Background: an optimization exercise with open tools, aiming at small area, a short achievable clock period and few clock cycles. Do not read the settings as production practice.
RTL that was checked went through simulation tests only; none was proved equivalent to the original.
The series may have gaps, and a smaller design here may also do less where the tests do not look.
Only the layout flow was run in runs 1 to 3; the RTL was not checked for function there.
With no activity given, the tool overestimates toggling in this design, so its power and IR-drop figures are unreliable.

==> flow/design.v, too long to show whole: its modules and the start of the top module <==
// module booth_multiplier: 1330 lines
// module bm_gpn: 6 lines
// module bm_gpp: 6 lines
// module bm_gn: 5 lines
// module bm_gp: 5 lines
// module bm_fa: 6 lines
module booth_multiplier(clk, reset_n, multiplier, multiplicand, op_start, op_clear, op_done, result);
  // ...
==> flow/run.sh <==
#!/bin/bash
# synth_recipe.tcl (not shown) runs the flow's synth.tcl, then flattens the netlist and writes it again
# the make line also repeats each setting of config.mk as NAME=value (left out here)
make -C /OpenROAD-flow-scripts/flow DESIGN_CONFIG=/design/flow/config.mk WORK_HOME=/design/flow/orfs CLKGATE_MAP_FILE= SYNTH_SCRIPT=/design/flow/synth_recipe.tcl finish
==> flow/config.mk <==
export PLATFORM = sky130hd
export DESIGN_NAME = booth_multiplier
export DESIGN_NICKNAME = booth_multiplier
export VERILOG_FILES = /design/flow/design.v
export SDC_FILE = /design/flow/constraint.sdc
export NUM_CORES = 4
export LEC_CHECK = 0
export ABC_CLOCK_PERIOD_IN_PS = 2500
export CAP_MARGIN = 20
export CORE_MARGIN = 2
export CORE_UTILIZATION = 50
export PLACE_DENSITY = 0.65
export SETUP_SLACK_MARGIN = 3.0
export SLEW_MARGIN = 20
export SYNTH_HIERARCHICAL = 1
==> flow/constraint.sdc <==
create_clock -name core_clock -period 5.5 [get_ports {clk}]
set_input_delay 1.1000 -clock core_clock [delete_from_list [all_inputs] [get_ports {clk}]]
set_output_delay 1.1000 -clock core_clock [all_outputs]
set_load 0.01 [all_outputs]
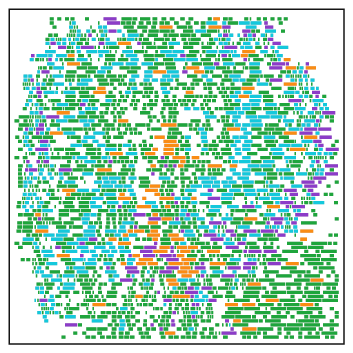
Fig. 1. Cell sizes after repair (run 1).
Scale: 1.5 px per um.
color	size	cells	share	most used
purple	drive 3 to 4	167	6.6%	buf_4
orange	drive 6 and up	111	4.4%	clkbuf_16
green	drive 1 or less	1,699	68%	xnor2_1
cyan	drive 2	538	21%	a21oi_2
Final WS setup: 2.70 ns
Layout area overhead: 28.9%

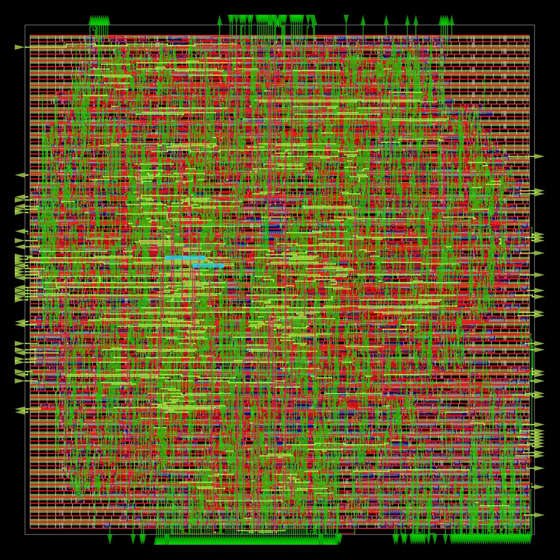
Fig. 2. Wires after detailed routing (run 1).
GRT Util Overall: 29.7%
met1 WL: 31,200 um
metal2 WL: 36,600 um

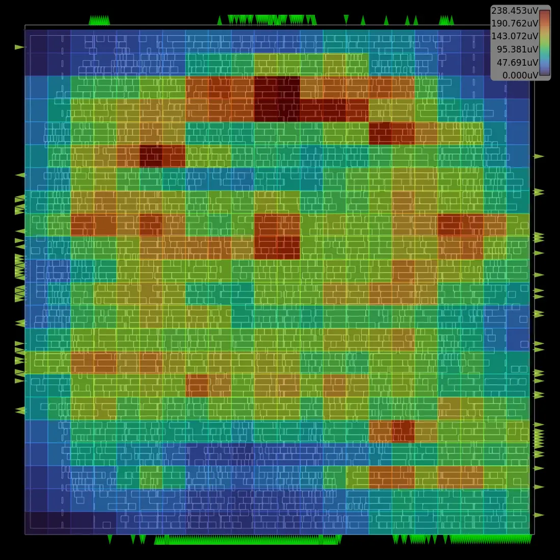
Fig. 3. IR drop over the die (run 1).

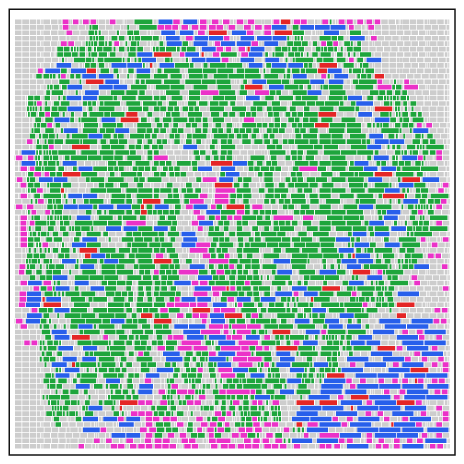
Fig. 4. Cell classes on the final placement (run 1).
Scale: 2 px per um. Fill, decap, tap and diode cells in gray.
color	class	cells	share of their area
red	clock drivers and dummy loads	63	3.9%
blue	flip-flops	292	22%
magenta	other buffers and delay cells	382	14%
green	all other logic	1,778	60%
final core occ: 65.6%
row cnt: 79

==> summary.txt, run 1 <==
Area contributors post-synth fa_1 (22%), dfxtp_1 (19%), xnor2_1 (12%); WHS 0.433 ns; Vias 18,700; number of flip-flops in the largest register 66; status timing/DRC/antenna clean; H-tree Lvls 2; layout cells sized above 1 32.4%; worst reg2reg setup slack 2.70 ns; Ports 261; CP Class reg2reg; Slowest-stage cell, CP fa_1; Hold Path Depth 0; cell count after synthesis 2,329; Nets 2,958; Die Wd 222 um; WP data arrival 3.26 ns; first-pass GRT wire length 114,000 um; post-route ant nets 0; CTS tree done; #FFs+latches synth 292; Final setup viols 0; Placement Cell Area 26,500 um^2; Seq/Total Area, Yosys 27.3%; Async SR Flop Fraction 0.685%; DRC viols 0; Clock Tree Buf Depth 3; Slew Limit Fails 0; RSZ-0062 raised after global routing true; first-pass iteration count of the detailed router 6; setup TNS 0 ns; Overflow after GRT 0; Die Span Y 222 um; Root Driver clkbuf_16; Multi-input gate area 17,700 um^2; commonest non-fill, non-tap cell in the layout xnor2_1; Max FO, Critical Path 3; final wirelength 75,500 um; gpl congestion 0.874; clock buffers created by TritonCTS 35; fmax 357 MHz; Die ar. 49,400 um^2; prevailing post-synth register cell dfxtp_1; vias in the first global route 19,000; register clock-pin slew on the reported worst setup and hold paths 0.07 ns; Fill cells 3,583; Worst Path Required 5.96 ns; Cell variety after synth 60; WL/cell 24.1 um; DR vias/cell 5.98; sequential cell area 6650 um^2; core region area 46,800 um^2; Most common cell on crit path fa_1; Layout Cell Area excl Fill 30,700 um^2; antenna violations before repair 8; most frequent cells in the layout xnor2_1 (273), a22oi_1 (170), fa_1 (162); dpl hpwl 49,800 um; Crit. End Element register; CP peak stage delay 0.55 ns; Mapped Avg Cell Area 10.2 um^2; Slew HR 28.4%; largest net degree at the start of global routing 65; CP Cell Sequence buf_12 -> buf_6 -> a22oi_2 -> xnor2_2 -> fa_1 -> fa_1 -> fa_2 -> and3_1; period utilisation layout 50.9%; Initial Util 50.9%; Hold Crit Class reg2reg; top-area cell type share of the netlist area 21.8%; maxcap violations 0; Buffers on Ports 260; Post-Syn Area 23,800 um^2; cells on worst reg2reg path 8; EDFF count, synth 64; critical path startpoint category register; Iter 0 DRT Violations 1,536; Synth area leader fa_1; Ys Warns 7; clk_skew 0.0182 ns; final worst path period need 2.80 ns; endpoints failing hold 0; clk sinks 292; Slew @ Worst Pin 1.07 ns; latest clock arrival within the worst-skew pair 0.57 ns
-- run 1: cells by family after synthesis --
family | count (synthesis) | share of synthesized area [%]
compound gates | 615 | 19.6
simple gates | 390 | 7.32
buf+inv | 344 | 6.95
fa+ha+maj | 337 | 25.9
xor+xnor | 336 | 12.4
flops | 292 | 27.3
mux | 14 | 0.615
other cells | 1 | 0.0158
-- run 1: synth_stat cells, types with 5 or more instances --
cell type	n
xnor2_1	324
fa_1	259
a22oi_1	253
dfxtp_1	226
nand2_1	176
a21oi_2	123
nor2_1	109
and3_1	79
inv_1	79
ha_1	78
clkbuf_1	73
buf_4	67
edfxtp_1	64
clkbuf_2	61
o21ai_2	53
buf_1	48
a21oi_1	46
a211oi_1	35
o21ai_1	34
o21ai_0	13
o22ai_1	12
xor2_1	12
buf_2	11
mux2i_1	9
a2bb2oi_1	7
mux2_2	5
nor2b_1	5
o211ai_1	5
o2bb2ai_1	5
-- run 1: layer usage --
metal / part of all wire, % / wire length [um] / GRT usage, %
met1: 41 / 31200 / 39.6
met2: 49 / 36600 / 49.0
met3: 7.3 / 5500 / 5.45
met4: 2.8 / 2120 / 9.55
met5: 0.036 / 27 / 0
-- run 1: timing repair --
action                                  in CTS  in global routing
cloned                                       5                  4
pin swaps                                   48                131
endpoints found under the setup margin     289                133
gates resized for setup                    361                233
hold buffers                                 0                  0
buffers inserted                            54                 41
-- run 1: worst max-delay path, delay by kind of cell (launching register included) --
kind | cells | cell delay [ns]
and+or+nand+nor | 1 | 0.17
AOI/OAI and AO/OA | 1 | 0.24
buffers and inverters | 2 | 0.27
adders and majority gates | 3 | 1.47
DFF | 1 | 0.38
xor gates and xnor gates | 1 | 0.16
-- run 1: metrics by stage --
stage	std cells	setup WS, ns
3_5_place_dp	2955	1.85
4_1_cts	3077	2.74
5_1_grt	3127	2.64
6_report	3128	2.70
2_1_floorplan	2332	2.87
3_3_place_gp	2955	1.87
-- run 1: layout make-up --
class,count,share of cell area [%]
diodes,6,0.0489
multi-input cells,1697,57.7
flip-flops and latches,292,21.7
repair buffers,382,13.3
clock inverters,15,0.636
well taps,607,2.47
clock buffers,48,3.18
inverters,81,1.06
Fig. 5: run 1, register map, names as in the netlist
Scale: 2 px per um.
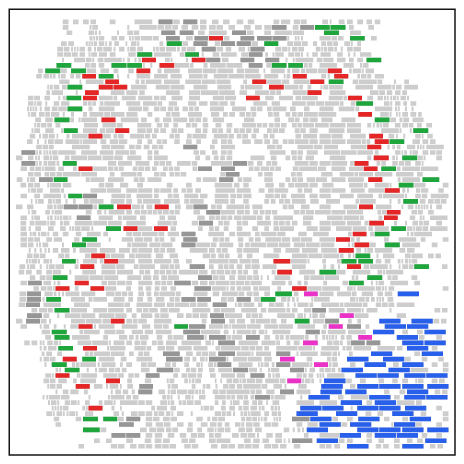

==> run 2, diff against run 1 <==
--- a/flow/config.mk
+++ b/flow/config.mk
@@ -10,6 +10,6 @@
 export CORE_MARGIN = 2
 export CORE_UTILIZATION = 50
 export PLACE_DENSITY = 0.65
-export SETUP_SLACK_MARGIN = 3.0
+export SETUP_SLACK_MARGIN = 2.5
 export SLEW_MARGIN = 20
 export SYNTH_HIERARCHICAL = 1
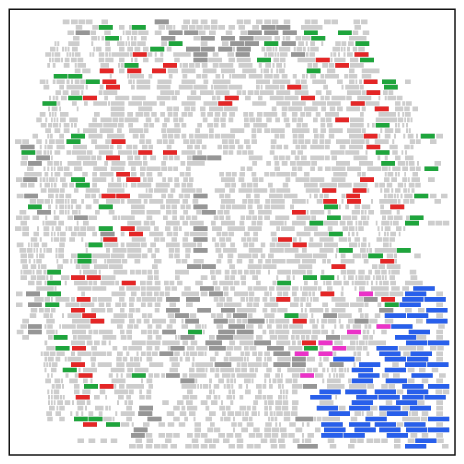
Fig. 6. Register map, names as in the netlist (run 2).
Scale: 2 px per um.
color	signal	sequential cells	where
blue	`rlo`	64	south-east
red	`C`	63	widely spread
magenta	`L1`	8	south-east
green	`S`	66	widely spread
final core occ: 59.9%
sequential cell area: 6550 um^2

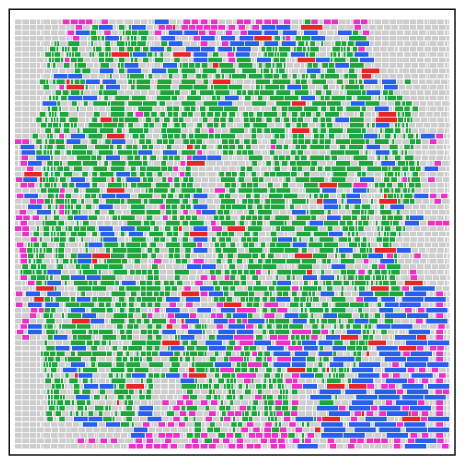
Fig. 7. Cell classes on the final placement (run 2).
Scale: 2 px per um. Fill, decap, tap and diode cells in gray.
color	class	cells	share of their area
magenta	other buffers and delay cells	324	12%
red	clock drivers and dummy loads	65	4.4%
green	all other logic	1,777	59%
blue	flip-flops	292	24%
core region area: 46,800 um^2
Layout Cell Area excl Fill: 28,000 um^2

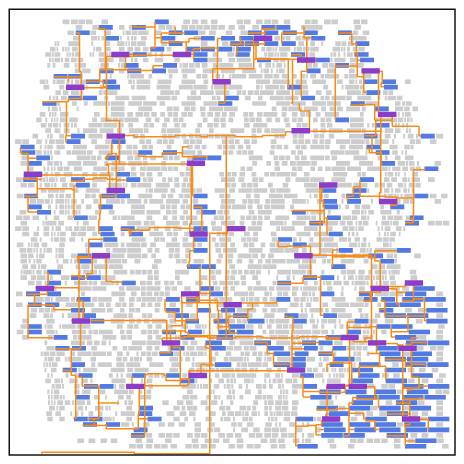
Fig. 8. Routed clock nets over the placement (run 2).
Scale: 2 px per um.
[blue] flip-flops | count: 292
[orange] clock wires | length: 4,260 um
[purple] cells driving clock nets | count: 36
flops lie	widely spread
routed clock nets	37
clk_skew: 0.0168 ns

==> run 2 against run 1 <==
Effect of this change: highest routed layer is now met4; worst setup slack lost 0.14 ns; register-to-register slack lost 0.14 ns; first-iteration DRC count grew 11%; critical endpoint is now S[43].
==> summary.txt, run 2 <==
status timing/DRC/antenna clean; cell count after synthesis 2,329; Root Driver clkbuf_16; most frequent cells in the layout xnor2_1 (324), clkdlybuf4s50_1 (260), fa_1 (259); CTS tree done; first-pass iteration count of the detailed router 6; GRT Util Overall 28.6%; gpl congestion 0.908; H-tree Lvls 2; Hold Path Depth 0; clock buffers created by TritonCTS 36; Ys Warns 7; WL/cell 23.3 um; Seq/Total Area, Yosys 27.3%; cell family with most CP delay adder cells; Slew Limit Fails 0; first-pass GRT wire length 110,000 um; Post-synth top cells xnor2_1 (324), fa_1 (259), a22oi_1 (253), dfxtp_1 (226), nand2_1 (176); Final setup viols 0; cells on worst reg2reg path 8; antenna violations before repair 1; Post-Syn Area 23,800 um^2; final wirelength 71,400 um; Fill cells 3,960; Die ar. 49,400 um^2; final worst path period need 2.94 ns; fmax 340 MHz; endpoints failing hold 0; Die Wd 222 um; WP depth 8; Critical path buffers and inverters 1; layout cells sized above 1 14.4%; Slew @ Worst Pin 0.814 ns; post-route ant nets 0; Slowest-stage cell, CP dfxtp_4; Cell variety after synth 60; largest net degree at the start of global routing 65; top-area cell type share of the netlist area 21.8%; WP data arrival 3.35 ns; Buffers on Ports 260; worst reg2reg setup slack 2.56 ns; Overflow after GRT 0; critical path startpoint category register; CP peak stage delay 0.62 ns; commonest non-fill, non-tap cell in the layout xnor2_1; period utilisation layout 53.4%; setup TNS 0 ns; row cnt 79; Nets 2,900; Max FO, Critical Path 27; Clock Tree Buf Depth 3; register clock-pin slew on the reported worst setup and hold paths 0.06 ns; Async SR Flop Fraction 0.685%; latest clock arrival within the worst-skew pair 0.57 ns; dpl hpwl 50,000 um; CP Class reg2reg; number of flip-flops in the largest register 66; maxcap violations 0; Mapped Avg Cell Area 10.2 um^2; Die Span Y 222 um; vias in the first global route 18,700; Crit. End Element register; prevailing post-synth register cell dfxtp_1; #FFs+latches synth 292; most common cell in the netlist xnor2_1; DR vias/cell 5.98; Iter 0 DRT Violations 1,704; CP Cell Sequence buf_4 -> a22oi_1 -> xnor2_1 -> fa_1 -> fa_1 -> fa_1 -> nor2_1 -> a211oi_1; Multi-input gate area 15,800 um^2; Hold Crit Class reg2reg; WHS 0.440 ns; Synth area leader fa_1; RSZ-0062 raised after global routing true; clk sinks 292; Worst Path Required 5.91 ns; Area contributors post-synth fa_1 (22%), dfxtp_1 (19%), xnor2_1 (12%); Most common cell on crit path fa_1; Layout area overhead 17.6%; EDFF count, synth 64; Ports 261; Vias 18,300; Initial Util 50.9%; DRC viols 0; Slew HR 45.7%
## run 2: logic make-up (layout without fill, tap and decap cells)
group	Yosys count	count (layout)	share of synthesized area, %
flops	292	292	27.3
xor+xnor	336	336	12.4
other cells	1	5	0.0158
buf+inv	344	470	6.95
mux	14	14	0.615
fa+ha+maj	337	337	25.9
compound gates	615	615	19.6
simple gates	390	390	7.32
## run 2: layout make-up
class | count | area share, %
Multi-Input combinational cell | 1696 | 56.5
Sequential cell | 292 | 23.4
Timing Repair Buffer | 324 | 12.0
Clock buffer | 46 | 3.46
Tap cell | 607 | 2.71
Inverter | 81 | 1.12
Clock inverter | 19 | 0.800
Antenna cell | 1 | 0.00894
## run 2: repair_timing
action                                 4_1_cts  5_1_grt
hold buffers                                 0        0
resized for setup                           24       34
endpoints found under the hold margin        0        0
setup endpoints to repair                  134      107
pin swaps                                    2        2
buffers inserted                            18       22
## run 2: per-stage QoR
step	cell area (um^2)	cells	worst slack (ns)
after detailed placement	26000	2960	1.84
after global routing	28000	3066	2.47
final	28000	3066	2.56
after floorplan	23800	2332	2.50
after CTS	27600	3043	2.50
after global placement	26000	2960	1.95
## run 2: layer usage
metal	global-route usage (%)	wire length [um]
met3	4.26	5530
met2	46.2	33600
met5	0	0
met1	40.2	30600
met4	7.63	1730
Fig. 9: run 2, IR drop over the die
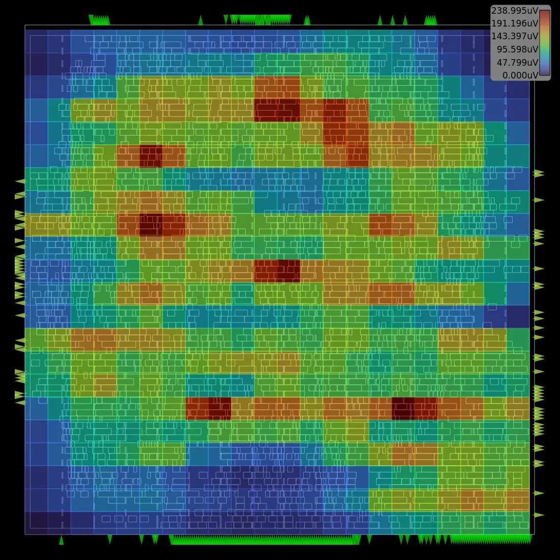

==> run 3, diff against run 2 <==
--- a/flow/config.mk
+++ b/flow/config.mk
@@ -10,6 +10,6 @@
 export CORE_MARGIN = 2
 export CORE_UTILIZATION = 50
 export PLACE_DENSITY = 0.65
-export SETUP_SLACK_MARGIN = 2.5
+export SETUP_SLACK_MARGIN = 2.2
 export SLEW_MARGIN = 20
 export SYNTH_HIERARCHICAL = 1
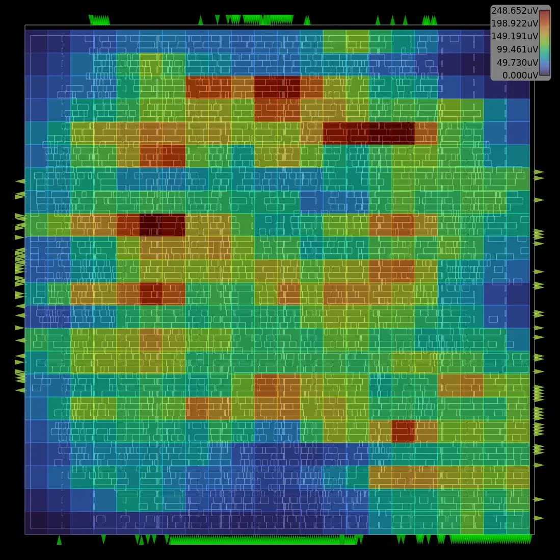
Fig. 10. IR drop over the die (run 3).

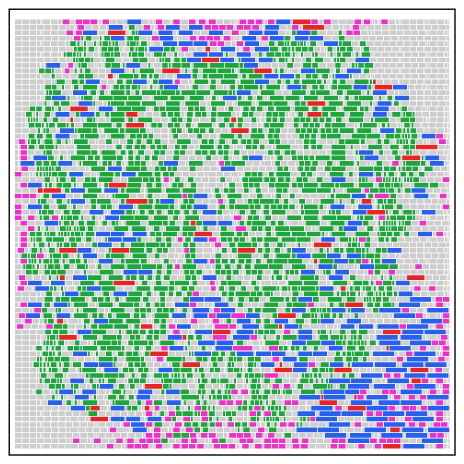
Fig. 11. Cell classes on the final placement (run 3).
Scale: 2 px per um. Fill, decap, tap and diode cells in gray.
color	class	cells	share of their area
blue	flip-flops	292	25%
magenta	other buffers and delay cells	288	11%
green	all other logic	1,777	60%
red	clock drivers and dummy loads	64	4.5%
final core occ: 58.7%
fraction of area in registers: 23.8%
Layout Cell Area excl Fill: 27,500 um^2

==> run 3 against run 2 <==
Effect of this change: worst hold slack better by 0.0045 ns; sequential share of layout area grew 0.44 points; wire length shrank 4.9%; global-route usage decreased by 0.98 points; count of clock-buffer cells in the layout down 4; synthesized cell count did not move; via count fell by 2.5%; maximum frequency down 7.3%; utilization decreased by 1.1 points; sequential cell count unchanged.
==> summary.txt, run 3 <==
Seq/Total Area, Yosys 27.3%; core region area 46,800 um^2; Nets 2,863; Worst Path Required 5.95 ns; cell count after synthesis 2,329; Slew HR 40.9%; clk sinks 292; row cnt 79; Post-Synth Simple-Gate Area 7.32%; main combinational cell family by area after synthesis adder cells; Placement Cell Area 26,000 um^2; Buffers on Ports 260; final wirelength 67,900 um; XOR/XNOR Fraction of Synth Area 12.4%; endpoints failing hold 0; worst reg2reg setup slack 2.33 ns; Slew @ Worst Pin 0.886 ns; Ys Warns 7; Area contributors post-synth fa_1 (22%), dfxtp_1 (19%), xnor2_1 (12%); Die Span Y 222 um; setup TNS 0 ns; Die Wd 222 um; DP Cell Count 2,958; dpl hpwl 49,800 um; first-pass GRT wire length 107,000 um; EDFF count, synth 64; Cell variety after synth 60; post-route ant nets 0; largest net degree at the start of global routing 66; Root Driver clkbuf_16; Non-Filler Instances 3,032; Slew Limit Fails 0; Hold Path Depth 0; CP Class reg2reg; WL/cell 22.4 um; clk_skew 0.0176 ns; Async SR Flop Fraction 0.685%; mux cell area share after synthesis 0.615%; number of flip-flops in the largest register 66; prevailing post-synth register cell dfxtp_1; vias in the first global route 18,500; fmax 315 MHz; Mapped Avg Cell Area 10.2 um^2; Synth area leader fa_1; DR vias/cell 5.89; CTS tree done; Die ar. 49,400 um^2; top-area cell type share of the netlist area 21.8%; Post-synth top cells xnor2_1 (324), fa_1 (259), a22oi_1 (253), dfxtp_1 (226), nand2_1 (176); Post-Synth Adder-Cell Area 25.9%; Layout area overhead 15.4%; Post-Syn Area 23,800 um^2; period utilisation layout 57.6%; clock buffers created by TritonCTS 35; status timing/DRC/antenna clean; Ports 261; final worst path period need 3.17 ns; antenna violations before repair 4; Initial Util 50.9%; most common cell in the netlist xnor2_1; H-tree Lvls 2; WP data arrival 3.63 ns; Crit. End Element register; commonest non-fill, non-tap cell in the layout xnor2_1; #FFs+latches synth 292; Vias 17,900; Overflow after GRT 0; maxcap violations 0; register clock-pin slew on the reported worst setup and hold paths 0.06 ns; cells on worst reg2reg path 7; latest clock arrival within the worst-skew pair 0.57 ns; DRC viols 0; Clock Tree Buf Depth 3; RSZ-0062 raised after global routing true; gpl congestion 0.866; layout cells sized above 1 12.7%; GRT Util Overall 27.6%; Max FO, Critical Path 50; Iter 0 DRT Violations 1,512; Compound-Gate Fraction of Synth Area 19.6%; Hold Crit Class reg2reg; critical path startpoint category register; most frequent cells in the layout xnor2_1 (324), clkdlybuf4s50_1 (260), fa_1 (259); first-pass iteration count of the detailed router 6; Final setup viols 0; Fill cells 3,984
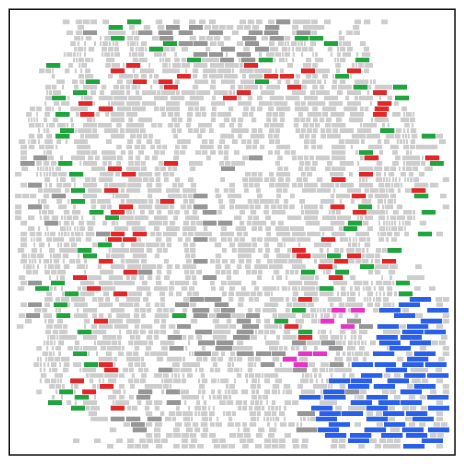
Fig. 12. Register map, names as in the netlist (run 3).
Scale: 2 px per um.
color	signal	sequential cells
red	`C`	63
green	`S`	66
magenta	`L1`	8
blue	`rlo`	64
not colored	91
sequential cell area: 6540 um^2

==> run 3: cells by family (layout without fill, tap and decap cells) <==
| group | after synthesis | count (layout) |
|---|---|---|
| adders and majority gates | 337 | 337 |
| and+or+nand+nor | 390 | 390 |
| AOI/OAI and AO/OA | 615 | 615 |
| xor gates and xnor gates | 336 | 336 |
| other | 1 | 8 |
| DFF | 292 | 292 |
| muxes | 14 | 14 |
| buffers and inverters | 344 | 433 |
==> run 3: stage by stage <==
step / setup WS (ns) / hold slack, ns
3_5_place_dp: 1.95 / 0.433
3_3_place_gp: 2.03 / 0.430
5_1_grt: 2.14 / 0.448
6_report: 2.33 / 0.444
4_1_cts: 2.18 / 0.446
2_1_floorplan: 2.40 / 0.499
==> run 3: per-layer routing <==
layer,track usage (%),part of all wire [%]
met3,5.20,7.6
met2,44.4,47
met5,0,0
met1,38.2,43
met4,7.45,2.6
==> run 3: worst max-delay path: stages (launching register included) <==
cell     delay [ns]
dfxtp_4        0.74
buf_4          0.33
a22oi_1        0.11
xnor2_1        0.17
fa_1           0.50
fa_1           0.60
fa_1           0.42
and3_1         0.19
==> run 3: area by class of cell <==
cell class | count | area (um^2) | area share (%)
sequential | 292 | 6540 | 23.8
inverter | 81 | 310 | 1.13
clock inverter | 22 | 272 | 0.989
tap | 607 | 759 | 2.77
timing repair buffer | 288 | 2920 | 10.6
clock buffer | 42 | 942 | 3.43
multi-input combinational | 1696 | 15700 | 57.2
antenna | 4 | 10.0 | 0.0364
==> run 3: timing repair <==
| action | CTS | global route |
|---|---|---|
| pin swaps | 0 | 1 |
| hold buffers | 0 | 0 |
| setup endpoints to repair | 100 | 37 |
| gates resized for setup | 11 | 15 |
| setup buffers | 4 | 2 |
Fig. 13: run 3, routed clock nets over the placement
Scale: 2 px per um.
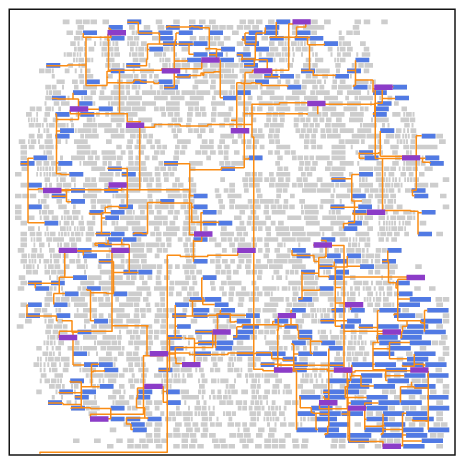

==> run 4, diff against run 3 <==
--- a/flow/design.v
+++ b/flow/design.v
@@ -5,7 +5,6 @@
 	output [127:0] result;
 	reg run, done;
 	reg [3:0] cnt;
-	reg [63:0] a;             
 	reg [3:0] one, two, neg;  
 	reg [65:0] S, C;         
 	reg [7:0] L0, L1;       
@@ -45,8 +44,8 @@
 			neg_n[i] = chunk[2*i+2];
 		end
 	end
-	wire [64:0] ae = {a[63], a};
-	wire [65:0] ae1 = {a[63], a, 1'b0};
+	wire [64:0] ae = {multiplicand[63], multiplicand};
+	wire [65:0] ae1 = {multiplicand[63], multiplicand, 1'b0};
 	wire [65:0] pp0;
 	assign pp0[64:0] = (({65{one[0]}} & ae) | ({65{two[0]}} & ae1[64:0])) ^ {65{neg[0]}};
 	assign pp0[65] = ~pp0[64];
@@ -1307,7 +1306,6 @@
 	assign full[70] = ~(xp[70] ^ pg6_70_g);
 	assign full[71] = xp[71] ^ pg6_71_g;
 	always @(posedge clk) begin
-		a <= multiplicand;
 		one <= one_n;
 		two <= two_n;
 		neg <= neg_n;
--- a/flow/config.mk
+++ b/flow/config.mk
@@ -10,6 +10,6 @@
 export CORE_MARGIN = 2
 export CORE_UTILIZATION = 50
 export PLACE_DENSITY = 0.65
-export SETUP_SLACK_MARGIN = 2.2
+export SETUP_SLACK_MARGIN = 2.5
 export SLEW_MARGIN = 20
 export SYNTH_HIERARCHICAL = 1
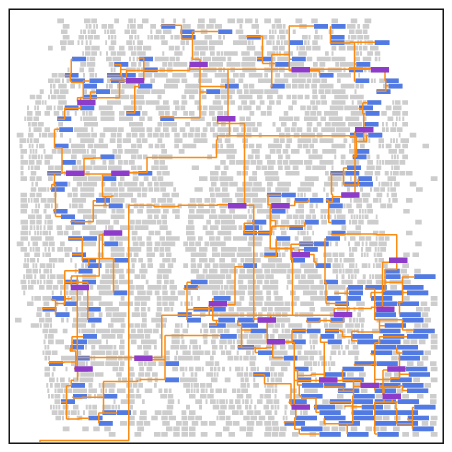
Fig. 14. Routed clock nets over the placement (run 4).
Scale: 2 px per um.
[blue] flip-flops | count: 228
[purple] cells driving clock nets | count: 28
[orange] clock wires | length: 3,450 um
routed clock nets	29
flops lie	widely spread
clk_skew: 0.0432 ns
latest clock arrival within the worst-skew pair: 0.60 ns

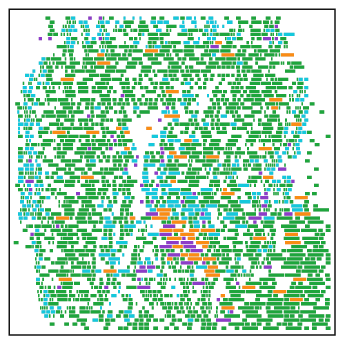
Fig. 15. Cell sizes after repair (run 4).
Scale: 1.5 px per um.
color	size	cells	share	most used
purple	drive 3 to 4	74	3.1%	buf_4
orange	drive 6 and up	65	2.7%	clkbuf_16
cyan	drive 2	357	15%	a21oi_2
green	drive 1 or less	1,885	79%	xnor2_1
Non-clk bufs: 325
Final WS setup: 2.51 ns

==> run 4 against run 3 <==
Effect of this change: cell area down 2.5%; synthesized cell count down 2.7%; first-iteration DRC count down 0.93%; maximum frequency up 6.1%; final cell count down 1.7%; critical path type unchanged; worst setup slack better by 0.18 ns; highest routed layer is now met5.
==> summary.txt, run 4 <==
status timing/DRC/antenna clean; WP data arrival 3.52 ns; most frequent cells in the layout xnor2_1 (322), fa_1 (235), clkdlybuf4s50_1 (196); endpoints failing hold 0; Ys Warns 7; Vias 17,700; Post-Syn Area 22,500 um^2; Post-synth top cells xnor2_1 (324), fa_1 (259), a22oi_1 (253), nand2_1 (176), dfxtp_1 (162); maxcap violations 0; H-tree Lvls 1; Die ar. 46,800 um^2; register clock-pin slew on the reported worst setup and hold paths 0.07 ns; commonest non-fill, non-tap cell in the layout xnor2_1; gpl congestion 0.877; WL/cell 22.6 um; largest net degree at the start of global routing 67; Synth area leader fa_1; DRC viols 0; Overflow after GRT 0; CP Class reg2reg; most common cell in the netlist xnor2_1; Layout area overhead 18.8%; Ports 261; CTS Hold Bufs 0; Buffers on Ports 260; Slew @ Worst Pin 0.773 ns; Hold Path Depth 0; Root Driver clkbuf_16; number of flip-flops in the largest register 66; Async SR Flop Fraction 0.877%; Final setup viols 0; Worst Path Required 6.03 ns; antenna violations before repair 8; Mapped Avg Cell Area 9.94 um^2; Area contributors post-synth fa_1 (23%), dfxtp_1 (14%), xnor2_1 (13%); Clock Tree Buf Depth 3; RSZ-0062 raised after global routing true; Seq/Total Area, Yosys 23.2%; layout cells sized above 1 20.8%; worst reg2reg setup slack 2.51 ns; Die Span Y 216 um; Iter 0 DRT Violations 1,498; prevailing post-synth register cell dfxtp_1; Placement Cell Area 25,000 um^2; CTS tree done; Nets 2,829; first-pass GRT wire length 104,000 um; GRT Util Overall 28.3%; #FFs+latches synth 228; Initial Util 50.8%; fmax 335 MHz; cells on worst reg2reg path 15; DR vias/cell 5.92; Cell variety after synth 60; dpl hpwl 47,700 um; core region area 44,300 um^2; setup TNS 0 ns; post-route ant nets 0; Slew HR 48.5%; Die Wd 216 um; critical path startpoint category register; cell count after synthesis 2,265; Non-Filler Instances 2,980; EDFF count, synth 64
Testbench counts for the RTL of run 4, summed over its fixed seeds: cycles 4,224.
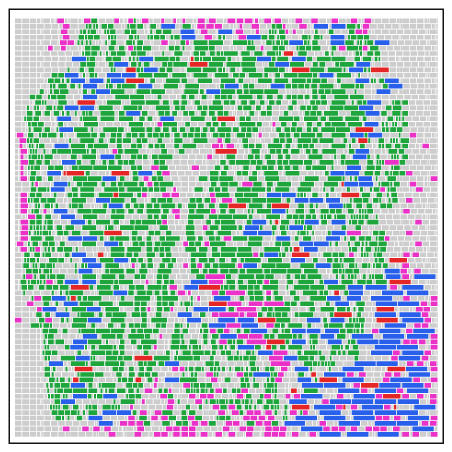
Fig. 16. Cell classes on the final placement (run 4).
Scale: 2 px per um. Fill, decap, tap and diode cells in gray.
color	class	cells	share of their area
blue	flip-flops	228	20%
red	clock drivers and dummy loads	51	3.7%
magenta	other buffers and delay cells	325	13%
green	all other logic	1,777	63%
final core occ: 60.4%
row cnt: 77
fraction of area in registers: 19.7%

## run 4: metrics by stage
stage	hold slack, ns	setup WS (ns)
global placement	0.429	1.55
global route	0.443	2.34
detailed placement	0.431	1.52
finish	0.439	2.51
CTS	0.443	2.36
floorplan	0.499	2.31
## run 4: kinds of logic after synthesis
group / synth area share [%]
buffers and inverters: 7.36
xor gates and xnor gates: 13.1
adders and majority gates: 27.4
other: 0.0166
DFF: 23.2
AOI/OAI and AO/OA: 20.7
muxes: 0.650
and+or+nand+nor: 7.74
## run 4: worst max-delay path, stage by stage, from the launching register on
cell,delay (ns)
dfxtp_1,0.36
ha_1,0.41
nand2_1,0.16
nor2_1,0.19
nand2_1,0.09
o21ai_2,0.12
buf_4,0.23
a21oi_2,0.10
buf_12,0.17
o21ai_4,0.19
inv_1,0.12
o21ai_1,0.23
xnor2_1,0.17
xnor2_1,0.14
nand2_1,0.07
a21oi_1,0.16
## run 4: final cells by class
type,instances,area (um^2),share of cell area [%]
Multi-Input combinational cell,1696,16200,60.5
Sequential cell,228,5270,19.7
Timing Repair Buffer,325,3260,12.2
Clock buffer,35,757,2.83
Tap cell,592,741,2.77
Inverter,81,314,1.17
Clock inverter,16,211,0.790
Antenna cell,7,17.5,0.0654
## run 4: timing repair
action                     in CTS  in global routing
setup buffers                  18                 23
setup endpoints to repair     137                121
resized for setup             153                127
pin swaps                       2                  6
cloned                          0                  0
## run 4: layer usage
layer / vias to the layer above / share of wire [%] / routed length, um / GRT usage [%]
li1: 7964 / - / - / -
met4: 4 / 2.8 / 1890 / 9.04
met2: 672 / 49 / 32800 / 47.0
met5: - / 0.034 / 23 / 0
met3: 123 / 6.7 / 4480 / 4.04
met1: 8888 / 42 / 28100 / 38.2
Fig. 17: run 4, wires after detailed routing
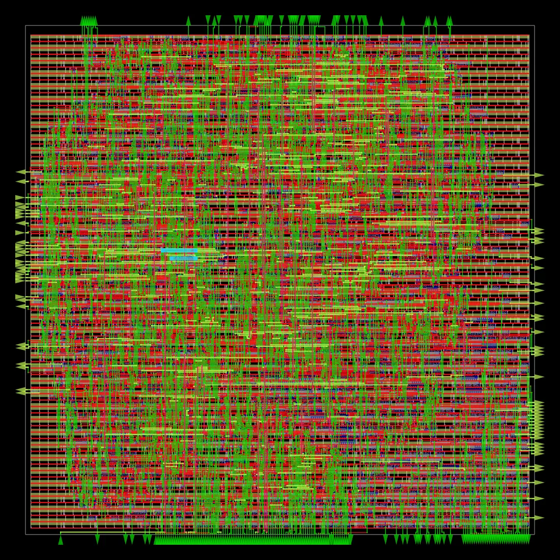

==> run 5, diff against run 4 <==
==> flow/flow/run.sh (new file) <==
#!/bin/bash
# The standard synthesis and layout, with the port buffers the standard flow's flow adds made from
# sky130_fd_sc_hd__buf_1 instead of the cell buffer_ports picks by itself.
set -euo pipefail
bash standard.sh synth > synth.log 2>&1
export BUFFER_PORTS_ARGS="-buffer_cell sky130_fd_sc_hd__buf_1"
bash standard.sh > layout.log 2>&1
==> flow/standard.sh (new file) <==
#!/bin/bash
# synth_recipe.tcl (not shown) runs the flow's synth.tcl, then flattens the netlist and writes it again
# the make line also repeats each setting of config.mk as NAME=value (left out here)
make -C /OpenROAD-flow-scripts/flow DESIGN_CONFIG=/design/flow/config.mk WORK_HOME=/design/flow/orfs CLKGATE_MAP_FILE= SYNTH_SCRIPT=/design/flow/synth_recipe.tcl "${@:-finish}"
--- a/flow/config.mk
+++ b/flow/config.mk
@@ -8,8 +8,8 @@
 export ABC_CLOCK_PERIOD_IN_PS = 2500
 export CAP_MARGIN = 20
 export CORE_MARGIN = 2
-export CORE_UTILIZATION = 50
-export PLACE_DENSITY = 0.65
+export CORE_UTILIZATION = 60
+export PLACE_DENSITY = 0.72
 export SETUP_SLACK_MARGIN = 2.5
 export SLEW_MARGIN = 20
 export SYNTH_HIERARCHICAL = 1
removed: flow/run.sh
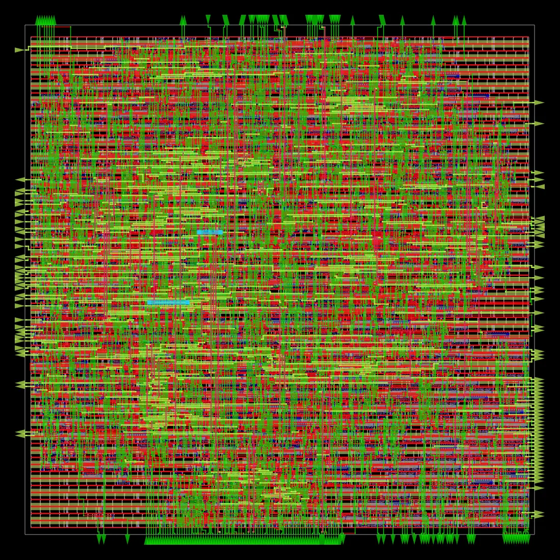
Fig. 18. Wires after detailed routing (run 5).
Vias: 17,900
top sig layer: met5
GRT Util Overall: 33.5%
metal2 WL: 30,600 um

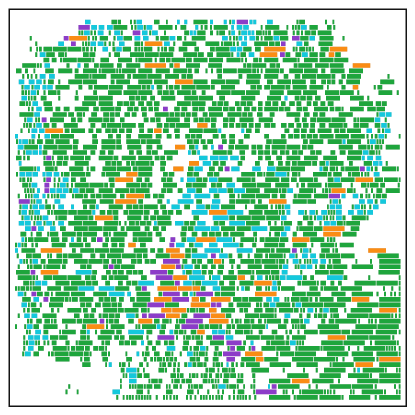
Fig. 19. Cell sizes after repair (run 5).
Scale: 2 px per um.
color	size	cells	share	most used
green	drive 1 or less	1,932	82%	xnor2_1
cyan	drive 2	315	13%	a21oi_2
orange	drive 6 and up	66	2.8%	clkbuf_16
purple	drive 3 to 4	56	2.4%	buf_4
Final WS setup: 2.53 ns
Layout area overhead: 10.5%
Layout Cell Area excl Fill: 24,900 um^2
Non-clk bufs: 316

==> run 5 against run 4 <==
Effect of this change: register-to-register slack improved by 0.04 ns; global-route usage increased by 5.3 points; sequential share of layout area increased by 1.5 points; wire length decreased by 2.4%.
==> summary.txt, run 5 <==
layout cells sized above 1 18.4%; post-route ant nets 0; Post-Syn Area 22,500 um^2; critical path startpoint category primary input; CTS Hold Bufs 0; Max FO, Critical Path 8; Slowest-stage cell, CP fa_1; final worst path period need 2.97 ns; Final setup viols 0; clock buffers created by TritonCTS 26; most common cell in the netlist xnor2_1; prevailing post-synth register cell dfxtp_1; antenna violations before repair 9; vias in the first global route 18,200; Worst Path Required 5.96 ns; met1 WL 26,600 um; register clock-pin slew on the reported worst setup and hold paths 0.06 ns; Buffers on Ports 260; WP data arrival 3.43 ns; Synth area leader fa_1; most frequent cells in the layout xnor2_1 (322), fa_1 (236), a22oi_1 (220); Slew @ Worst Pin 0.973 ns; Area contributors post-synth fa_1 (23%), dfxtp_1 (14%), xnor2_1 (13%); Root Driver clkbuf_16; DRC viols 0; status timing/DRC/antenna clean; metal3 WL 6480 um; fmax 337 MHz; Async SR Flop Fraction 0.877%; Hold Crit Class in2async; Ys Warns 7; Post-synth top cells xnor2_1 (324), fa_1 (259), a22oi_1 (253), nand2_1 (176), dfxtp_1 (162); CTS tree done; top-area cell type share of the netlist area 23.0%; number of flip-flops in the largest register 66; CP Class in2reg; H-tree Lvls 1; first-pass GRT wire length 102,000 um; Slew HR 35.0%; dpl hpwl 45,400 um; maxcap violations 0; Die ar. 39,100 um^2; Mapped Avg Cell Area 9.94 um^2; Non-Filler Instances 2,844; Most common cell on crit path fa_1; Fill cells 2,896; Overflow after GRT 0; Nets 2,818; Iter 0 DRT Violations 1,927; Seq/Total Area, Yosys 23.2%; CP Cell Sequence buf_2 -> o21ai_0 -> xnor2_1 -> buf_4 -> fa_1 -> fa_1 -> fa_1 -> and3_1; Crit. End Element register; gpl congestion 0.915; cells on worst reg2reg path 6; Clock Tree Buf Depth 3; Die Wd 198 um; EDFF count, synth 64; clk_skew 0.0242 ns; #FFs+latches synth 228; WL/cell 23.1 um; RSZ-0062 raised after global routing true; first-pass iteration count of the detailed router 7; worst reg2reg setup slack 2.55 ns; CP peak stage delay 0.59 ns; cell count after synthesis 2,265; DP Cell Count 2,755; core region area 36,800 um^2; DR vias/cell 6.30; period utilisation layout 54.0%; commonest non-fill, non-tap cell in the layout xnor2_1; row cnt 70; setup TNS 0 ns; Cell variety after synth 60; endpoints failing hold 0; clk sinks 228; Initial Util 61.2%; Slew Limit Fails 0; latest clock arrival within the worst-skew pair 0.57 ns; final wirelength 65,700 um; largest net degree at the start of global routing 65; Ports 261; Die Span Y 198 um
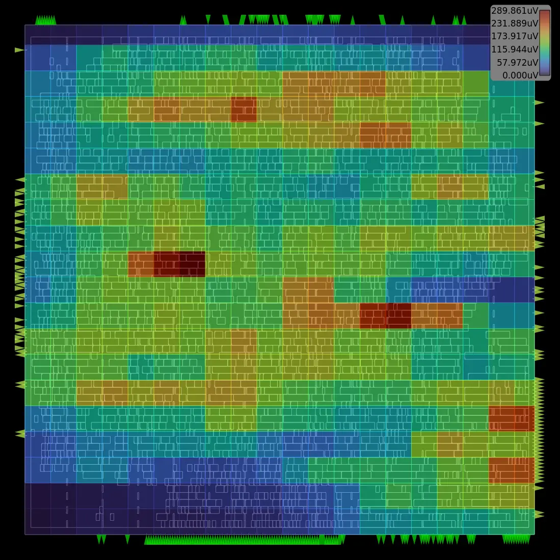
Fig. 20. IR drop over the die (run 5).

-- run 5: cell types whose count changed in the layout (fill, tap and decap cells not counted), moves of 4 or more --
cell             delta
dfxtp_1             +7
buf_2              +17
buf_4              -10
bufinv_16           +4
buf_1             +206
a22oi_1            +32
dlygate4sd2_1       -4
dfxtp_2             -8
clkdlybuf4s50_1   -196
clkdlybuf4s15_2    -23
a22oi_2            -32
-- run 5: what timing repair did --
action,in CTS,in global routing
setup endpoints to repair,144,117
cloned,0,0
pin swaps,1,2
resized for setup,54,49
buffers inserted,19,15
-- run 5: worst max-delay path: cells and delay by family --
kind | cells | cell delay, ns
adders and majority gates | 3 | 1.45
buffers and inverters | 2 | 0.33
xor gates and xnor gates | 1 | 0.23
and+or+nand+nor | 1 | 0.18
AOI/OAI and AO/OA | 1 | 0.13
-- run 5: area by class of cell --
class | count | area (um^2) | share of cell area, %
Timing Repair Buffer | 316 | 1760 | 7.07
Antenna cell | 7 | 17.5 | 0.0704
Sequential cell | 228 | 5260 | 21.1
Clock inverter | 20 | 304 | 1.22
Clock buffer | 28 | 658 | 2.64
Inverter | 81 | 314 | 1.26
Multi-Input combinational cell | 1696 | 16000 | 64.2
Tap cell | 468 | 586 | 2.35
-- run 5: per-layer routing --
| metal | GRT usage, % | vias up |
|---|---|---|
| li1 | - | 7919 |
| met1 | 45.4 | 8949 |
| met2 | 53.7 | 896 |
| met3 | 7.70 | 143 |
| met4 | 10.6 | 4 |
| met5 | 0 | - |
-- run 5: logic make-up after synthesis --
family,count (synthesis),share of synthesized area [%]
AOI/OAI and AO/OA,615,20.7
and+or+nand+nor,390,7.74
buffers and inverters,344,7.36
adders and majority gates,337,27.4
xor gates and xnor gates,336,13.1
DFF,228,23.2
muxes,14,0.650
other,1,0.0166
-- run 5: metrics by stage --
| stage | setup WS [ns] | hold WS [ns] | area [um^2] | utilization, % |
|---|---|---|---|---|
| after floorplan | 2.31 | 0.499 | 22900 | - |
| after detailed placement | 1.58 | 0.430 | 23200 | 63.0 |
| after global routing | 2.38 | 0.310 | 24900 | 67.7 |
| after CTS | 2.51 | 0.304 | 24600 | 67.0 |
| final | 2.53 | 0.323 | 24900 | 67.7 |
| after global placement | 1.67 | 0.427 | 23200 | 63.0 |
Fig. 21: run 5, routed clock nets over the placement
Scale: 2 px per um.
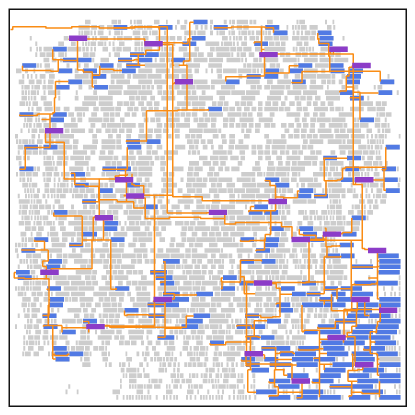

==> run 6, diff against run 5 <==
--- a/flow/config.mk
+++ b/flow/config.mk
@@ -8,8 +8,8 @@
 export ABC_CLOCK_PERIOD_IN_PS = 2500
 export CAP_MARGIN = 20
 export CORE_MARGIN = 2
-export CORE_UTILIZATION = 60
-export PLACE_DENSITY = 0.72
+export CORE_UTILIZATION = 45
+export PLACE_DENSITY = 0.6
 export SETUP_SLACK_MARGIN = 2.5
 export SLEW_MARGIN = 20
 export SYNTH_HIERARCHICAL = 1
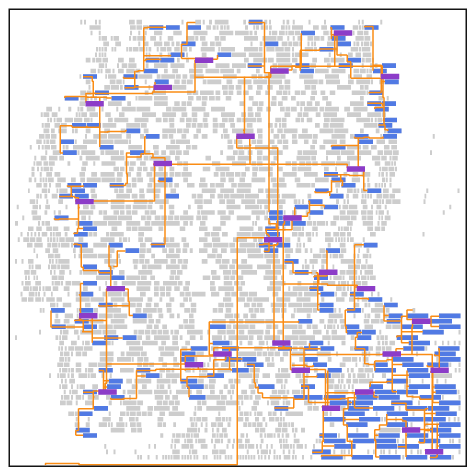
Fig. 22. Routed clock nets over the placement (run 6).
Scale: 2 px per um.
[orange] clock wires | length: 3,610 um
[purple] cells driving clock nets | count: 28
[blue] flip-flops | count: 228
routed clock nets	29
clk_skew: 0.0493 ns

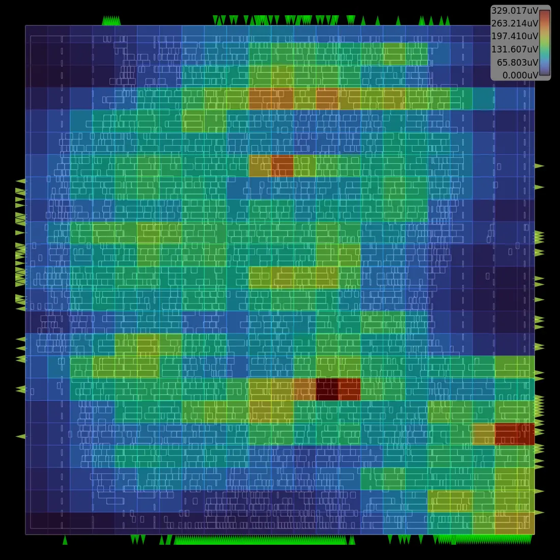
Fig. 23. IR drop over the die (run 6).

==> run 6 against run 5 <==
Effect of this change: sequential share of layout area down 0.26 points; clock skew up 0.025 ns; sequential cell count did not move; worst hold slack lost 0.041 ns; largest cell class unchanged; non-clock buffer count up 6; synthesized cell count did not move; via count decreased by 2.2%; first-iteration DRC count fell by 39%; still clean; count of clock-buffer cells in the layout is 4 higher.
==> summary.txt, run 6 <==
post-route ant nets 0; Slew @ Worst Pin 1.09 ns; Hold Crit Class in2async; gpl congestion 0.895; commonest non-fill, non-tap cell in the layout xnor2_1; WL/cell 22.2 um; Die ar. 51,900 um^2; WP depth 7; #FFs+latches synth 228; period utilisation layout 54.0%; Final WS setup 2.53 ns; RSZ-0062 raised after global routing true; maxcap violations 0; CP peak stage delay 0.52 ns; Ports 261; first-pass iteration count of the detailed router 8; layout cells sized above 1 18.5%; fmax 336 MHz; most frequent cells in the layout xnor2_1 (324), fa_1 (236), a22oi_1 (220); Overflow after GRT 0; DP Cell Count 2,954; Synth area leader fa_1; Post-synth top cells xnor2_1 (324), fa_1 (259), a22oi_1 (253), nand2_1 (176), dfxtp_1 (162); Vias 17,500; vias in the first global route 18,200; Die Span Y 228 um; dpl hpwl 48,800 um; register clock-pin slew on the reported worst setup and hold paths 0.06 ns; top-area cell type share of the netlist area 23.0%; latest clock arrival within the worst-skew pair 0.60 ns; DR vias/cell 5.74; cell family with most CP delay adder cells; Nets 2,826; prevailing post-synth register cell dfxtp_1; Non-Filler Instances 3,052; worst slack, placed 1.79 ns; GRT Util Overall 25.6%; Async SR Flop Fraction 0.877%; Mapped Avg Cell Area 9.94 um^2; largest net degree at the start of global routing 108; Critical path buffers and inverters 1; Ys Warns 7; Root Driver clkbuf_16; Layout Cell Area excl Fill 25,200 um^2; Worst Path Required 6.00 ns; H-tree Lvls 1; Post-Syn Area 22,500 um^2; CP Cell Sequence buf_1 -> a22oi_1 -> xnor2_1 -> fa_1 -> fa_1 -> fa_1 -> and3_1; WHS 0.281 ns; Die Wd 228 um; CP Class in2reg; final wirelength 67,800 um; Seq/Total Area, Yosys 23.2%; Slew HR 27.5%; EDFF count, synth 64; Clock Tree Buf Depth 3; Initial Util 45.8%; WP data arrival 3.47 ns; clk sinks 228; CTS Hold Bufs 0; cells on worst reg2reg path 7; most common cell in the netlist xnor2_1; Crit. End Element register; critical path startpoint category primary input; Final setup viols 0; core region area 49,200 um^2; endpoints failing hold 0; setup TNS 0 ns; row cnt 81; Layout area overhead 11.8%; Buffers on Ports 260; DRC viols 0; Most common cell on crit path fa_1; status timing/DRC/antenna clean; worst reg2reg setup slack 2.56 ns; Slew Limit Fails 0; first-pass GRT wire length 106,000 um; final worst path period need 2.97 ns; Iter 0 DRT Violations 1,175; CTS tree done; clock buffers created by TritonCTS 28; cell count after synthesis 2,265; Slowest-stage cell, CP fa_1; Placement Cell Area 23,400 um^2; Max FO, Critical Path 8; antenna violations before repair 16; Cell variety after synth 60; Area contributors post-synth fa_1 (23%), dfxtp_1 (14%), xnor2_1 (13%); number of flip-flops in the largest register 66
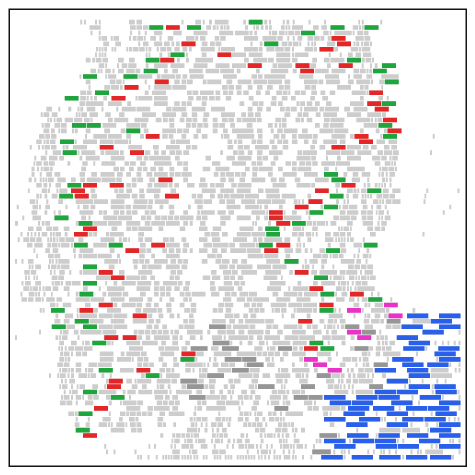
Fig. 24. Register map, names as in the netlist (run 6).
Scale: 2 px per um.
color	signal	sequential cells
blue	`rlo`	64
green	`S`	66
red	`C`	63
magenta	`L1`	8
not colored	27
sequential cell area: 5260 um^2
final core occ: 51.3%
fraction of area in registers: 20.9%

[run 6: cell families after synthesis]
kind of cell,after synthesis,share of synthesized area [%]
and+or+nand+nor,390,7.74
AOI/OAI and AO/OA,615,20.7
adders and majority gates,337,27.4
other,1,0.0166
xor gates and xnor gates,336,13.1
DFF,228,23.2
muxes,14,0.650
buffers and inverters,344,7.36
[run 6: worst reg2reg max path: stages (launching register included)]
cell,delay (ns)
dfxtp_4,0.50
buf_8,0.26
a22oi_1,0.17
xnor2_1,0.17
fa_1,0.46
fa_1,0.62
fa_1,0.43
and3_1,0.18
[run 6: routing by layer]
metal | vias to the layer above | GRT usage (%) | part of all wire (%)
met2 | 655 | 40.9 | 47
met4 | 12 | 8.80 | 2.7
met1 | 8813 | 35.3 | 43
met5 | - | 0 | 0.10
met3 | 108 | 3.98 | 7.0
li1 | 7935 | - | -
[run 6: repair_timing]
action	CTS	global route
pin swaps	1	4
endpoints found under the setup margin	139	105
resized for setup	39	74
buffers inserted	14	23
[run 6: cell type report]
type	instances	area, um^2
Fill cell	4548	24000
Multi-Input combinational cell	1696	16000
Sequential cell	228	5260
Timing Repair Buffer	322	1800
Tap cell	664	831
Clock buffer	32	716
Inverter	81	312
Clock inverter	19	268
Antenna cell	10	25.0
[run 6: metrics by stage]
step	utilization, %
5_1_grt	51.3
2_1_floorplan	-
4_1_cts	50.5
3_5_place_dp	47.7
3_3_place_gp	47.7
6_report	51.3
Fig. 25: run 6, cell sizes after repair
Scale: 1.5 px per um.
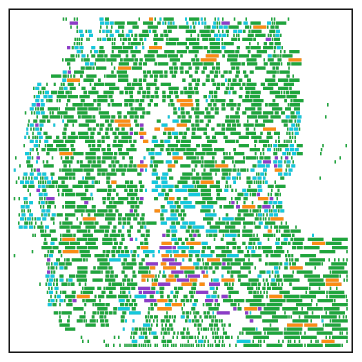

==> run 7, diff against run 6 <==
--- a/flow/config.mk
+++ b/flow/config.mk
@@ -8,8 +8,8 @@
 export ABC_CLOCK_PERIOD_IN_PS = 2500
 export CAP_MARGIN = 20
 export CORE_MARGIN = 2
-export CORE_UTILIZATION = 45
-export PLACE_DENSITY = 0.6
+export CORE_UTILIZATION = 50
+export PLACE_DENSITY = 0.7
 export SETUP_SLACK_MARGIN = 2.5
 export SLEW_MARGIN = 20
 export SYNTH_HIERARCHICAL = 1
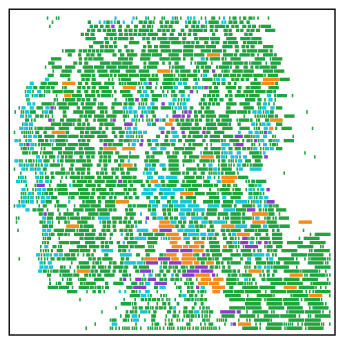
Fig. 26. Cell sizes after repair (run 7).
Scale: 1.5 px per um.
color	size	cells	share	most used
green	drive 1 or less	1,947	82%	xnor2_1
cyan	drive 2	299	13%	a21oi_2
purple	drive 3 to 4	65	2.7%	buf_4
orange	drive 6 and up	60	2.5%	clkbuf_16
Layout Cell Area excl Fill: 25,000 um^2
Final WS setup: 2.53 ns
Layout area overhead: 11.0%

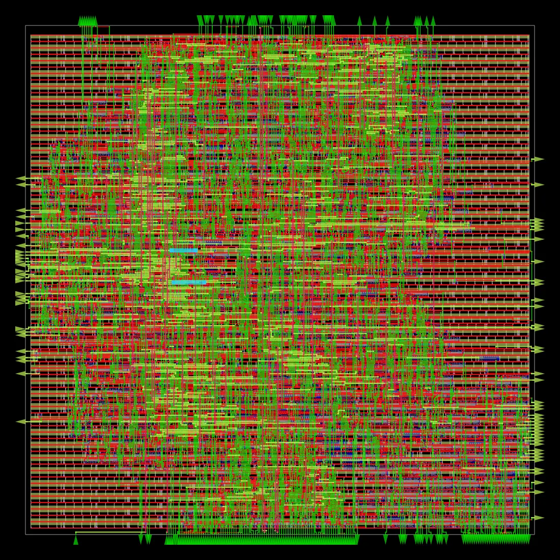
Fig. 27. Wires after detailed routing (run 7).
metal2 WL: 32,600 um
Vias: 18,100
met1 WL: 27,500 um
metal3 WL: 5850 um

==> run 7 against run 6 <==
Effect of this change: still clean on timing, DRC and antenna; clock skew fell by 0.031 ns; sequential cell count did not move; cell area fell by 0.75%; critical path type unchanged; highest routed layer unchanged.
==> summary.txt, run 7 <==
status timing/DRC/antenna clean; Final setup viols 0; Clock Tree Buf Depth 3; Die Wd 216 um; final wirelength 68,700 um; first-pass iteration count of the detailed router 8; Die ar. 46,800 um^2; Post-Syn Area 22,500 um^2; Buffers on Ports 260; Cell variety after synth 60; cell count after synthesis 2,265; Crit. End Element register; Initial Util 50.8%; post-route ant nets 0; top-area cell type share of the netlist area 23.0%; Max FO, Critical Path 8; maxcap violations 0; Post-synth top cells xnor2_1 (324), fa_1 (259), a22oi_1 (253), nand2_1 (176), dfxtp_1 (162); EDFF count, synth 64; Worst Path Required 5.97 ns; antenna violations before repair 11; clock buffers created by TritonCTS 27; clk sinks 228; DR vias/cell 6.08; most frequent cells in the layout xnor2_1 (323), fa_1 (235), a22oi_1 (220); Slew @ Worst Pin 0.836 ns; endpoints failing hold 0; CP Class in2reg; worst reg2reg setup slack 2.56 ns; first-pass GRT wire length 106,000 um; Seq/Total Area, Yosys 23.2%; prevailing post-synth register cell dfxtp_1; WL/cell 23.1 um; clk_skew 0.0183 ns; Root Driver clkbuf_16; gpl congestion 0.898; critical path startpoint category primary input; Synth area leader fa_1; register clock-pin slew on the reported worst setup and hold paths 0.06 ns; core region area 44,300 um^2; CTS tree done; cells on worst reg2reg path 7; H-tree Lvls 1; #FFs+latches synth 228; Ports 261; fmax 337 MHz; Hold Crit Class in2async; Iter 0 DRT Violations 1,867; RSZ-0062 raised after global routing true; largest net degree at the start of global routing 66; most common cell in the netlist xnor2_1; setup TNS 0 ns; CTS Hold Bufs 0; period utilisation layout 54.0%; final worst path period need 2.97 ns; Overflow after GRT 0; latest clock arrival within the worst-skew pair 0.58 ns; dpl hpwl 46,800 um; Slew HR 44.2%; row cnt 77; Async SR Flop Fraction 0.877%; vias in the first global route 18,500; Ys Warns 7; sequential cell area 5260 um^2; Fill cells 3,826; number of flip-flops in the largest register 66; Nets 2,819; DRC viols 0; GRT Util Overall 28.6%; layout cells sized above 1 17.9%; WP data arrival 3.44 ns; Slew Limit Fails 0; Die Span Y 216 um; commonest non-fill, non-tap cell in the layout xnor2_1; Mapped Avg Cell Area 9.94 um^2; Area contributors post-synth fa_1 (23%), dfxtp_1 (14%), xnor2_1 (13%); Multi-input gate area 16,000 um^2
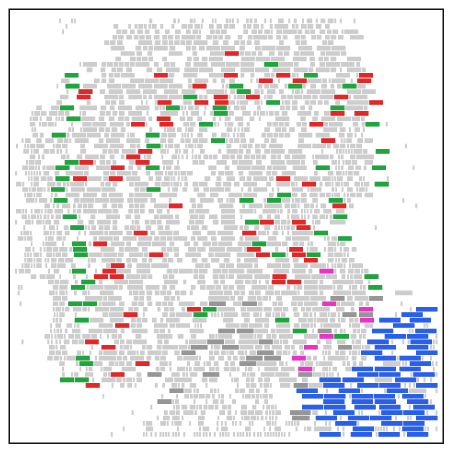
Fig. 28. Register map, names as in the netlist (run 7).
Scale: 2 px per um.
color	signal	sequential cells
magenta	`L1`	8
blue	`rlo`	64
red	`C`	63
green	`S`	66
not colored	27
final core occ: 56.4%

## run 7: cell counts after synthesis
No cell type changed its count.
## run 7: stage by stage
stage / instance area, um^2 / setup WS, ns / util [%] / cells / hold WS, ns
finish: 25000 / 2.53 / 56.4 / 2974 / 0.311
global route: 25000 / 2.41 / 56.4 / 2972 / 0.303
CTS: 24700 / 2.51 / 55.8 / 2950 / 0.286
detailed placement: 23300 / 1.74 / 52.6 / 2879 / 0.431
global placement: 23300 / 1.78 / 52.6 / 2879 / 0.426
floorplan: 22900 / 2.31 / - / 2268 / 0.499
## run 7: worst max-delay path, stage by stage
cell,delay (ns)
buf_1,0.32
a22oi_1,0.18
xnor2_1,0.24
fa_1,0.48
fa_1,0.52
fa_1,0.42
and3_1,0.17
## run 7: layer usage
layer	up-vias	part of all wire (%)	wire, um	track usage [%]
li1	7931	-	-	-
met1	9031	40	27500	37.8
met2	924	47	32600	46.5
met3	182	8.5	5850	5.26
met4	4	4.0	2750	11.8
met5	-	0.033	23	0
## run 7: cell families after synthesis
logic type      synth area share (%)
compound gates                  20.7
simple gates                    7.74
buf+inv                         7.36
fa+ha+maj                       27.4
xor+xnor                        13.1
flops                           23.2
mux                            0.650
other cells                   0.0166
## run 7: layout make-up
class	instances	share of cell area [%]
multi-input cells	1696	64.1
flip-flops and latches	228	21.0
repair buffers	316	6.85
well taps	592	2.96
clock buffers	32	2.82
inverters	81	1.26
clock inverters	18	0.891
diodes	11	0.110
## run 7: what timing repair did
item / in CTS / in global routing
setup endpoints to repair: 142 / 117
endpoints found under the hold margin: 0 / 0
pin swaps: 4 / 3
cloned: 0 / 0
resized for setup: 35 / 58
buffers inserted: 21 / 13
Fig. 29: run 7, IR drop over the die
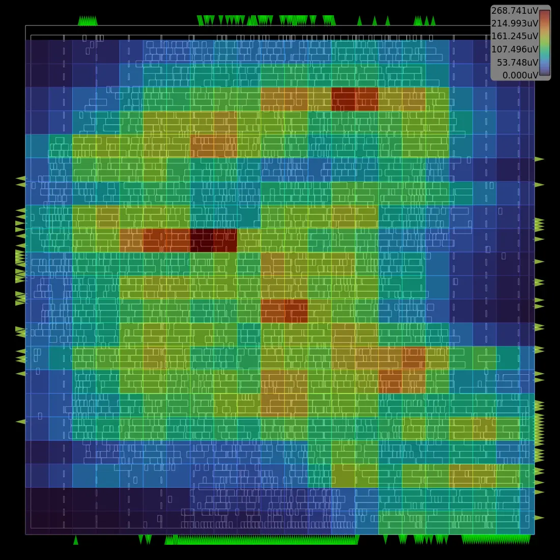

==> run 8, diff against run 7 <==
--- a/flow/config.mk
+++ b/flow/config.mk
@@ -9,7 +9,7 @@
 export CAP_MARGIN = 20
 export CORE_MARGIN = 2
 export CORE_UTILIZATION = 50
-export PLACE_DENSITY = 0.7
+export PLACE_DENSITY = 0.55
 export SETUP_SLACK_MARGIN = 2.5
 export SLEW_MARGIN = 20
 export SYNTH_HIERARCHICAL = 1
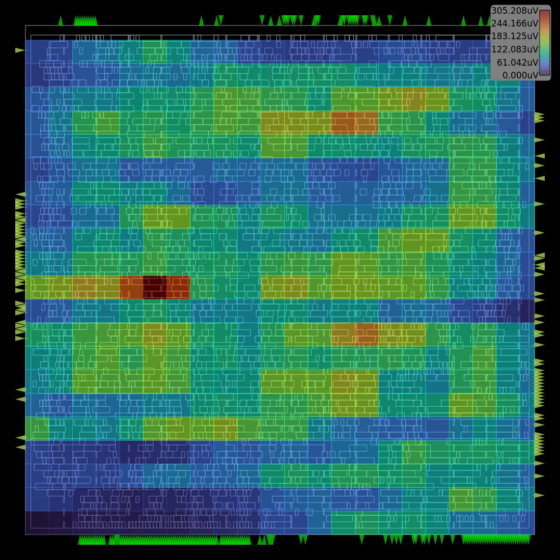
Fig. 30. IR drop over the die (run 8).

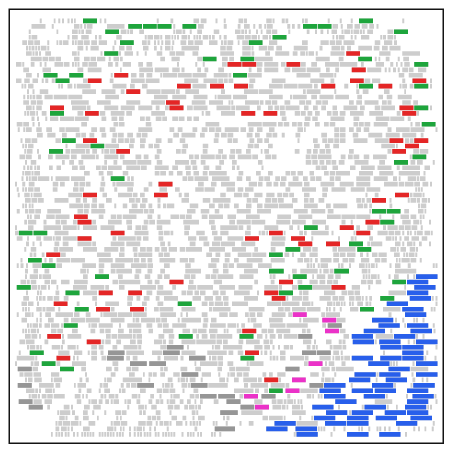
Fig. 31. Register map, names as in the netlist (run 8).
Scale: 2 px per um.
color	signal	sequential cells
green	`S`	66
blue	`rlo`	64
magenta	`L1`	8
red	`C`	63
not colored	27
sequential cell area: 5270 um^2
final core occ: 57.0%
fraction of area in registers: 20.8%

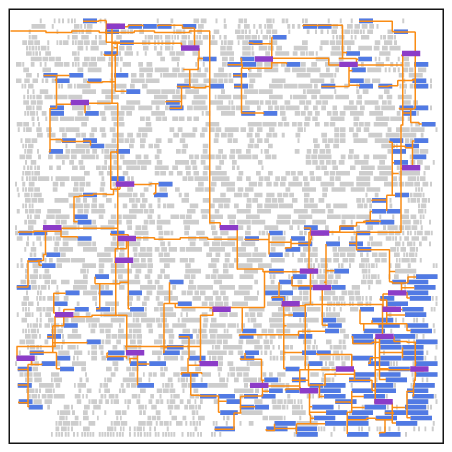
Fig. 32. Routed clock nets over the placement (run 8).
Scale: 2 px per um.
[orange] clock wires | length: 3,530 um
[purple] cells driving clock nets | count: 29
[blue] flip-flops | count: 228
flops lie	widely spread
latest clock arrival within the worst-skew pair: 0.58 ns
clk_skew: 0.0186 ns

==> run 8 against run 7 <==
Effect of this change: critical endpoint is now C[40]; highest routed layer unchanged; wire length up 1.9%; worst setup slack better by 0.019 ns; still clean on timing, DRC and antenna.
==> summary.txt, run 8 <==
EDFF count, synth 64; CTS tree done; Ys Warns 7; largest net degree at the start of global routing 66; Worst Path Required 5.97 ns; Final setup viols 0; Placement Cell Area 23,400 um^2; clock buffers created by TritonCTS 29; Mapped Avg Cell Area 9.94 um^2; Synth area leader fa_1; Die Wd 216 um; Fill cells 4,081; most frequent cells in the layout xnor2_1 (324), fa_1 (236), a22oi_1 (220); cells on worst reg2reg path 7; Multi-input gate area 16,000 um^2; endpoints failing hold 0; first-pass GRT wire length 105,000 um; WHS 0.294 ns; status timing/DRC/antenna clean; gpl congestion 0.883; register clock-pin slew on the reported worst setup and hold paths 0.06 ns; vias in the first global route 17,800; Post-synth top cells xnor2_1 (324), fa_1 (259), a22oi_1 (253), nand2_1 (176), dfxtp_1 (162); Seq/Total Area, Yosys 23.2%; GRT Util Overall 29.0%; Die Span Y 216 um; period utilisation layout 53.7%; DRC viols 0; Clock Tree Buf Depth 3; Hold Crit Class in2async; layout cells sized above 1 19.1%; setup TNS 0 ns; CTS Hold Bufs 0; cell count after synthesis 2,265; Area contributors post-synth fa_1 (23%), dfxtp_1 (14%), xnor2_1 (13%); Slew HR 48.4%; Iter 0 DRT Violations 1,386; first-pass iteration count of the detailed router 6; CP peak stage delay 0.52 ns; Vias 17,600; Buffers on Ports 260; Root Driver clkbuf_16; Post-Syn Area 22,500 um^2; Die ar. 46,800 um^2; clk sinks 228; DR vias/cell 5.91; Ports 261; Most common cell on crit path fa_1; row cnt 77; dpl hpwl 49,500 um; RSZ-0062 raised after global routing false; Slowest-stage cell, CP fa_1; antenna violations before repair 13; Critical path buffers and inverters 1; #FFs+latches synth 228; number of flip-flops in the largest register 66; Initial Util 50.8%; Overflow after GRT 0; Cell variety after synth 60; H-tree Lvls 1; Nets 2,828; most common cell in the netlist xnor2_1; WP depth 7; Crit. End Element register; CP Cell Sequence buf_1 -> a22oi_1 -> xnor2_1 -> fa_1 -> fa_1 -> fa_1 -> and3_1; top-area cell type share of the netlist area 23.0%; Slew @ Worst Pin 0.775 ns; post-route ant nets 0; worst reg2reg setup slack 2.58 ns; commonest non-fill, non-tap cell in the layout xnor2_1; critical path startpoint category primary input; Async SR Flop Fraction 0.877%; Layout area overhead 12.2%; cell family with most CP delay adder cells; final wirelength 70,000 um; final worst path period need 2.95 ns; Max FO, Critical Path 8; WL/cell 23.5 um; core region area 44,300 um^2; fmax 339 MHz; Layout Cell Area excl Fill 25,300 um^2; prevailing post-synth register cell dfxtp_1; CP Class in2reg; maxcap violations 0; WP data arrival 3.42 ns
==> run 8: cell types whose count changed in the layout (fill, tap and decap cells not counted), moves of 4 or more <==
| cell | before | now |
|---|---|---|
| clkbuf_16 | 27 | 32 |
| buf_1 | 217 | 207 |
| clkbuf_2 | 39 | 46 |
| buf_16 | 2 | 7 |
| buf_4 | 31 | 37 |
| clkinv_2 | 2 | 6 |
| diode_2 | 11 | 6 |
| buf_12 | 13 | 6 |
| nor2_4 | 1 | 5 |
==> run 8: routing by layer <==
layer,up-vias,part of all wire [%],GRT usage [%]
li1,7943,-,-
met4,14,2.5,7.26
met5,-,0.13,0
met3,128,7.1,5.75
met2,636,47,46.3
met1,8879,44,40.6
==> run 8: kinds of logic after synthesis <==
kind of cell | after synthesis | share of synthesized area, %
flops | 228 | 23.2
simple gates | 390 | 7.74
fa+ha+maj | 337 | 27.4
mux | 14 | 0.650
compound gates | 615 | 20.7
other cells | 1 | 0.0166
buf+inv | 344 | 7.36
xor+xnor | 336 | 13.1
==> run 8: repair_timing <==
action / CTS / global route
setup buffers: 14 / 15
pin swaps: 2 / 4
gates resized for setup: 33 / 90
setup endpoints to repair: 150 / 112
cloned: 0 / 3
==> run 8: cell type report <==
type | count | share of cell area (%)
timing repair buffer | 323 | 7.27
inverter | 81 | 1.29
multi-input combinational | 1696 | 63.5
clock buffer | 34 | 2.99
clock inverter | 20 | 1.08
tap | 592 | 2.93
antenna | 6 | 0.0594
sequential | 228 | 20.8
==> run 8: stage by stage <==
| step | worst slack [ns] | utilization (%) | cells |
|---|---|---|---|
| 2_1_floorplan | 2.31 | - | 2268 |
| 3_3_place_gp | 1.74 | 52.8 | 2888 |
| 3_5_place_dp | 1.69 | 52.8 | 2888 |
| 4_1_cts | 2.50 | 55.9 | 2956 |
| 5_1_grt | 2.49 | 57.0 | 2977 |
| 6_report | 2.55 | 57.0 | 2980 |
Fig. 33: run 8, cell sizes after repair
Scale: 1.5 px per um.
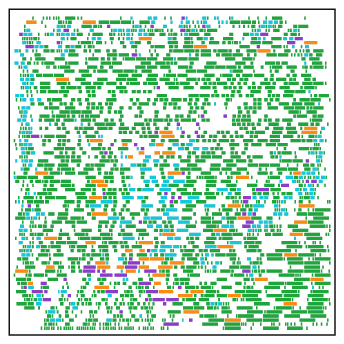

==> run 9, diff against run 8 <==
--- a/flow/config.mk
+++ b/flow/config.mk
@@ -9,7 +9,7 @@
 export CAP_MARGIN = 20
 export CORE_MARGIN = 2
 export CORE_UTILIZATION = 50
-export PLACE_DENSITY = 0.55
+export PLACE_DENSITY = 0.65
 export SETUP_SLACK_MARGIN = 2.5
 export SLEW_MARGIN = 20
 export SYNTH_HIERARCHICAL = 1
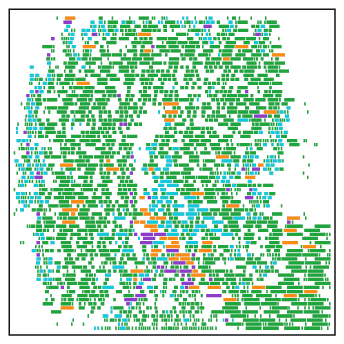
Fig. 34. Cell sizes after repair (run 9).
Scale: 1.5 px per um.
color	size	cells	share	most used
green	drive 1 or less	1,934	82%	xnor2_1
cyan	drive 2	316	13%	a21oi_2
orange	drive 6 and up	61	2.6%	clkbuf_16
purple	drive 3 to 4	60	2.5%	buf_4
Final WS setup: 2.55 ns
Layout area overhead: 10.8%

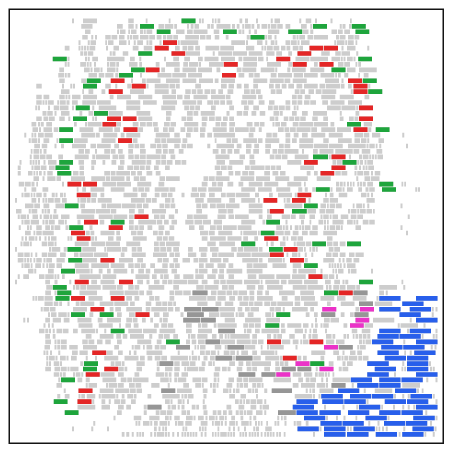
Fig. 35. Register map, names as in the netlist (run 9).
Scale: 2 px per um.
color	signal	sequential cells
green	`S`	66
blue	`rlo`	64
magenta	`L1`	8
red	`C`	63
not colored	27
sequential cell area: 5260 um^2
fraction of area in registers: 21.1%

==> run 9 against run 8 <==
Effect of this change: still clean on timing, DRC and antenna; count of clock-buffer cells in the layout down 2; maximum frequency about the same; die area unchanged; area after synthesis unchanged; register-to-register slack worse by 0.03 ns; worst hold slack better by 0.016 ns; utilization down 0.72 points; global-route usage down 1.3 points; critical endpoint is now C[25].
==> summary.txt, run 9 <==
grt met1 use 37.6%; row cnt 77; core region area 44,300 um^2; gpl congestion 0.891; Iter 0 DRT Violations 1,456; GRT Util Overall 27.7%; Cell variety after synth 60; Async SR Flop Fraction 0.877%; H-tree Lvls 1; Final setup viols 0; DRC viols 0; WL/cell 21.9 um; DP Cell Count 2,880; Slew @ Worst Pin 1.04 ns; Ports 261; clk sinks 228; clock buffers created by TritonCTS 26; Die ar. 46,800 um^2; CP Cell Sequence buf_4 -> xnor2_1 -> fa_1 -> fa_1 -> fa_1 -> and3_1; Area contributors post-synth fa_1 (23%), dfxtp_1 (14%), xnor2_1 (13%); Overflow after GRT 0; WP data arrival 3.41 ns; endpoints failing hold 0; mux cell area share after synthesis 0.650%; cell count after synthesis 2,265; Worst Path Required 5.96 ns; Crit. End Element register; CP Class reg2reg; Nets 2,822; cells on worst reg2reg path 6; Slew Limit Fails 0; first-pass GRT wire length 103,000 um; Post-synth top cells xnor2_1 (324), fa_1 (259), a22oi_1 (253), nand2_1 (176), dfxtp_1 (162); Hold Crit Class in2async; fmax 339 MHz; Post-Synth Adder-Cell Area 27.4%; maxcap violations 0; dpl hpwl 46,700 um; largest net degree at the start of global routing 95; Ys Warns 7; EDFF count, synth 64; met2 Use GR 45.5%; Clock Tree Buf Depth 3; setup TNS 0 ns; XOR/XNOR Fraction of Synth Area 13.1%; Synth area leader fa_1; critical path startpoint category register; latest clock arrival within the worst-skew pair 0.58 ns; Compound-Gate Fraction of Synth Area 20.7%; most common cell in the netlist xnor2_1; gr busiest metal met2; grt met3 use 4.45%; main combinational cell family by area after synthesis adder cells; post-route ant nets 0; Die Span Y 216 um; CTS tree done; Max FO, Critical Path 15; Vias 17,400; layout cells sized above 1 18.4%; register clock-pin slew on the reported worst setup and hold paths 0.07 ns; status timing/DRC/antenna clean; RSZ-0062 raised after global routing true; Multi-input gate area 16,000 um^2; Post-Syn Area 22,500 um^2; DR vias/cell 5.86; period utilisation layout 53.6%; Post-Synth Simple-Gate Area 7.74%; prevailing post-synth register cell dfxtp_1; number of flip-flops in the largest register 66; Mapped Avg Cell Area 9.94 um^2; most frequent cells in the layout xnor2_1 (323), fa_1 (236), a22oi_1 (220); Fill cells 3,916; antenna violations before repair 11; Slowest-stage cell, CP dfxtp_4; Non-Filler Instances 2,972; CP peak stage delay 0.61 ns; Root Driver clkbuf_16; final core occ 56.3%; first-pass iteration count of the detailed router 7; Initial Util 50.8%; final wirelength 65,200 um; vias in the first global route 17,900; Slew HR 30.9%; commonest non-fill, non-tap cell in the layout xnor2_1; Most common cell on crit path fa_1; top-area cell type share of the netlist area 23.0%; worst reg2reg setup slack 2.55 ns; Seq/Total Area, Yosys 23.2%; final worst path period need 2.95 ns; #FFs+latches synth 228; Die Wd 216 um; Buffers on Ports 260
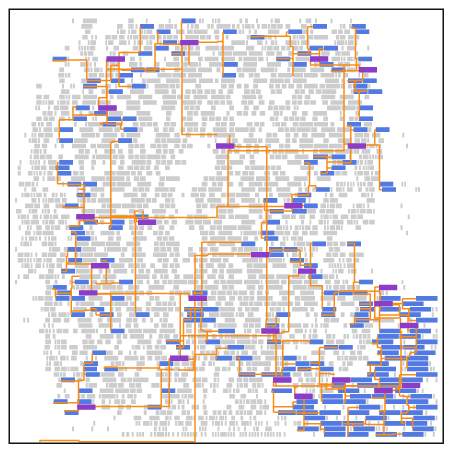
Fig. 36. Routed clock nets over the placement (run 9).
Scale: 2 px per um.
[orange] clock wires | length: 3,420 um
[blue] flip-flops | count: 228
[purple] cells driving clock nets | count: 26
routed clock nets	27
clk_skew: 0.0129 ns

[run 9: cell counts after synthesis]
Identical to the previous run, type by type.
[run 9: final cells by class]
| cell class | instances | area share (%) |
|---|---|---|
| clock buffers | 32 | 2.78 |
| diodes | 9 | 0.0903 |
| clock inverters | 14 | 0.652 |
| inverters | 81 | 1.25 |
| multi-input cells | 1696 | 64.1 |
| repair buffers | 320 | 7.04 |
| flip-flops and latches | 228 | 21.1 |
| well taps | 592 | 2.97 |
[run 9: what timing repair did]
item	4_1_cts	5_1_grt
setup buffers	15	21
gates cloned	0	0
endpoints found under the setup margin	137	116
resized for setup	28	72
pin swaps	1	2
hold buffers	0	0
[run 9: cell families (layout without fill, tap and decap cells)]
family                   after synthesis  count (layout)
AO/OA/AOI/OAI                        615             615
AND/OR/NAND/NOR                      390             390
buffers and inverters                344             447
adder cells (fa/ha/maj)              337             337
XOR/XNOR                             336             336
flip-flops                           228             228
multiplexers                          14              14
other                                  1              13
[run 9: stage by stage]
step	hold slack (ns)	instance area [um^2]	worst slack (ns)
5_1_grt	0.302	24900	2.36
3_5_place_dp	0.431	23300	1.77
2_1_floorplan	0.499	22900	2.31
4_1_cts	0.294	24600	2.38
3_3_place_gp	0.427	23300	1.79
6_report	0.310	24900	2.55
[run 9: critical path, delay by kind of cell, from the launching register on]
kind | cells | cell delay (ns)
flip-flops | 1 | 0.61
adder cells (fa/ha/maj) | 3 | 1.45
buffers and inverters | 1 | 0.37
AND/OR/NAND/NOR | 1 | 0.19
XOR/XNOR | 1 | 0.18
[run 9: metal layers]
metal,vias to the layer above,share of wire [%]
li1,7924,-
met1,8722,42
met2,660,48
met3,110,7.0
met4,4,2.8
met5,-,0.028
Fig. 37: run 9, cell classes on the final placement
Scale: 2 px per um. Fill, decap, tap and diode cells in gray.
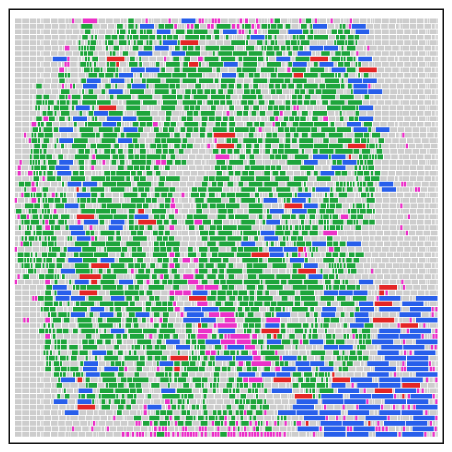

==> run 10, diff against run 9 <==
--- a/flow/config.mk
+++ b/flow/config.mk
@@ -10,6 +10,6 @@
 export CORE_MARGIN = 2
 export CORE_UTILIZATION = 50
 export PLACE_DENSITY = 0.65
-export SETUP_SLACK_MARGIN = 2.5
+export SETUP_SLACK_MARGIN = 2.3
 export SLEW_MARGIN = 20
 export SYNTH_HIERARCHICAL = 1
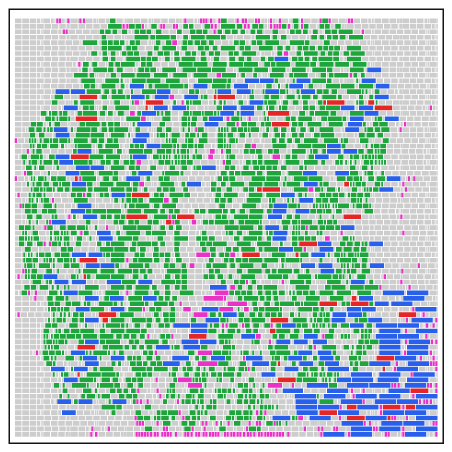
Fig. 38. Cell classes on the final placement (run 10).
Scale: 2 px per um. Fill, decap, tap and diode cells in gray.
color	class	cells	share of their area
magenta	other buffers and delay cells	295	6.0%
red	clock drivers and dummy loads	49	3.8%
blue	flip-flops	228	22%
green	all other logic	1,777	68%
core region area: 44,300 um^2
Layout Cell Area excl Fill: 24,400 um^2
final core occ: 55.0%
fraction of area in registers: 21.6%

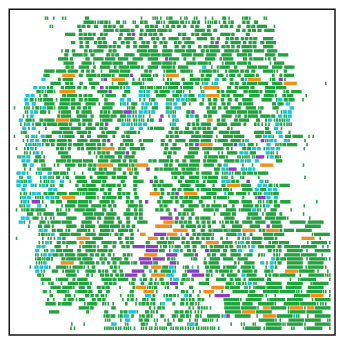
Fig. 39. Cell sizes after repair (run 10).
Scale: 1.5 px per um.
color	size	cells	share	most used
green	drive 1 or less	2,049	87%	xnor2_1
orange	drive 6 and up	47	2.0%	clkbuf_16
cyan	drive 2	203	8.6%	a21oi_2
purple	drive 3 to 4	50	2.1%	buf_4
Final WS setup: 2.38 ns
Non-clk bufs: 295
Layout area overhead: 8.21%

==> run 10 against run 9 <==
Effect of this change: maximum frequency is 5.4% lower; via count is 1.5% higher; cell area is 2.3% lower; final cell count is 0.74% lower; wire length is 2.3% higher; largest cell class unchanged; worst setup slack worse by 0.17 ns.
==> summary.txt, run 10 <==
Cell variety after synth 60; worst reg2reg setup slack 2.38 ns; Ys Warns 7; final worst path period need 3.12 ns; RSZ-0062 raised after global routing false; Area contributors post-synth fa_1 (23%), dfxtp_1 (14%), xnor2_1 (13%); #FFs+latches synth 228; clk_skew 0.0243 ns; dpl hpwl 47,400 um; H-tree Lvls 1; number of flip-flops in the largest register 66; WP depth 8; DR vias/cell 5.99; Crit. End Element register; Die Span Y 216 um; CP Cell Sequence buf_4 -> a22oi_1 -> xnor2_1 -> fa_1 -> fa_1 -> fa_1 -> nor2_1 -> a211oi_1; Slew @ Worst Pin 0.818 ns; antenna violations before repair 10; post-route ant nets 0; WL/cell 22.6 um; Max FO, Critical Path 24; Seq/Total Area, Yosys 23.2%; worst slack, placed 1.81 ns; EDFF count, synth 64; endpoints failing hold 0; CP peak stage delay 0.61 ns; WHS 0.334 ns; first-pass GRT wire length 103,000 um; vias in the first global route 18,000; latest clock arrival within the worst-skew pair 0.57 ns; Hold Crit Class in2async; Final setup viols 0; Most common cell on crit path fa_1; status timing/DRC/antenna clean; DP Cell Count 2,880; WP data arrival 3.53 ns; cell count after synthesis 2,265; Die Wd 216 um; row cnt 77; Async SR Flop Fraction 0.877%; critical path startpoint category register; Critical path buffers and inverters 1; Overflow after GRT 0; maxcap violations 0; period utilisation layout 56.7%; largest net degree at the start of global routing 65; Root Driver clkbuf_16; Initial Util 50.8%; most common cell in the netlist xnor2_1; Post-Syn Area 22,500 um^2; Worst Path Required 5.91 ns; Nets 2,798; Buffers on Ports 260; Non-Filler Instances 2,950; layout cells sized above 1 12.8%; Clock Tree Buf Depth 3; top-area cell type share of the netlist area 23.0%; Ports 261; cell family with most CP delay adder cells; setup TNS 0 ns; most frequent cells in the layout xnor2_1 (324), fa_1 (259), buf_1 (259); CTS Hold Bufs 0; CP Class reg2reg; Mapped Avg Cell Area 9.94 um^2; Iter 0 DRT Violations 1,664; clock buffers created by TritonCTS 27; Synth area leader fa_1; Post-synth top cells xnor2_1 (324), fa_1 (259), a22oi_1 (253), nand2_1 (176), dfxtp_1 (162); CTS tree done; DRC viols 0; commonest non-fill, non-tap cell in the layout xnor2_1; Slowest-stage cell, CP dfxtp_4
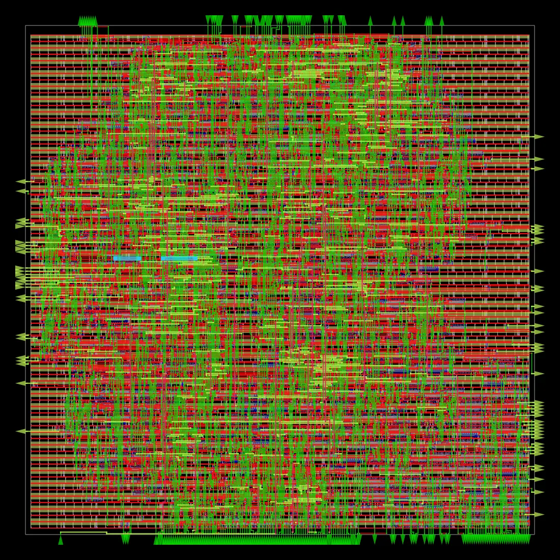
Fig. 40. Wires after detailed routing (run 10).
final wirelength: 66,700 um
GRT Util Overall: 27.7%
met1 WL: 27,800 um
Vias: 17,700

==> run 10: cell counts after synthesis <==
No cell type changed its count.
==> run 10: cell families after synthesis <==
| group | Yosys count | share of synthesized area (%) |
|---|---|---|
| other | 1 | 0.0166 |
| buffers and inverters | 344 | 7.36 |
| adder cells (fa/ha/maj) | 337 | 27.4 |
| AO/OA/AOI/OAI | 615 | 20.7 |
| flip-flops | 228 | 23.2 |
| multiplexers | 14 | 0.650 |
| AND/OR/NAND/NOR | 390 | 7.74 |
| XOR/XNOR | 336 | 13.1 |
==> run 10: final cells by class <==
type	instances	area, um^2
Inverter	81	310
Timing Repair Buffer	295	1410
Fill cell	3975	19900
Clock inverter	17	180
Multi-Input combinational cell	1696	15700
Clock buffer	32	714
Antenna cell	9	22.5
Sequential cell	228	5260
Tap cell	592	741
==> run 10: worst register-to-register path: cells and delay by family (launching register included) <==
family,cells,cell delay (ns)
XOR/XNOR,1,0.19
buffers and inverters,1,0.38
AO/OA/AOI/OAI,2,0.21
adder cells (fa/ha/maj),3,1.38
AND/OR/NAND/NOR,1,0.20
flip-flops,1,0.61
==> run 10: stage by stage <==
stage	instance area, um^2	utilization (%)
after floorplan	22500	-
after global placement	23100	52.1
after detailed placement	23100	52.1
after CTS	24200	54.6
after global routing	24400	55.0
final	24400	55.0
==> run 10: what timing repair did <==
item / 4_1_cts / 5_1_grt
endpoints found under the setup margin: 128 / 91
gates resized for setup: 15 / 13
pin swaps: 1 / 2
buffers inserted: 7 / 5
==> run 10: per-layer routing <==
| metal | GRT usage [%] | vias up | wire length [um] |
|---|---|---|---|
| met4 | 7.99 | 4 | 1730 |
| met5 | 0 | - | 23 |
| met3 | 4.14 | 114 | 4730 |
| met1 | 37.5 | 8907 | 27800 |
| met2 | 46.2 | 770 | 32500 |
| li1 | - | 7883 | - |
Fig. 41: run 10, routed clock nets over the placement
Scale: 2 px per um.
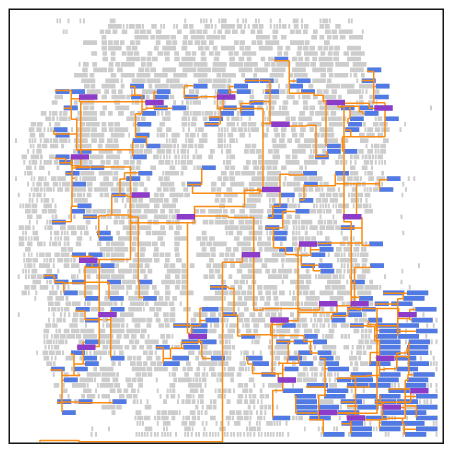

==> run 11, diff against run 10 <==
--- a/flow/config.mk
+++ b/flow/config.mk
@@ -10,6 +10,6 @@
 export CORE_MARGIN = 2
 export CORE_UTILIZATION = 50
 export PLACE_DENSITY = 0.65
-export SETUP_SLACK_MARGIN = 2.3
+export SETUP_SLACK_MARGIN = 2.4
 export SLEW_MARGIN = 20
 export SYNTH_HIERARCHICAL = 1
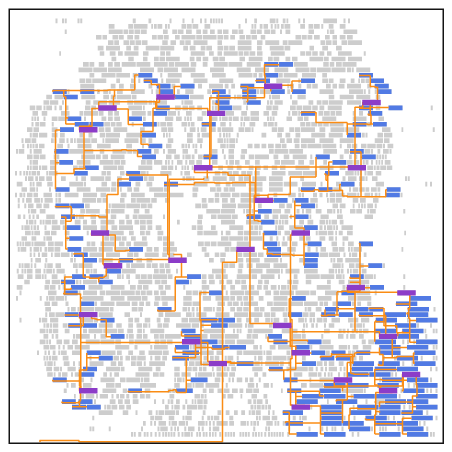
Fig. 42. Routed clock nets over the placement (run 11).
Scale: 2 px per um.
[orange] clock wires | length: 3,330 um
[blue] flip-flops | count: 228
[purple] cells driving clock nets | count: 27
routed clock nets	28
flops lie	widely spread
clk_skew: 0.0115 ns
latest clock arrival within the worst-skew pair: 0.56 ns

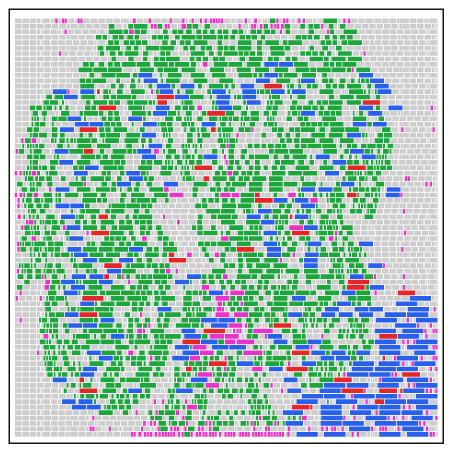
Fig. 43. Cell classes on the final placement (run 11).
Scale: 2 px per um. Fill, decap, tap and diode cells in gray.
color	class	cells	share of their area
green	all other logic	1,777	67%
red	clock drivers and dummy loads	49	4.1%
magenta	other buffers and delay cells	312	6.9%
blue	flip-flops	228	22%
final core occ: 55.8%
fraction of area in registers: 21.3%
Layout Cell Area excl Fill: 24,700 um^2

==> run 11 against run 10 <==
Effect of this change: sequential share of layout area down 0.31 points; still clean on timing, DRC and antenna; global-route usage hardly changed; maximum frequency increased by 1.5%; die area unchanged; register-to-register slack better by 0.11 ns; area after synthesis did not move; non-clock buffer count grew 17.
==> summary.txt, run 11 <==
Nets 2,815; cells on worst reg2reg path 8; Mapped Avg Cell Area 9.94 um^2; Die Span Y 216 um; Ports 261; Final setup viols 0; first-pass iteration count of the detailed router 6; DRC viols 0; met1 WL 28,500 um; Hold Crit Class in2async; CTS tree done; Overflow after GRT 0; fmax 325 MHz; #FFs+latches synth 228; dpl hpwl 46,600 um; Die Wd 216 um; period utilisation layout 55.9%; setup TNS 0 ns; Iter 0 DRT Violations 1,686; Fill cells 3,954; number of flip-flops in the largest register 66; Clock Tree Buf Depth 3; Die ar. 46,800 um^2; Slew Limit Fails 0; most common cell in the netlist xnor2_1; Multi-input gate area 15,800 um^2; maxcap violations 0; Seq/Total Area, Yosys 23.2%; critical path startpoint category primary input; Initial Util 50.8%; Layout area overhead 9.79%; post-route ant nets 0; sequential cell area 5260 um^2; layout cells sized above 1 14.5%; Async SR Flop Fraction 0.877%; DR vias/cell 5.98; first-pass GRT wire length 102,000 um; top sig layer met5; GRT Util Overall 27.7%; Cell variety after synth 60; register clock-pin slew on the reported worst setup and hold paths 0.06 ns; gpl congestion 0.902; row cnt 77; final worst path period need 3.07 ns; Post-synth top cells xnor2_1 (324), fa_1 (259), a22oi_1 (253), nand2_1 (176), dfxtp_1 (162); metal2 WL 32,700 um; Root Driver clkbuf_16; H-tree Lvls 1; clock buffers created by TritonCTS 27; largest net degree at the start of global routing 96; CP Class in2reg; most frequent cells in the layout xnor2_1 (324), fa_1 (254), a22oi_1 (252); vias in the first global route 17,800; core region area 44,300 um^2; EDFF count, synth 64; WP data arrival 3.46 ns; RSZ-0062 raised after global routing true; clk sinks 228; prevailing post-synth register cell dfxtp_1; top-area cell type share of the netlist area 23.0%; Crit. End Element register; antenna violations before repair 9; cell count after synthesis 2,265; worst reg2reg setup slack 2.49 ns; Ys Warns 7; Synth area leader fa_1; Vias 17,800; endpoints failing hold 0; Slew @ Worst Pin 1.15 ns; status timing/DRC/antenna clean; Area contributors post-synth fa_1 (23%), dfxtp_1 (14%), xnor2_1 (13%); Max FO, Critical Path 8; Post-Syn Area 22,500 um^2; Slew HR 23.2%; Buffers on Ports 260; commonest non-fill, non-tap cell in the layout xnor2_1; Worst Path Required 5.89 ns
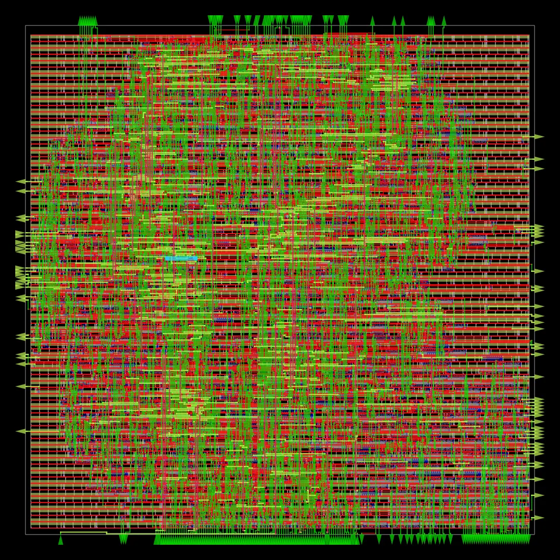
Fig. 44. Wires after detailed routing (run 11).
metal3 WL: 5050 um
final wirelength: 68,300 um
WL/cell: 23.0 um

## run 11: cell counts after synthesis
No cell type changed its count.
## run 11: stage by stage
stage	utilization, %	instance area [um^2]	std cells	setup slack, ns	hold slack, ns
after floorplan	-	22600	2268	2.31	0.499
after global placement	52.1	23100	2878	1.77	0.428
after detailed placement	52.1	23100	2878	1.73	0.432
after CTS	55.0	24400	2938	2.33	0.302
after global routing	55.8	24700	2967	2.31	0.307
final	55.8	24700	2967	2.43	0.318
## run 11: final cells by class
class	instances	share of cell area, %
Tap cell	592	3.00
Antenna cell	9	0.0911
Multi-Input combinational cell	1696	63.7
Sequential cell	228	21.3
Inverter	81	1.26
Clock inverter	16	0.901
Timing Repair Buffer	312	6.72
Clock buffer	33	3.03
## run 11: cells by family (layout without fill, tap and decap cells)
| group | after synthesis | after routing | synth area share, % |
|---|---|---|---|
| AOI/OAI and AO/OA | 615 | 615 | 20.7 |
| other | 1 | 13 | 0.0166 |
| and+or+nand+nor | 390 | 390 | 7.74 |
| xor gates and xnor gates | 336 | 336 | 13.1 |
| buffers and inverters | 344 | 442 | 7.36 |
| muxes | 14 | 14 | 0.650 |
| adders and majority gates | 337 | 337 | 27.4 |
| DFF | 228 | 228 | 23.2 |
## run 11: critical path, stage by stage
cell	delay, ns
buf_1	0.33
a22oi_1	0.18
xnor2_1	0.18
fa_1	0.48
fa_1	0.49
fa_1	0.38
nor2_1	0.24
a211oi_1	0.08
## run 11: repair_timing
| item | CTS | global route |
|---|---|---|
| hold buffers | 0 | 0 |
| endpoints found under the setup margin | 136 | 110 |
| buffers inserted | 11 | 20 |
| gates resized for setup | 16 | 33 |
| pin swaps | 1 | 2 |
## run 11: routing by layer
metal	vias to the layer above	global-route usage [%]
met5	-	0
met4	2	8.65
met3	144	4.07
met2	814	46.0
met1	8856	37.5
li1	7937	-
Fig. 45: run 11, IR drop over the die
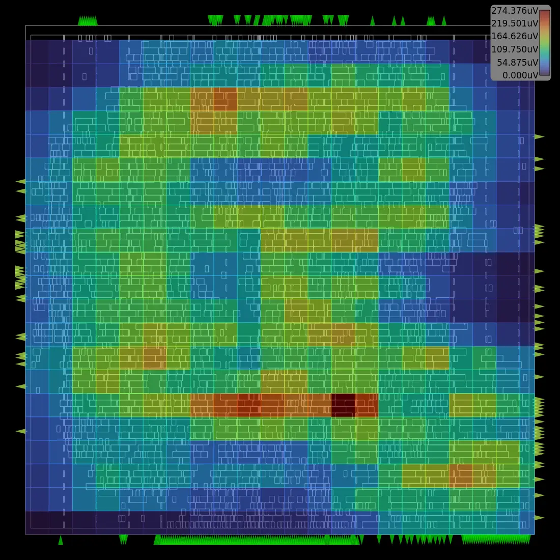

==> run 12, diff against run 11 <==
--- a/flow/config.mk
+++ b/flow/config.mk
@@ -10,6 +10,6 @@
 export CORE_MARGIN = 2
 export CORE_UTILIZATION = 50
 export PLACE_DENSITY = 0.65
-export SETUP_SLACK_MARGIN = 2.4
+export SETUP_SLACK_MARGIN = 2.6
 export SLEW_MARGIN = 20
 export SYNTH_HIERARCHICAL = 1
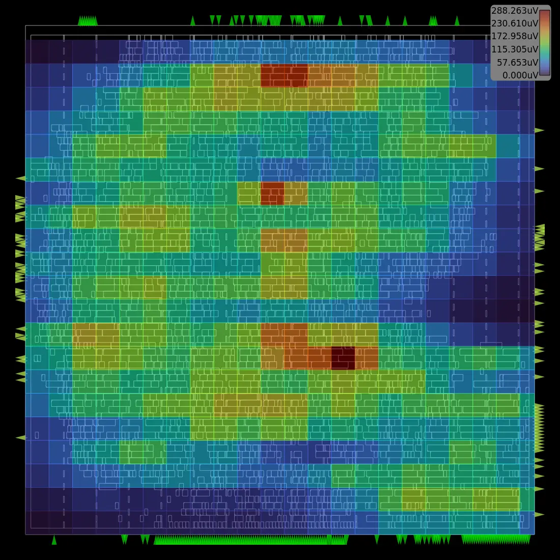
Fig. 46. IR drop over the die (run 12).

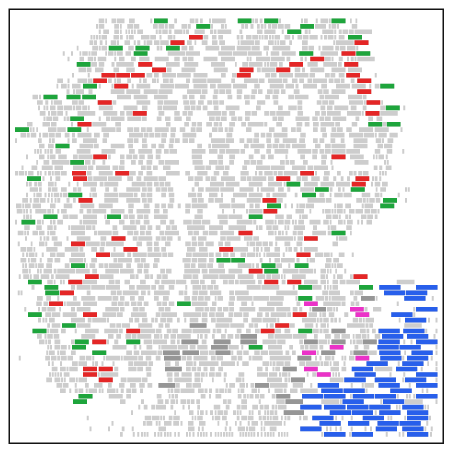
Fig. 47. Register map, names as in the netlist (run 12).
Scale: 2 px per um.
color	signal	sequential cells	where
blue	`rlo`	64	south-east
red	`C`	63	widely spread
magenta	`L1`	8	south-east
green	`S`	66	widely spread
not colored	27
fraction of area in registers: 20.8%
final core occ: 57.1%

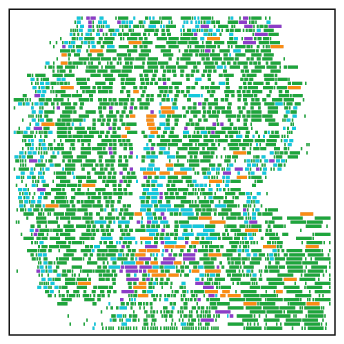
Fig. 48. Cell sizes after repair (run 12).
Scale: 1.5 px per um.
color	size	cells	share	most used
orange	drive 6 and up	64	2.7%	clkbuf_16
cyan	drive 2	335	14%	a21oi_2
purple	drive 3 to 4	87	3.6%	buf_4
green	drive 1 or less	1,907	80%	xnor2_1
Final WS setup: 2.59 ns
Layout Cell Area excl Fill: 25,300 um^2

==> run 12 against run 11 <==
Effect of this change: synthesized cell count is the same; sequential share of layout area shrank 0.50 points; non-clock buffer count grew 27; worst setup slack gained 0.16 ns; still clean on timing, DRC and antenna; global-route usage grew 0.33 points; critical path depth is the same; clock skew grew 0.016 ns.
==> summary.txt, run 12 <==
sequential cell area 5260 um^2; Cell variety after synth 60; #FFs+latches synth 228; WP data arrival 3.32 ns; critical path startpoint category primary input; worst reg2reg setup slack 2.62 ns; fmax 344 MHz; Nets 2,842; core region area 44,300 um^2; Synth area leader fa_1; register clock-pin slew on the reported worst setup and hold paths 0.06 ns; Post-Syn Area 22,500 um^2; Overflow after GRT 0; RSZ-0062 raised after global routing true; CP Class in2reg; GRT Util Overall 28.0%; Layout area overhead 12.4%; Clock Tree Buf Depth 3; most frequent cells in the layout xnor2_1 (322), fa_1 (234), a22oi_1 (215); metal2 WL 31,700 um; Vias 17,800; dpl hpwl 47,400 um; cell count after synthesis 2,265; first-pass GRT wire length 104,000 um; Iter 0 DRT Violations 1,453; Die Wd 216 um; setup TNS 0 ns; Die Span Y 216 um; number of flip-flops in the largest register 66; Post-synth top cells xnor2_1 (324), fa_1 (259), a22oi_1 (253), nand2_1 (176), dfxtp_1 (162); clk sinks 228; Buffers on Ports 260; Multi-input gate area 16,200 um^2; Slew HR 38.2%; met1 WL 28,500 um; top sig layer met5; commonest non-fill, non-tap cell in the layout xnor2_1; prevailing post-synth register cell dfxtp_1; vias in the first global route 18,100; most common cell in the netlist xnor2_1; Max FO, Critical Path 8; H-tree Lvls 1; Ys Warns 7; post-route ant nets 0; Hold Crit Class in2async; final worst path period need 2.91 ns; Initial Util 50.8%; period utilisation layout 52.9%; top-area cell type share of the netlist area 23.0%; layout cells sized above 1 20.3%; DRC viols 0; latest clock arrival within the worst-skew pair 0.59 ns; row cnt 77; largest net degree at the start of global routing 95; endpoints failing hold 0; Root Driver clkbuf_16; final wirelength 67,000 um; antenna violations before repair 17; clock buffers created by TritonCTS 27; CTS tree done; Ports 261; clk_skew 0.0273 ns; CTS Hold Bufs 0; maxcap violations 0; Crit. End Element register; Worst Path Required 5.91 ns; Seq/Total Area, Yosys 23.2%; first-pass iteration count of the detailed router 6; cells on worst reg2reg path 8; Slew Limit Fails 0; status timing/DRC/antenna clean; Slew @ Worst Pin 0.927 ns; gpl congestion 0.918; DR vias/cell 5.92; WL/cell 22.3 um; Fill cells 3,934; Mapped Avg Cell Area 9.94 um^2; Die ar. 46,800 um^2; EDFF count, synth 64; Area contributors post-synth fa_1 (23%), dfxtp_1 (14%), xnor2_1 (13%); Async SR Flop Fraction 0.877%; Final setup viols 0; metal3 WL 4730 um
## run 12: cell counts after synthesis
No cell type changed its count.
## run 12: logic make-up (layout without fill, tap and decap cells)
kind of cell / Yosys count / count (layout) / share of synthesized area [%]
XOR/XNOR: 336 / 336 / 13.1
AO/OA/AOI/OAI: 615 / 615 / 20.7
other: 1 / 17 / 0.0166
buffers and inverters: 344 / 469 / 7.36
flip-flops: 228 / 228 / 23.2
AND/OR/NAND/NOR: 390 / 390 / 7.74
adder cells (fa/ha/maj): 337 / 337 / 27.4
multiplexers: 14 / 14 / 0.650
## run 12: final cells by class
type	count	area share, %
Antenna cell	13	0.129
Inverter	81	1.25
Clock inverter	7	0.420
Multi-Input combinational cell	1696	63.8
Sequential cell	228	20.8
Timing Repair Buffer	339	7.69
Clock buffer	42	2.97
Tap cell	592	2.93
## run 12: through the flow
| stage | utilization (%) | hold WS [ns] | instance area, um^2 | worst slack [ns] | cells |
|---|---|---|---|---|---|
| finish | 57.1 | 0.322 | 25300 | 2.59 | 2998 |
| CTS | 55.8 | 0.293 | 24800 | 2.45 | 2954 |
| global placement | 52.6 | 0.426 | 23300 | 1.74 | 2880 |
| detailed placement | 52.6 | 0.432 | 23300 | 1.57 | 2880 |
| global route | 57.1 | 0.301 | 25300 | 2.50 | 2997 |
| floorplan | - | 0.499 | 23000 | 2.31 | 2268 |
## run 12: timing repair
action,CTS,global route
pin swaps,2,10
endpoints found under the setup margin,139,142
resized for setup,87,75
cloned,0,1
buffers inserted,25,30
## run 12: critical path: stages
cell and delay (ns):
buf_2 0.20, a22oi_2 0.11, xnor2_1 0.24, fa_1 0.51, fa_1 0.49, fa_1 0.38
nor2_1 0.21, a211oi_1 0.08
## run 12: per-layer routing
layer / global-route usage [%] / vias up
met5: 0 / -
met4: 9.75 / 8
met3: 5.91 / 125
met2: 44.8 / 701
met1: 37.9 / 8951
li1: - / 7975
Fig. 49: run 12, cell classes on the final placement
Scale: 2 px per um. Fill, decap, tap and diode cells in gray.
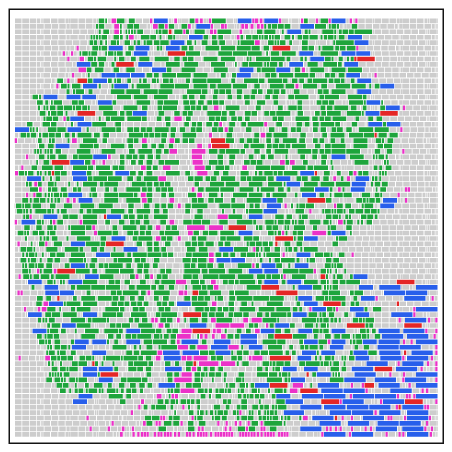

==> run 13, diff against run 12 <==
--- a/flow/config.mk
+++ b/flow/config.mk
@@ -9,7 +9,8 @@
 export CAP_MARGIN = 20
 export CORE_MARGIN = 2
 export CORE_UTILIZATION = 50
+export GPL_TIMING_DRIVEN = 0
 export PLACE_DENSITY = 0.65
-export SETUP_SLACK_MARGIN = 2.6
+export SETUP_SLACK_MARGIN = 2.5
 export SLEW_MARGIN = 20
 export SYNTH_HIERARCHICAL = 1
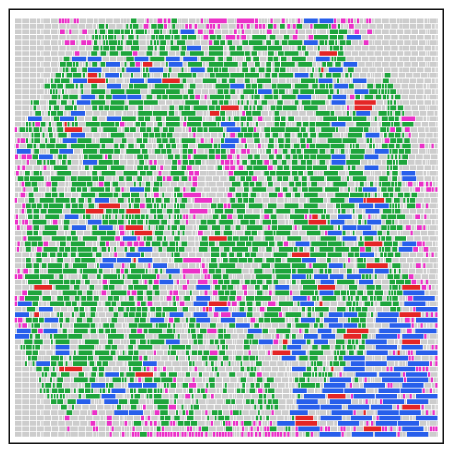
Fig. 50. Cell classes on the final placement (run 13).
Scale: 2 px per um. Fill, decap, tap and diode cells in gray.
color	class	cells	share of their area
magenta	other buffers and delay cells	473	10%
red	clock drivers and dummy loads	50	3.9%
green	all other logic	1,777	65%
blue	flip-flops	228	21%
Layout Cell Area excl Fill: 25,900 um^2
fraction of area in registers: 20.1%
final core occ: 58.5%

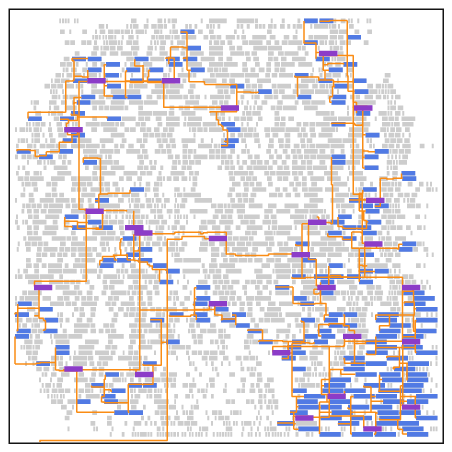
Fig. 51. Routed clock nets over the placement (run 13).
Scale: 2 px per um.
[purple] cells driving clock nets | count: 27
[blue] flip-flops | count: 228
[orange] clock wires | length: 3,340 um
routed clock nets	28
flops lie	widely spread
latest clock arrival within the worst-skew pair: 0.58 ns
clk_skew: 0.0196 ns

==> run 13 against run 12 <==
Effect of this change: still clean on timing, DRC and antenna; area after synthesis did not move; via count increased by 2.5%; wire length is 5.0% higher; synthesized cell count is the same; sequential cell count is the same; maximum frequency is 3.0% lower; critical path depth grew 1; clock skew shrank 0.0076 ns; register-to-register slack got worse by 0.12 ns; non-clock buffer count is 134 higher; largest cell class unchanged.
==> summary.txt, run 13 <==
gpl congestion 0.928; Max FO, Critical Path 10; core region area 44,300 um^2; CP Cell Sequence buf_4 -> clkbuf_4 -> a22oi_1 -> xnor2_1 -> fa_1 -> fa_1 -> fa_1 -> nor2_1 -> a211oi_1; most frequent cells in the layout xnor2_1 (324), fa_1 (235), a22oi_1 (220); cell count after synthesis 2,265; Root Driver clkbuf_16; Worst Path Required 5.92 ns; prevailing post-synth register cell dfxtp_1; Slew HR 32.4%; Slew @ Worst Pin 1.01 ns; Synth area leader fa_1; Cell variety after synth 60; period utilisation layout 54.6%; register clock-pin slew on the reported worst setup and hold paths 0.06 ns; Ys Warns 7; CTS tree done; Die Wd 216 um; Clock Tree Buf Depth 3; Hold Crit Class in2async; Vias 18,200; maxcap violations 0; WP data arrival 3.42 ns; layout cells sized above 1 21.9%; most common cell in the netlist xnor2_1; Initial Util 50.8%; top-area cell type share of the netlist area 23.0%; commonest non-fill, non-tap cell in the layout xnor2_1; worst reg2reg setup slack 2.50 ns; Mapped Avg Cell Area 9.94 um^2; Post-synth top cells xnor2_1 (324), fa_1 (259), a22oi_1 (253), nand2_1 (176), dfxtp_1 (162); post-route ant nets 0; antenna violations before repair 5; cell family with most CP delay adder cells; worst slack, placed 1.11 ns; Ports 261; clk sinks 228; DRC viols 0; Final WS setup 2.50 ns; #FFs+latches synth 228; DR vias/cell 5.83; cells on worst reg2reg path 9; Async SR Flop Fraction 0.877%; largest net degree at the start of global routing 65; number of flip-flops in the largest register 66; endpoints failing hold 0; Nets 2,976; Area contributors post-synth fa_1 (23%), dfxtp_1 (14%), xnor2_1 (13%); Iter 0 DRT Violations 1,548; H-tree Lvls 1; Seq/Total Area, Yosys 23.2%; Layout area overhead 15.0%; EDFF count, synth 64; first-pass GRT wire length 108,000 um; Die ar. 46,800 um^2; Most common cell on crit path fa_1; vias in the first global route 18,600; Critical path buffers and inverters 2; Slew Limit Fails 0; row cnt 77; CP peak stage delay 0.51 ns; Die Span Y 216 um; critical path startpoint category register; fmax 333 MHz; Final setup viols 0; Multi-input gate area 16,000 um^2; GRT Util Overall 29.7%; first-pass iteration count of the detailed router 6; status timing/DRC/antenna clean; setup TNS 0 ns; final wirelength 70,300 um; Fill cells 3,925; Crit. End Element register; CTS Hold Bufs 0; RSZ-0062 raised after global routing true; Slowest-stage cell, CP fa_1; CP Class reg2reg; clock buffers created by TritonCTS 27; Overflow after GRT 0; Post-Syn Area 22,500 um^2; final worst path period need 3.00 ns; WP depth 9; dpl hpwl 54,800 um; WL/cell 22.5 um; Buffers on Ports 197
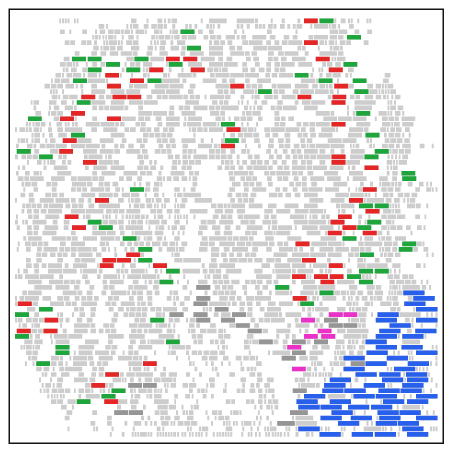
Fig. 52. Register map, names as in the netlist (run 13).
Scale: 2 px per um.
color	signal	sequential cells
green	`S`	66
blue	`rlo`	64
magenta	`L1`	8
red	`C`	63
sequential cell area: 5220 um^2

## run 13: stage by stage
stage | hold WS [ns] | instances | cell area [um^2]
floorplan | 0.499 | 2268 | 22900
global placement | 0.427 | 3057 | 24400
detailed placement | 0.431 | 3057 | 24400
CTS | 0.292 | 3117 | 25700
global route | 0.311 | 3125 | 25900
finish | 0.311 | 3125 | 25900
## run 13: repair_timing
item / CTS / global route
resized for setup: 116 / 82
endpoints found under the setup margin: 130 / 111
pin swaps: 4 / 3
setup buffers: 10 / 3
## run 13: area by class of cell
| cell class | count | share of cell area (%) |
|---|---|---|
| repair buffers | 210 | 3.29 |
| well taps | 592 | 2.86 |
| multi-input cells | 1696 | 61.8 |
| inverters | 81 | 1.20 |
| plain buffers | 263 | 6.85 |
| clock inverters | 14 | 0.942 |
| flip-flops and latches | 228 | 20.1 |
| diodes | 5 | 0.0483 |
| clock buffers | 36 | 2.85 |
## run 13: logic make-up after synthesis
group | after synthesis | synth area share (%)
AND/OR/NAND/NOR | 390 | 7.74
flip-flops | 228 | 23.2
other | 1 | 0.0166
AO/OA/AOI/OAI | 615 | 20.7
adder cells (fa/ha/maj) | 337 | 27.4
XOR/XNOR | 336 | 13.1
buffers and inverters | 344 | 7.36
multiplexers | 14 | 0.650
## run 13: worst register-to-register path, delay by kind of cell (launching register included)
kind / cells / cell delay [ns]
buffers and inverters: 2 / 0.49
flip-flops: 1 / 0.32
XOR/XNOR: 1 / 0.27
AND/OR/NAND/NOR: 1 / 0.24
adder cells (fa/ha/maj): 3 / 1.35
AO/OA/AOI/OAI: 2 / 0.18
## run 13: per-layer routing
layer  vias to the layer above  GRT usage (%)  wire length [um]
met1                      9032           39.6             29400
met3                       149           5.05              5080
met4                         0           11.4              2650
met2                       785           48.5             33200
li1                       8239              -                 -
met5                         -              0                 0
Fig. 53: run 13, wires after detailed routing
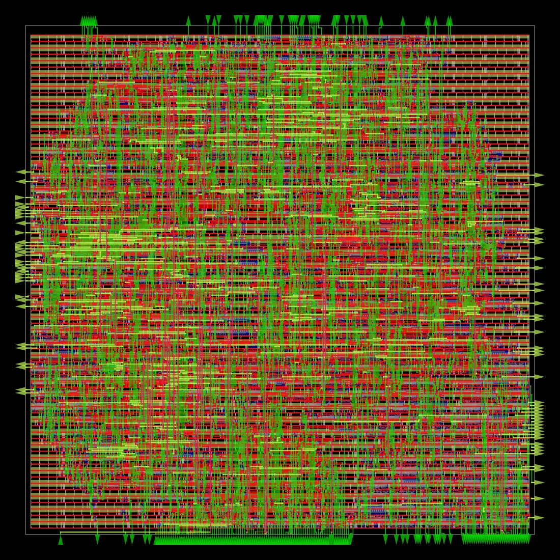

==> run 14, diff against run 13 <==
--- a/flow/config.mk
+++ b/flow/config.mk
@@ -5,11 +5,10 @@
 export SDC_FILE = /design/flow/constraint.sdc
 export NUM_CORES = 4
 export LEC_CHECK = 0
-export ABC_CLOCK_PERIOD_IN_PS = 2500
+export ABC_AREA = 1
 export CAP_MARGIN = 20
 export CORE_MARGIN = 2
 export CORE_UTILIZATION = 50
-export GPL_TIMING_DRIVEN = 0
 export PLACE_DENSITY = 0.65
 export SETUP_SLACK_MARGIN = 2.5
 export SLEW_MARGIN = 20
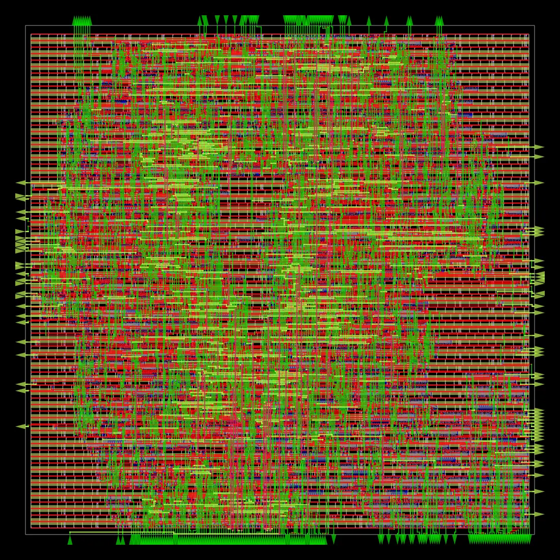
Fig. 54. Wires after detailed routing (run 14).
Vias: 17,800
top sig layer: met4
final wirelength: 64,900 um
WL/cell: 20.8 um

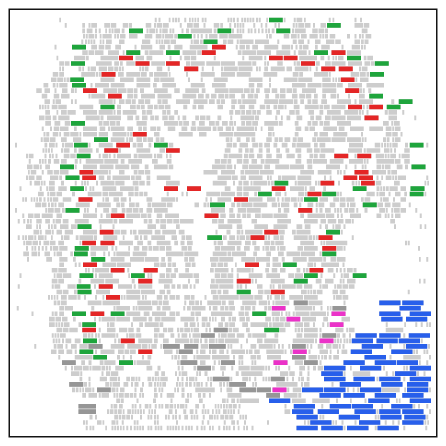
Fig. 55. Register map, names as in the netlist (run 14).
Scale: 2 px per um.
color	signal	sequential cells
blue	`rlo`	64
red	`C`	63
green	`S`	66
magenta	`L1`	8
not colored	27
fraction of area in registers: 21.4%
sequential cell area: 5240 um^2
final core occ: 56.8%

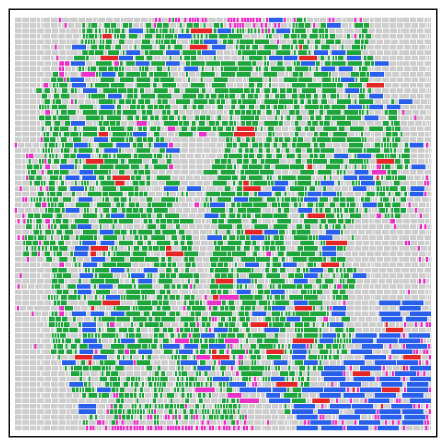
Fig. 56. Cell classes on the final placement (run 14).
Scale: 2 px per um. Fill, decap, tap and diode cells in gray.
color	class	cells	share of their area
magenta	other buffers and delay cells	299	6.0%
green	all other logic	1,950	68%
blue	flip-flops	228	22%
red	clock drivers and dummy loads	48	3.9%
core region area: 43,100 um^2
Layout Cell Area excl Fill: 24,500 um^2

==> run 14 against run 13 <==
Effect of this change: clock skew fell by 0.0056 ns; first-iteration DRC count is essentially flat; critical path depth did not move; critical endpoint is now S[3]; largest cell class unchanged.
==> summary.txt, run 14 <==
antenna violations before repair 5; DR vias/cell 5.73; Most common cell on crit path fa_1; WP data arrival 3.40 ns; Die ar. 45,400 um^2; dpl hpwl 45,800 um; H-tree Lvls 1; Seq/Total Area, Yosys 23.9%; Clock Tree Buf Depth 3; most common cell in the netlist xor2_1; row cnt 76; post-route ant nets 0; Max FO, Critical Path 8; CP Cell Sequence buf_1 -> inv_2 -> o22ai_1 -> xor2_1 -> fa_1 -> fa_1 -> fa_1 -> nand2_1 -> o21ai_0; Area contributors post-synth fa_1 (24%), dfxtp_1 (15%), xor2_1 (12%); status timing/DRC/antenna clean; Die Wd 213 um; Post-synth top cells xor2_1 (297), fa_1 (259), o22ai_1 (253), inv_1 (250), nand2_1 (215); DP Cell Count 3,033; first-pass iteration count of the detailed router 7; Slew HR 43.2%; Hold Crit Class in2async; gpl congestion 0.904; worst reg2reg setup slack 2.55 ns; Buffers on Ports 260; Root Driver clkbuf_16; Synth area leader fa_1; WHS 0.296 ns; Ys Warns 7; period utilisation layout 54.2%; Post-Syn Area 21,900 um^2; cell family with most CP delay adder cells; largest net degree at the start of global routing 66; RSZ-0062 raised after global routing true; layout cells sized above 1 15.0%; number of flip-flops in the largest register 66; clock buffers created by TritonCTS 26; Overflow after GRT 0; met2 Use GR 44.5%; grt met3 use 4.27%; cell count after synthesis 2,341; commonest non-fill, non-tap cell in the layout xor2_1; Slowest-stage cell, CP fa_1; Final setup viols 0; Slew Limit Fails 0; EDFF count, synth 64; endpoints failing hold 0; clk_skew 0.0141 ns; fmax 336 MHz; Async SR Flop Fraction 0.877%; most frequent cells in the layout xor2_1 (292), buf_1 (259), fa_1 (257); Slew @ Worst Pin 0.852 ns; Non-Filler Instances 3,115; Initial Util 50.7%; prevailing post-synth register cell dfxtp_1; latest clock arrival within the worst-skew pair 0.57 ns; CP Class in2reg; CP peak stage delay 0.49 ns; DRC viols 0; #FFs+latches synth 228; grt met1 use 39.0%; Iter 0 DRT Violations 1,547; Worst Path Required 5.92 ns; Layout area overhead 12.0%; GRT Util Overall 27.9%
## run 14: cell types whose count changed in the layout (fill, tap and decap cells not counted), sizes merged, moves of 27 or more
cell / before / now
nand2: 176 / 222
clkbuf: 172 / 32
o22ai: 12 / 253
xnor2: 324 / 38
inv: 80 / 264
nor2: 111 / 179
nand4: 1 / 28
o21ai: 100 / 154
buf: 337 / 298
xor2: 12 / 297
and3: 79 / 0
a211oi: 35 / 0
a22oi: 253 / 0
a21oi: 170 / 135
## run 14: cell families (layout without fill, tap and decap cells)
| kind of cell | Yosys count | in the layout | synth area share, % |
|---|---|---|---|
| xor+xnor | 335 | 335 | 13.4 |
| compound gates | 547 | 547 | 17.1 |
| other cells | 1 | 9 | 0.0172 |
| simple gates | 459 | 459 | 8.78 |
| flops | 228 | 228 | 23.9 |
| fa+ha+maj | 337 | 337 | 28.2 |
| buf+inv | 434 | 615 | 8.66 |
## run 14: through the flow
stage	area [um^2]	setup slack, ns
CTS	24000	2.49
finish	24500	2.52
floorplan	21900	2.38
global placement	22800	1.92
detailed placement	22900	1.84
global route	24500	2.47
## run 14: metal layers
layer | wire, um | part of all wire [%]
met5 | 0 | 0
met4 | 2050 | 3.2
met3 | 5050 | 7.8
met2 | 30100 | 46
met1 | 27700 | 43
## run 14: final cells by class
class | count | area (um^2)
timing repair buffer | 299 | 1430
tap | 585 | 732
inverter | 265 | 1110
clock buffer | 31 | 699
sequential | 228 | 5240
antenna | 5 | 12.5
clock inverter | 17 | 226
fill | 3805 | 18600
multi-input combinational | 1682 | 15000
timing repair inverter | 3 | 26.3
## run 14: timing repair
item                       in CTS  in global routing
buffers inserted                9                 17
gates resized for setup        28                 87
gates cloned                    0                  3
pin swaps                       1                  8
hold endpoints to repair        0                  0
setup endpoints to repair     127                118

[what the ideal ports hide]
Ports are ideal in the flow. The routed layouts listed here were re-timed in OpenROAD. Step 1 sets driving cells, clkbuf_16 on the clock port and buf_2 on the other inputs (assumed; they add their load-dependent delay and slew). Step 2 adds t to the input delays and takes it off the output delays; t is the mean of the earliest and latest rising clock arrival at the registers after step 1. Input paths then give back, and output paths get back, about the clock's delay inside the block. Slacks: ideal / step 1 / step 2; pairs: ideal / step 1.
run | shift t [ns] | setup slack, ns | worst hold slack (ns) | worst setup path after step 2 | slew at the worst register clock pin (ns)
run 1 | 0.614 | 2.700 / 2.700 / 2.517 | 0.433 / 0.433 / 0.433 | input to register | 0.07 / 0.07
run 2 | 0.614 | 2.562 / 2.562 / 2.562 | 0.440 / 0.440 / 0.440 | register to register | 0.06 / 0.06
run 3 | 0.614 | 2.330 / 2.330 / 2.330 | 0.444 / 0.444 / 0.444 | register to register | 0.06 / 0.06
run 4 | 0.641 | 2.511 / 2.511 / 1.877 | 0.439 / 0.439 / 0.439 | input to register | 0.07 / 0.07
run 5 | 0.616 | 2.532 / 2.538 / 1.922 | 0.323 / 0.288 / 0.444 | input to register | 0.07 / 0.07
run 6 | 0.637 | 2.528 / 2.540 / 1.904 | 0.281 / 0.272 / 0.447 | input to register | 0.07 / 0.07
run 7 | 0.627 | 2.530 / 2.529 / 1.902 | 0.311 / 0.278 / 0.447 | input to register | 0.07 / 0.07
run 8 | 0.633 | 2.549 / 2.581 / 1.949 | 0.294 / 0.256 / 0.446 | input to register | 0.07 / 0.07
run 9 | 0.623 | 2.550 / 2.550 / 1.934 | 0.310 / 0.277 / 0.444 | input to register | 0.07 / 0.07
run 10 | 0.613 | 2.382 / 2.382 / 1.811 | 0.334 / 0.302 / 0.443 | input to register | 0.07 / 0.07
run 11 | 0.607 | 2.428 / 2.381 / 1.774 | 0.318 / 0.291 / 0.446 | input to register | 0.06 / 0.06
run 12 | 0.628 | 2.590 / 2.577 / 1.949 | 0.322 / 0.291 / 0.441 | input to register | 0.06 / 0.06
run 13 | 0.618 | 2.499 / 2.499 / 1.917 | 0.311 / 0.282 / 0.443 | input to register | 0.06 / 0.06
run 14 | 0.623 | 2.520 / 2.539 / 1.916 | 0.296 / 0.264 / 0.444 | input to register | 0.07 / 0.07
After both steps setup and hold are still met in every run listed. The setup slack of run 11, which loses most, moves by -0.047 ns with the drivers and by -0.654 ns with both steps.
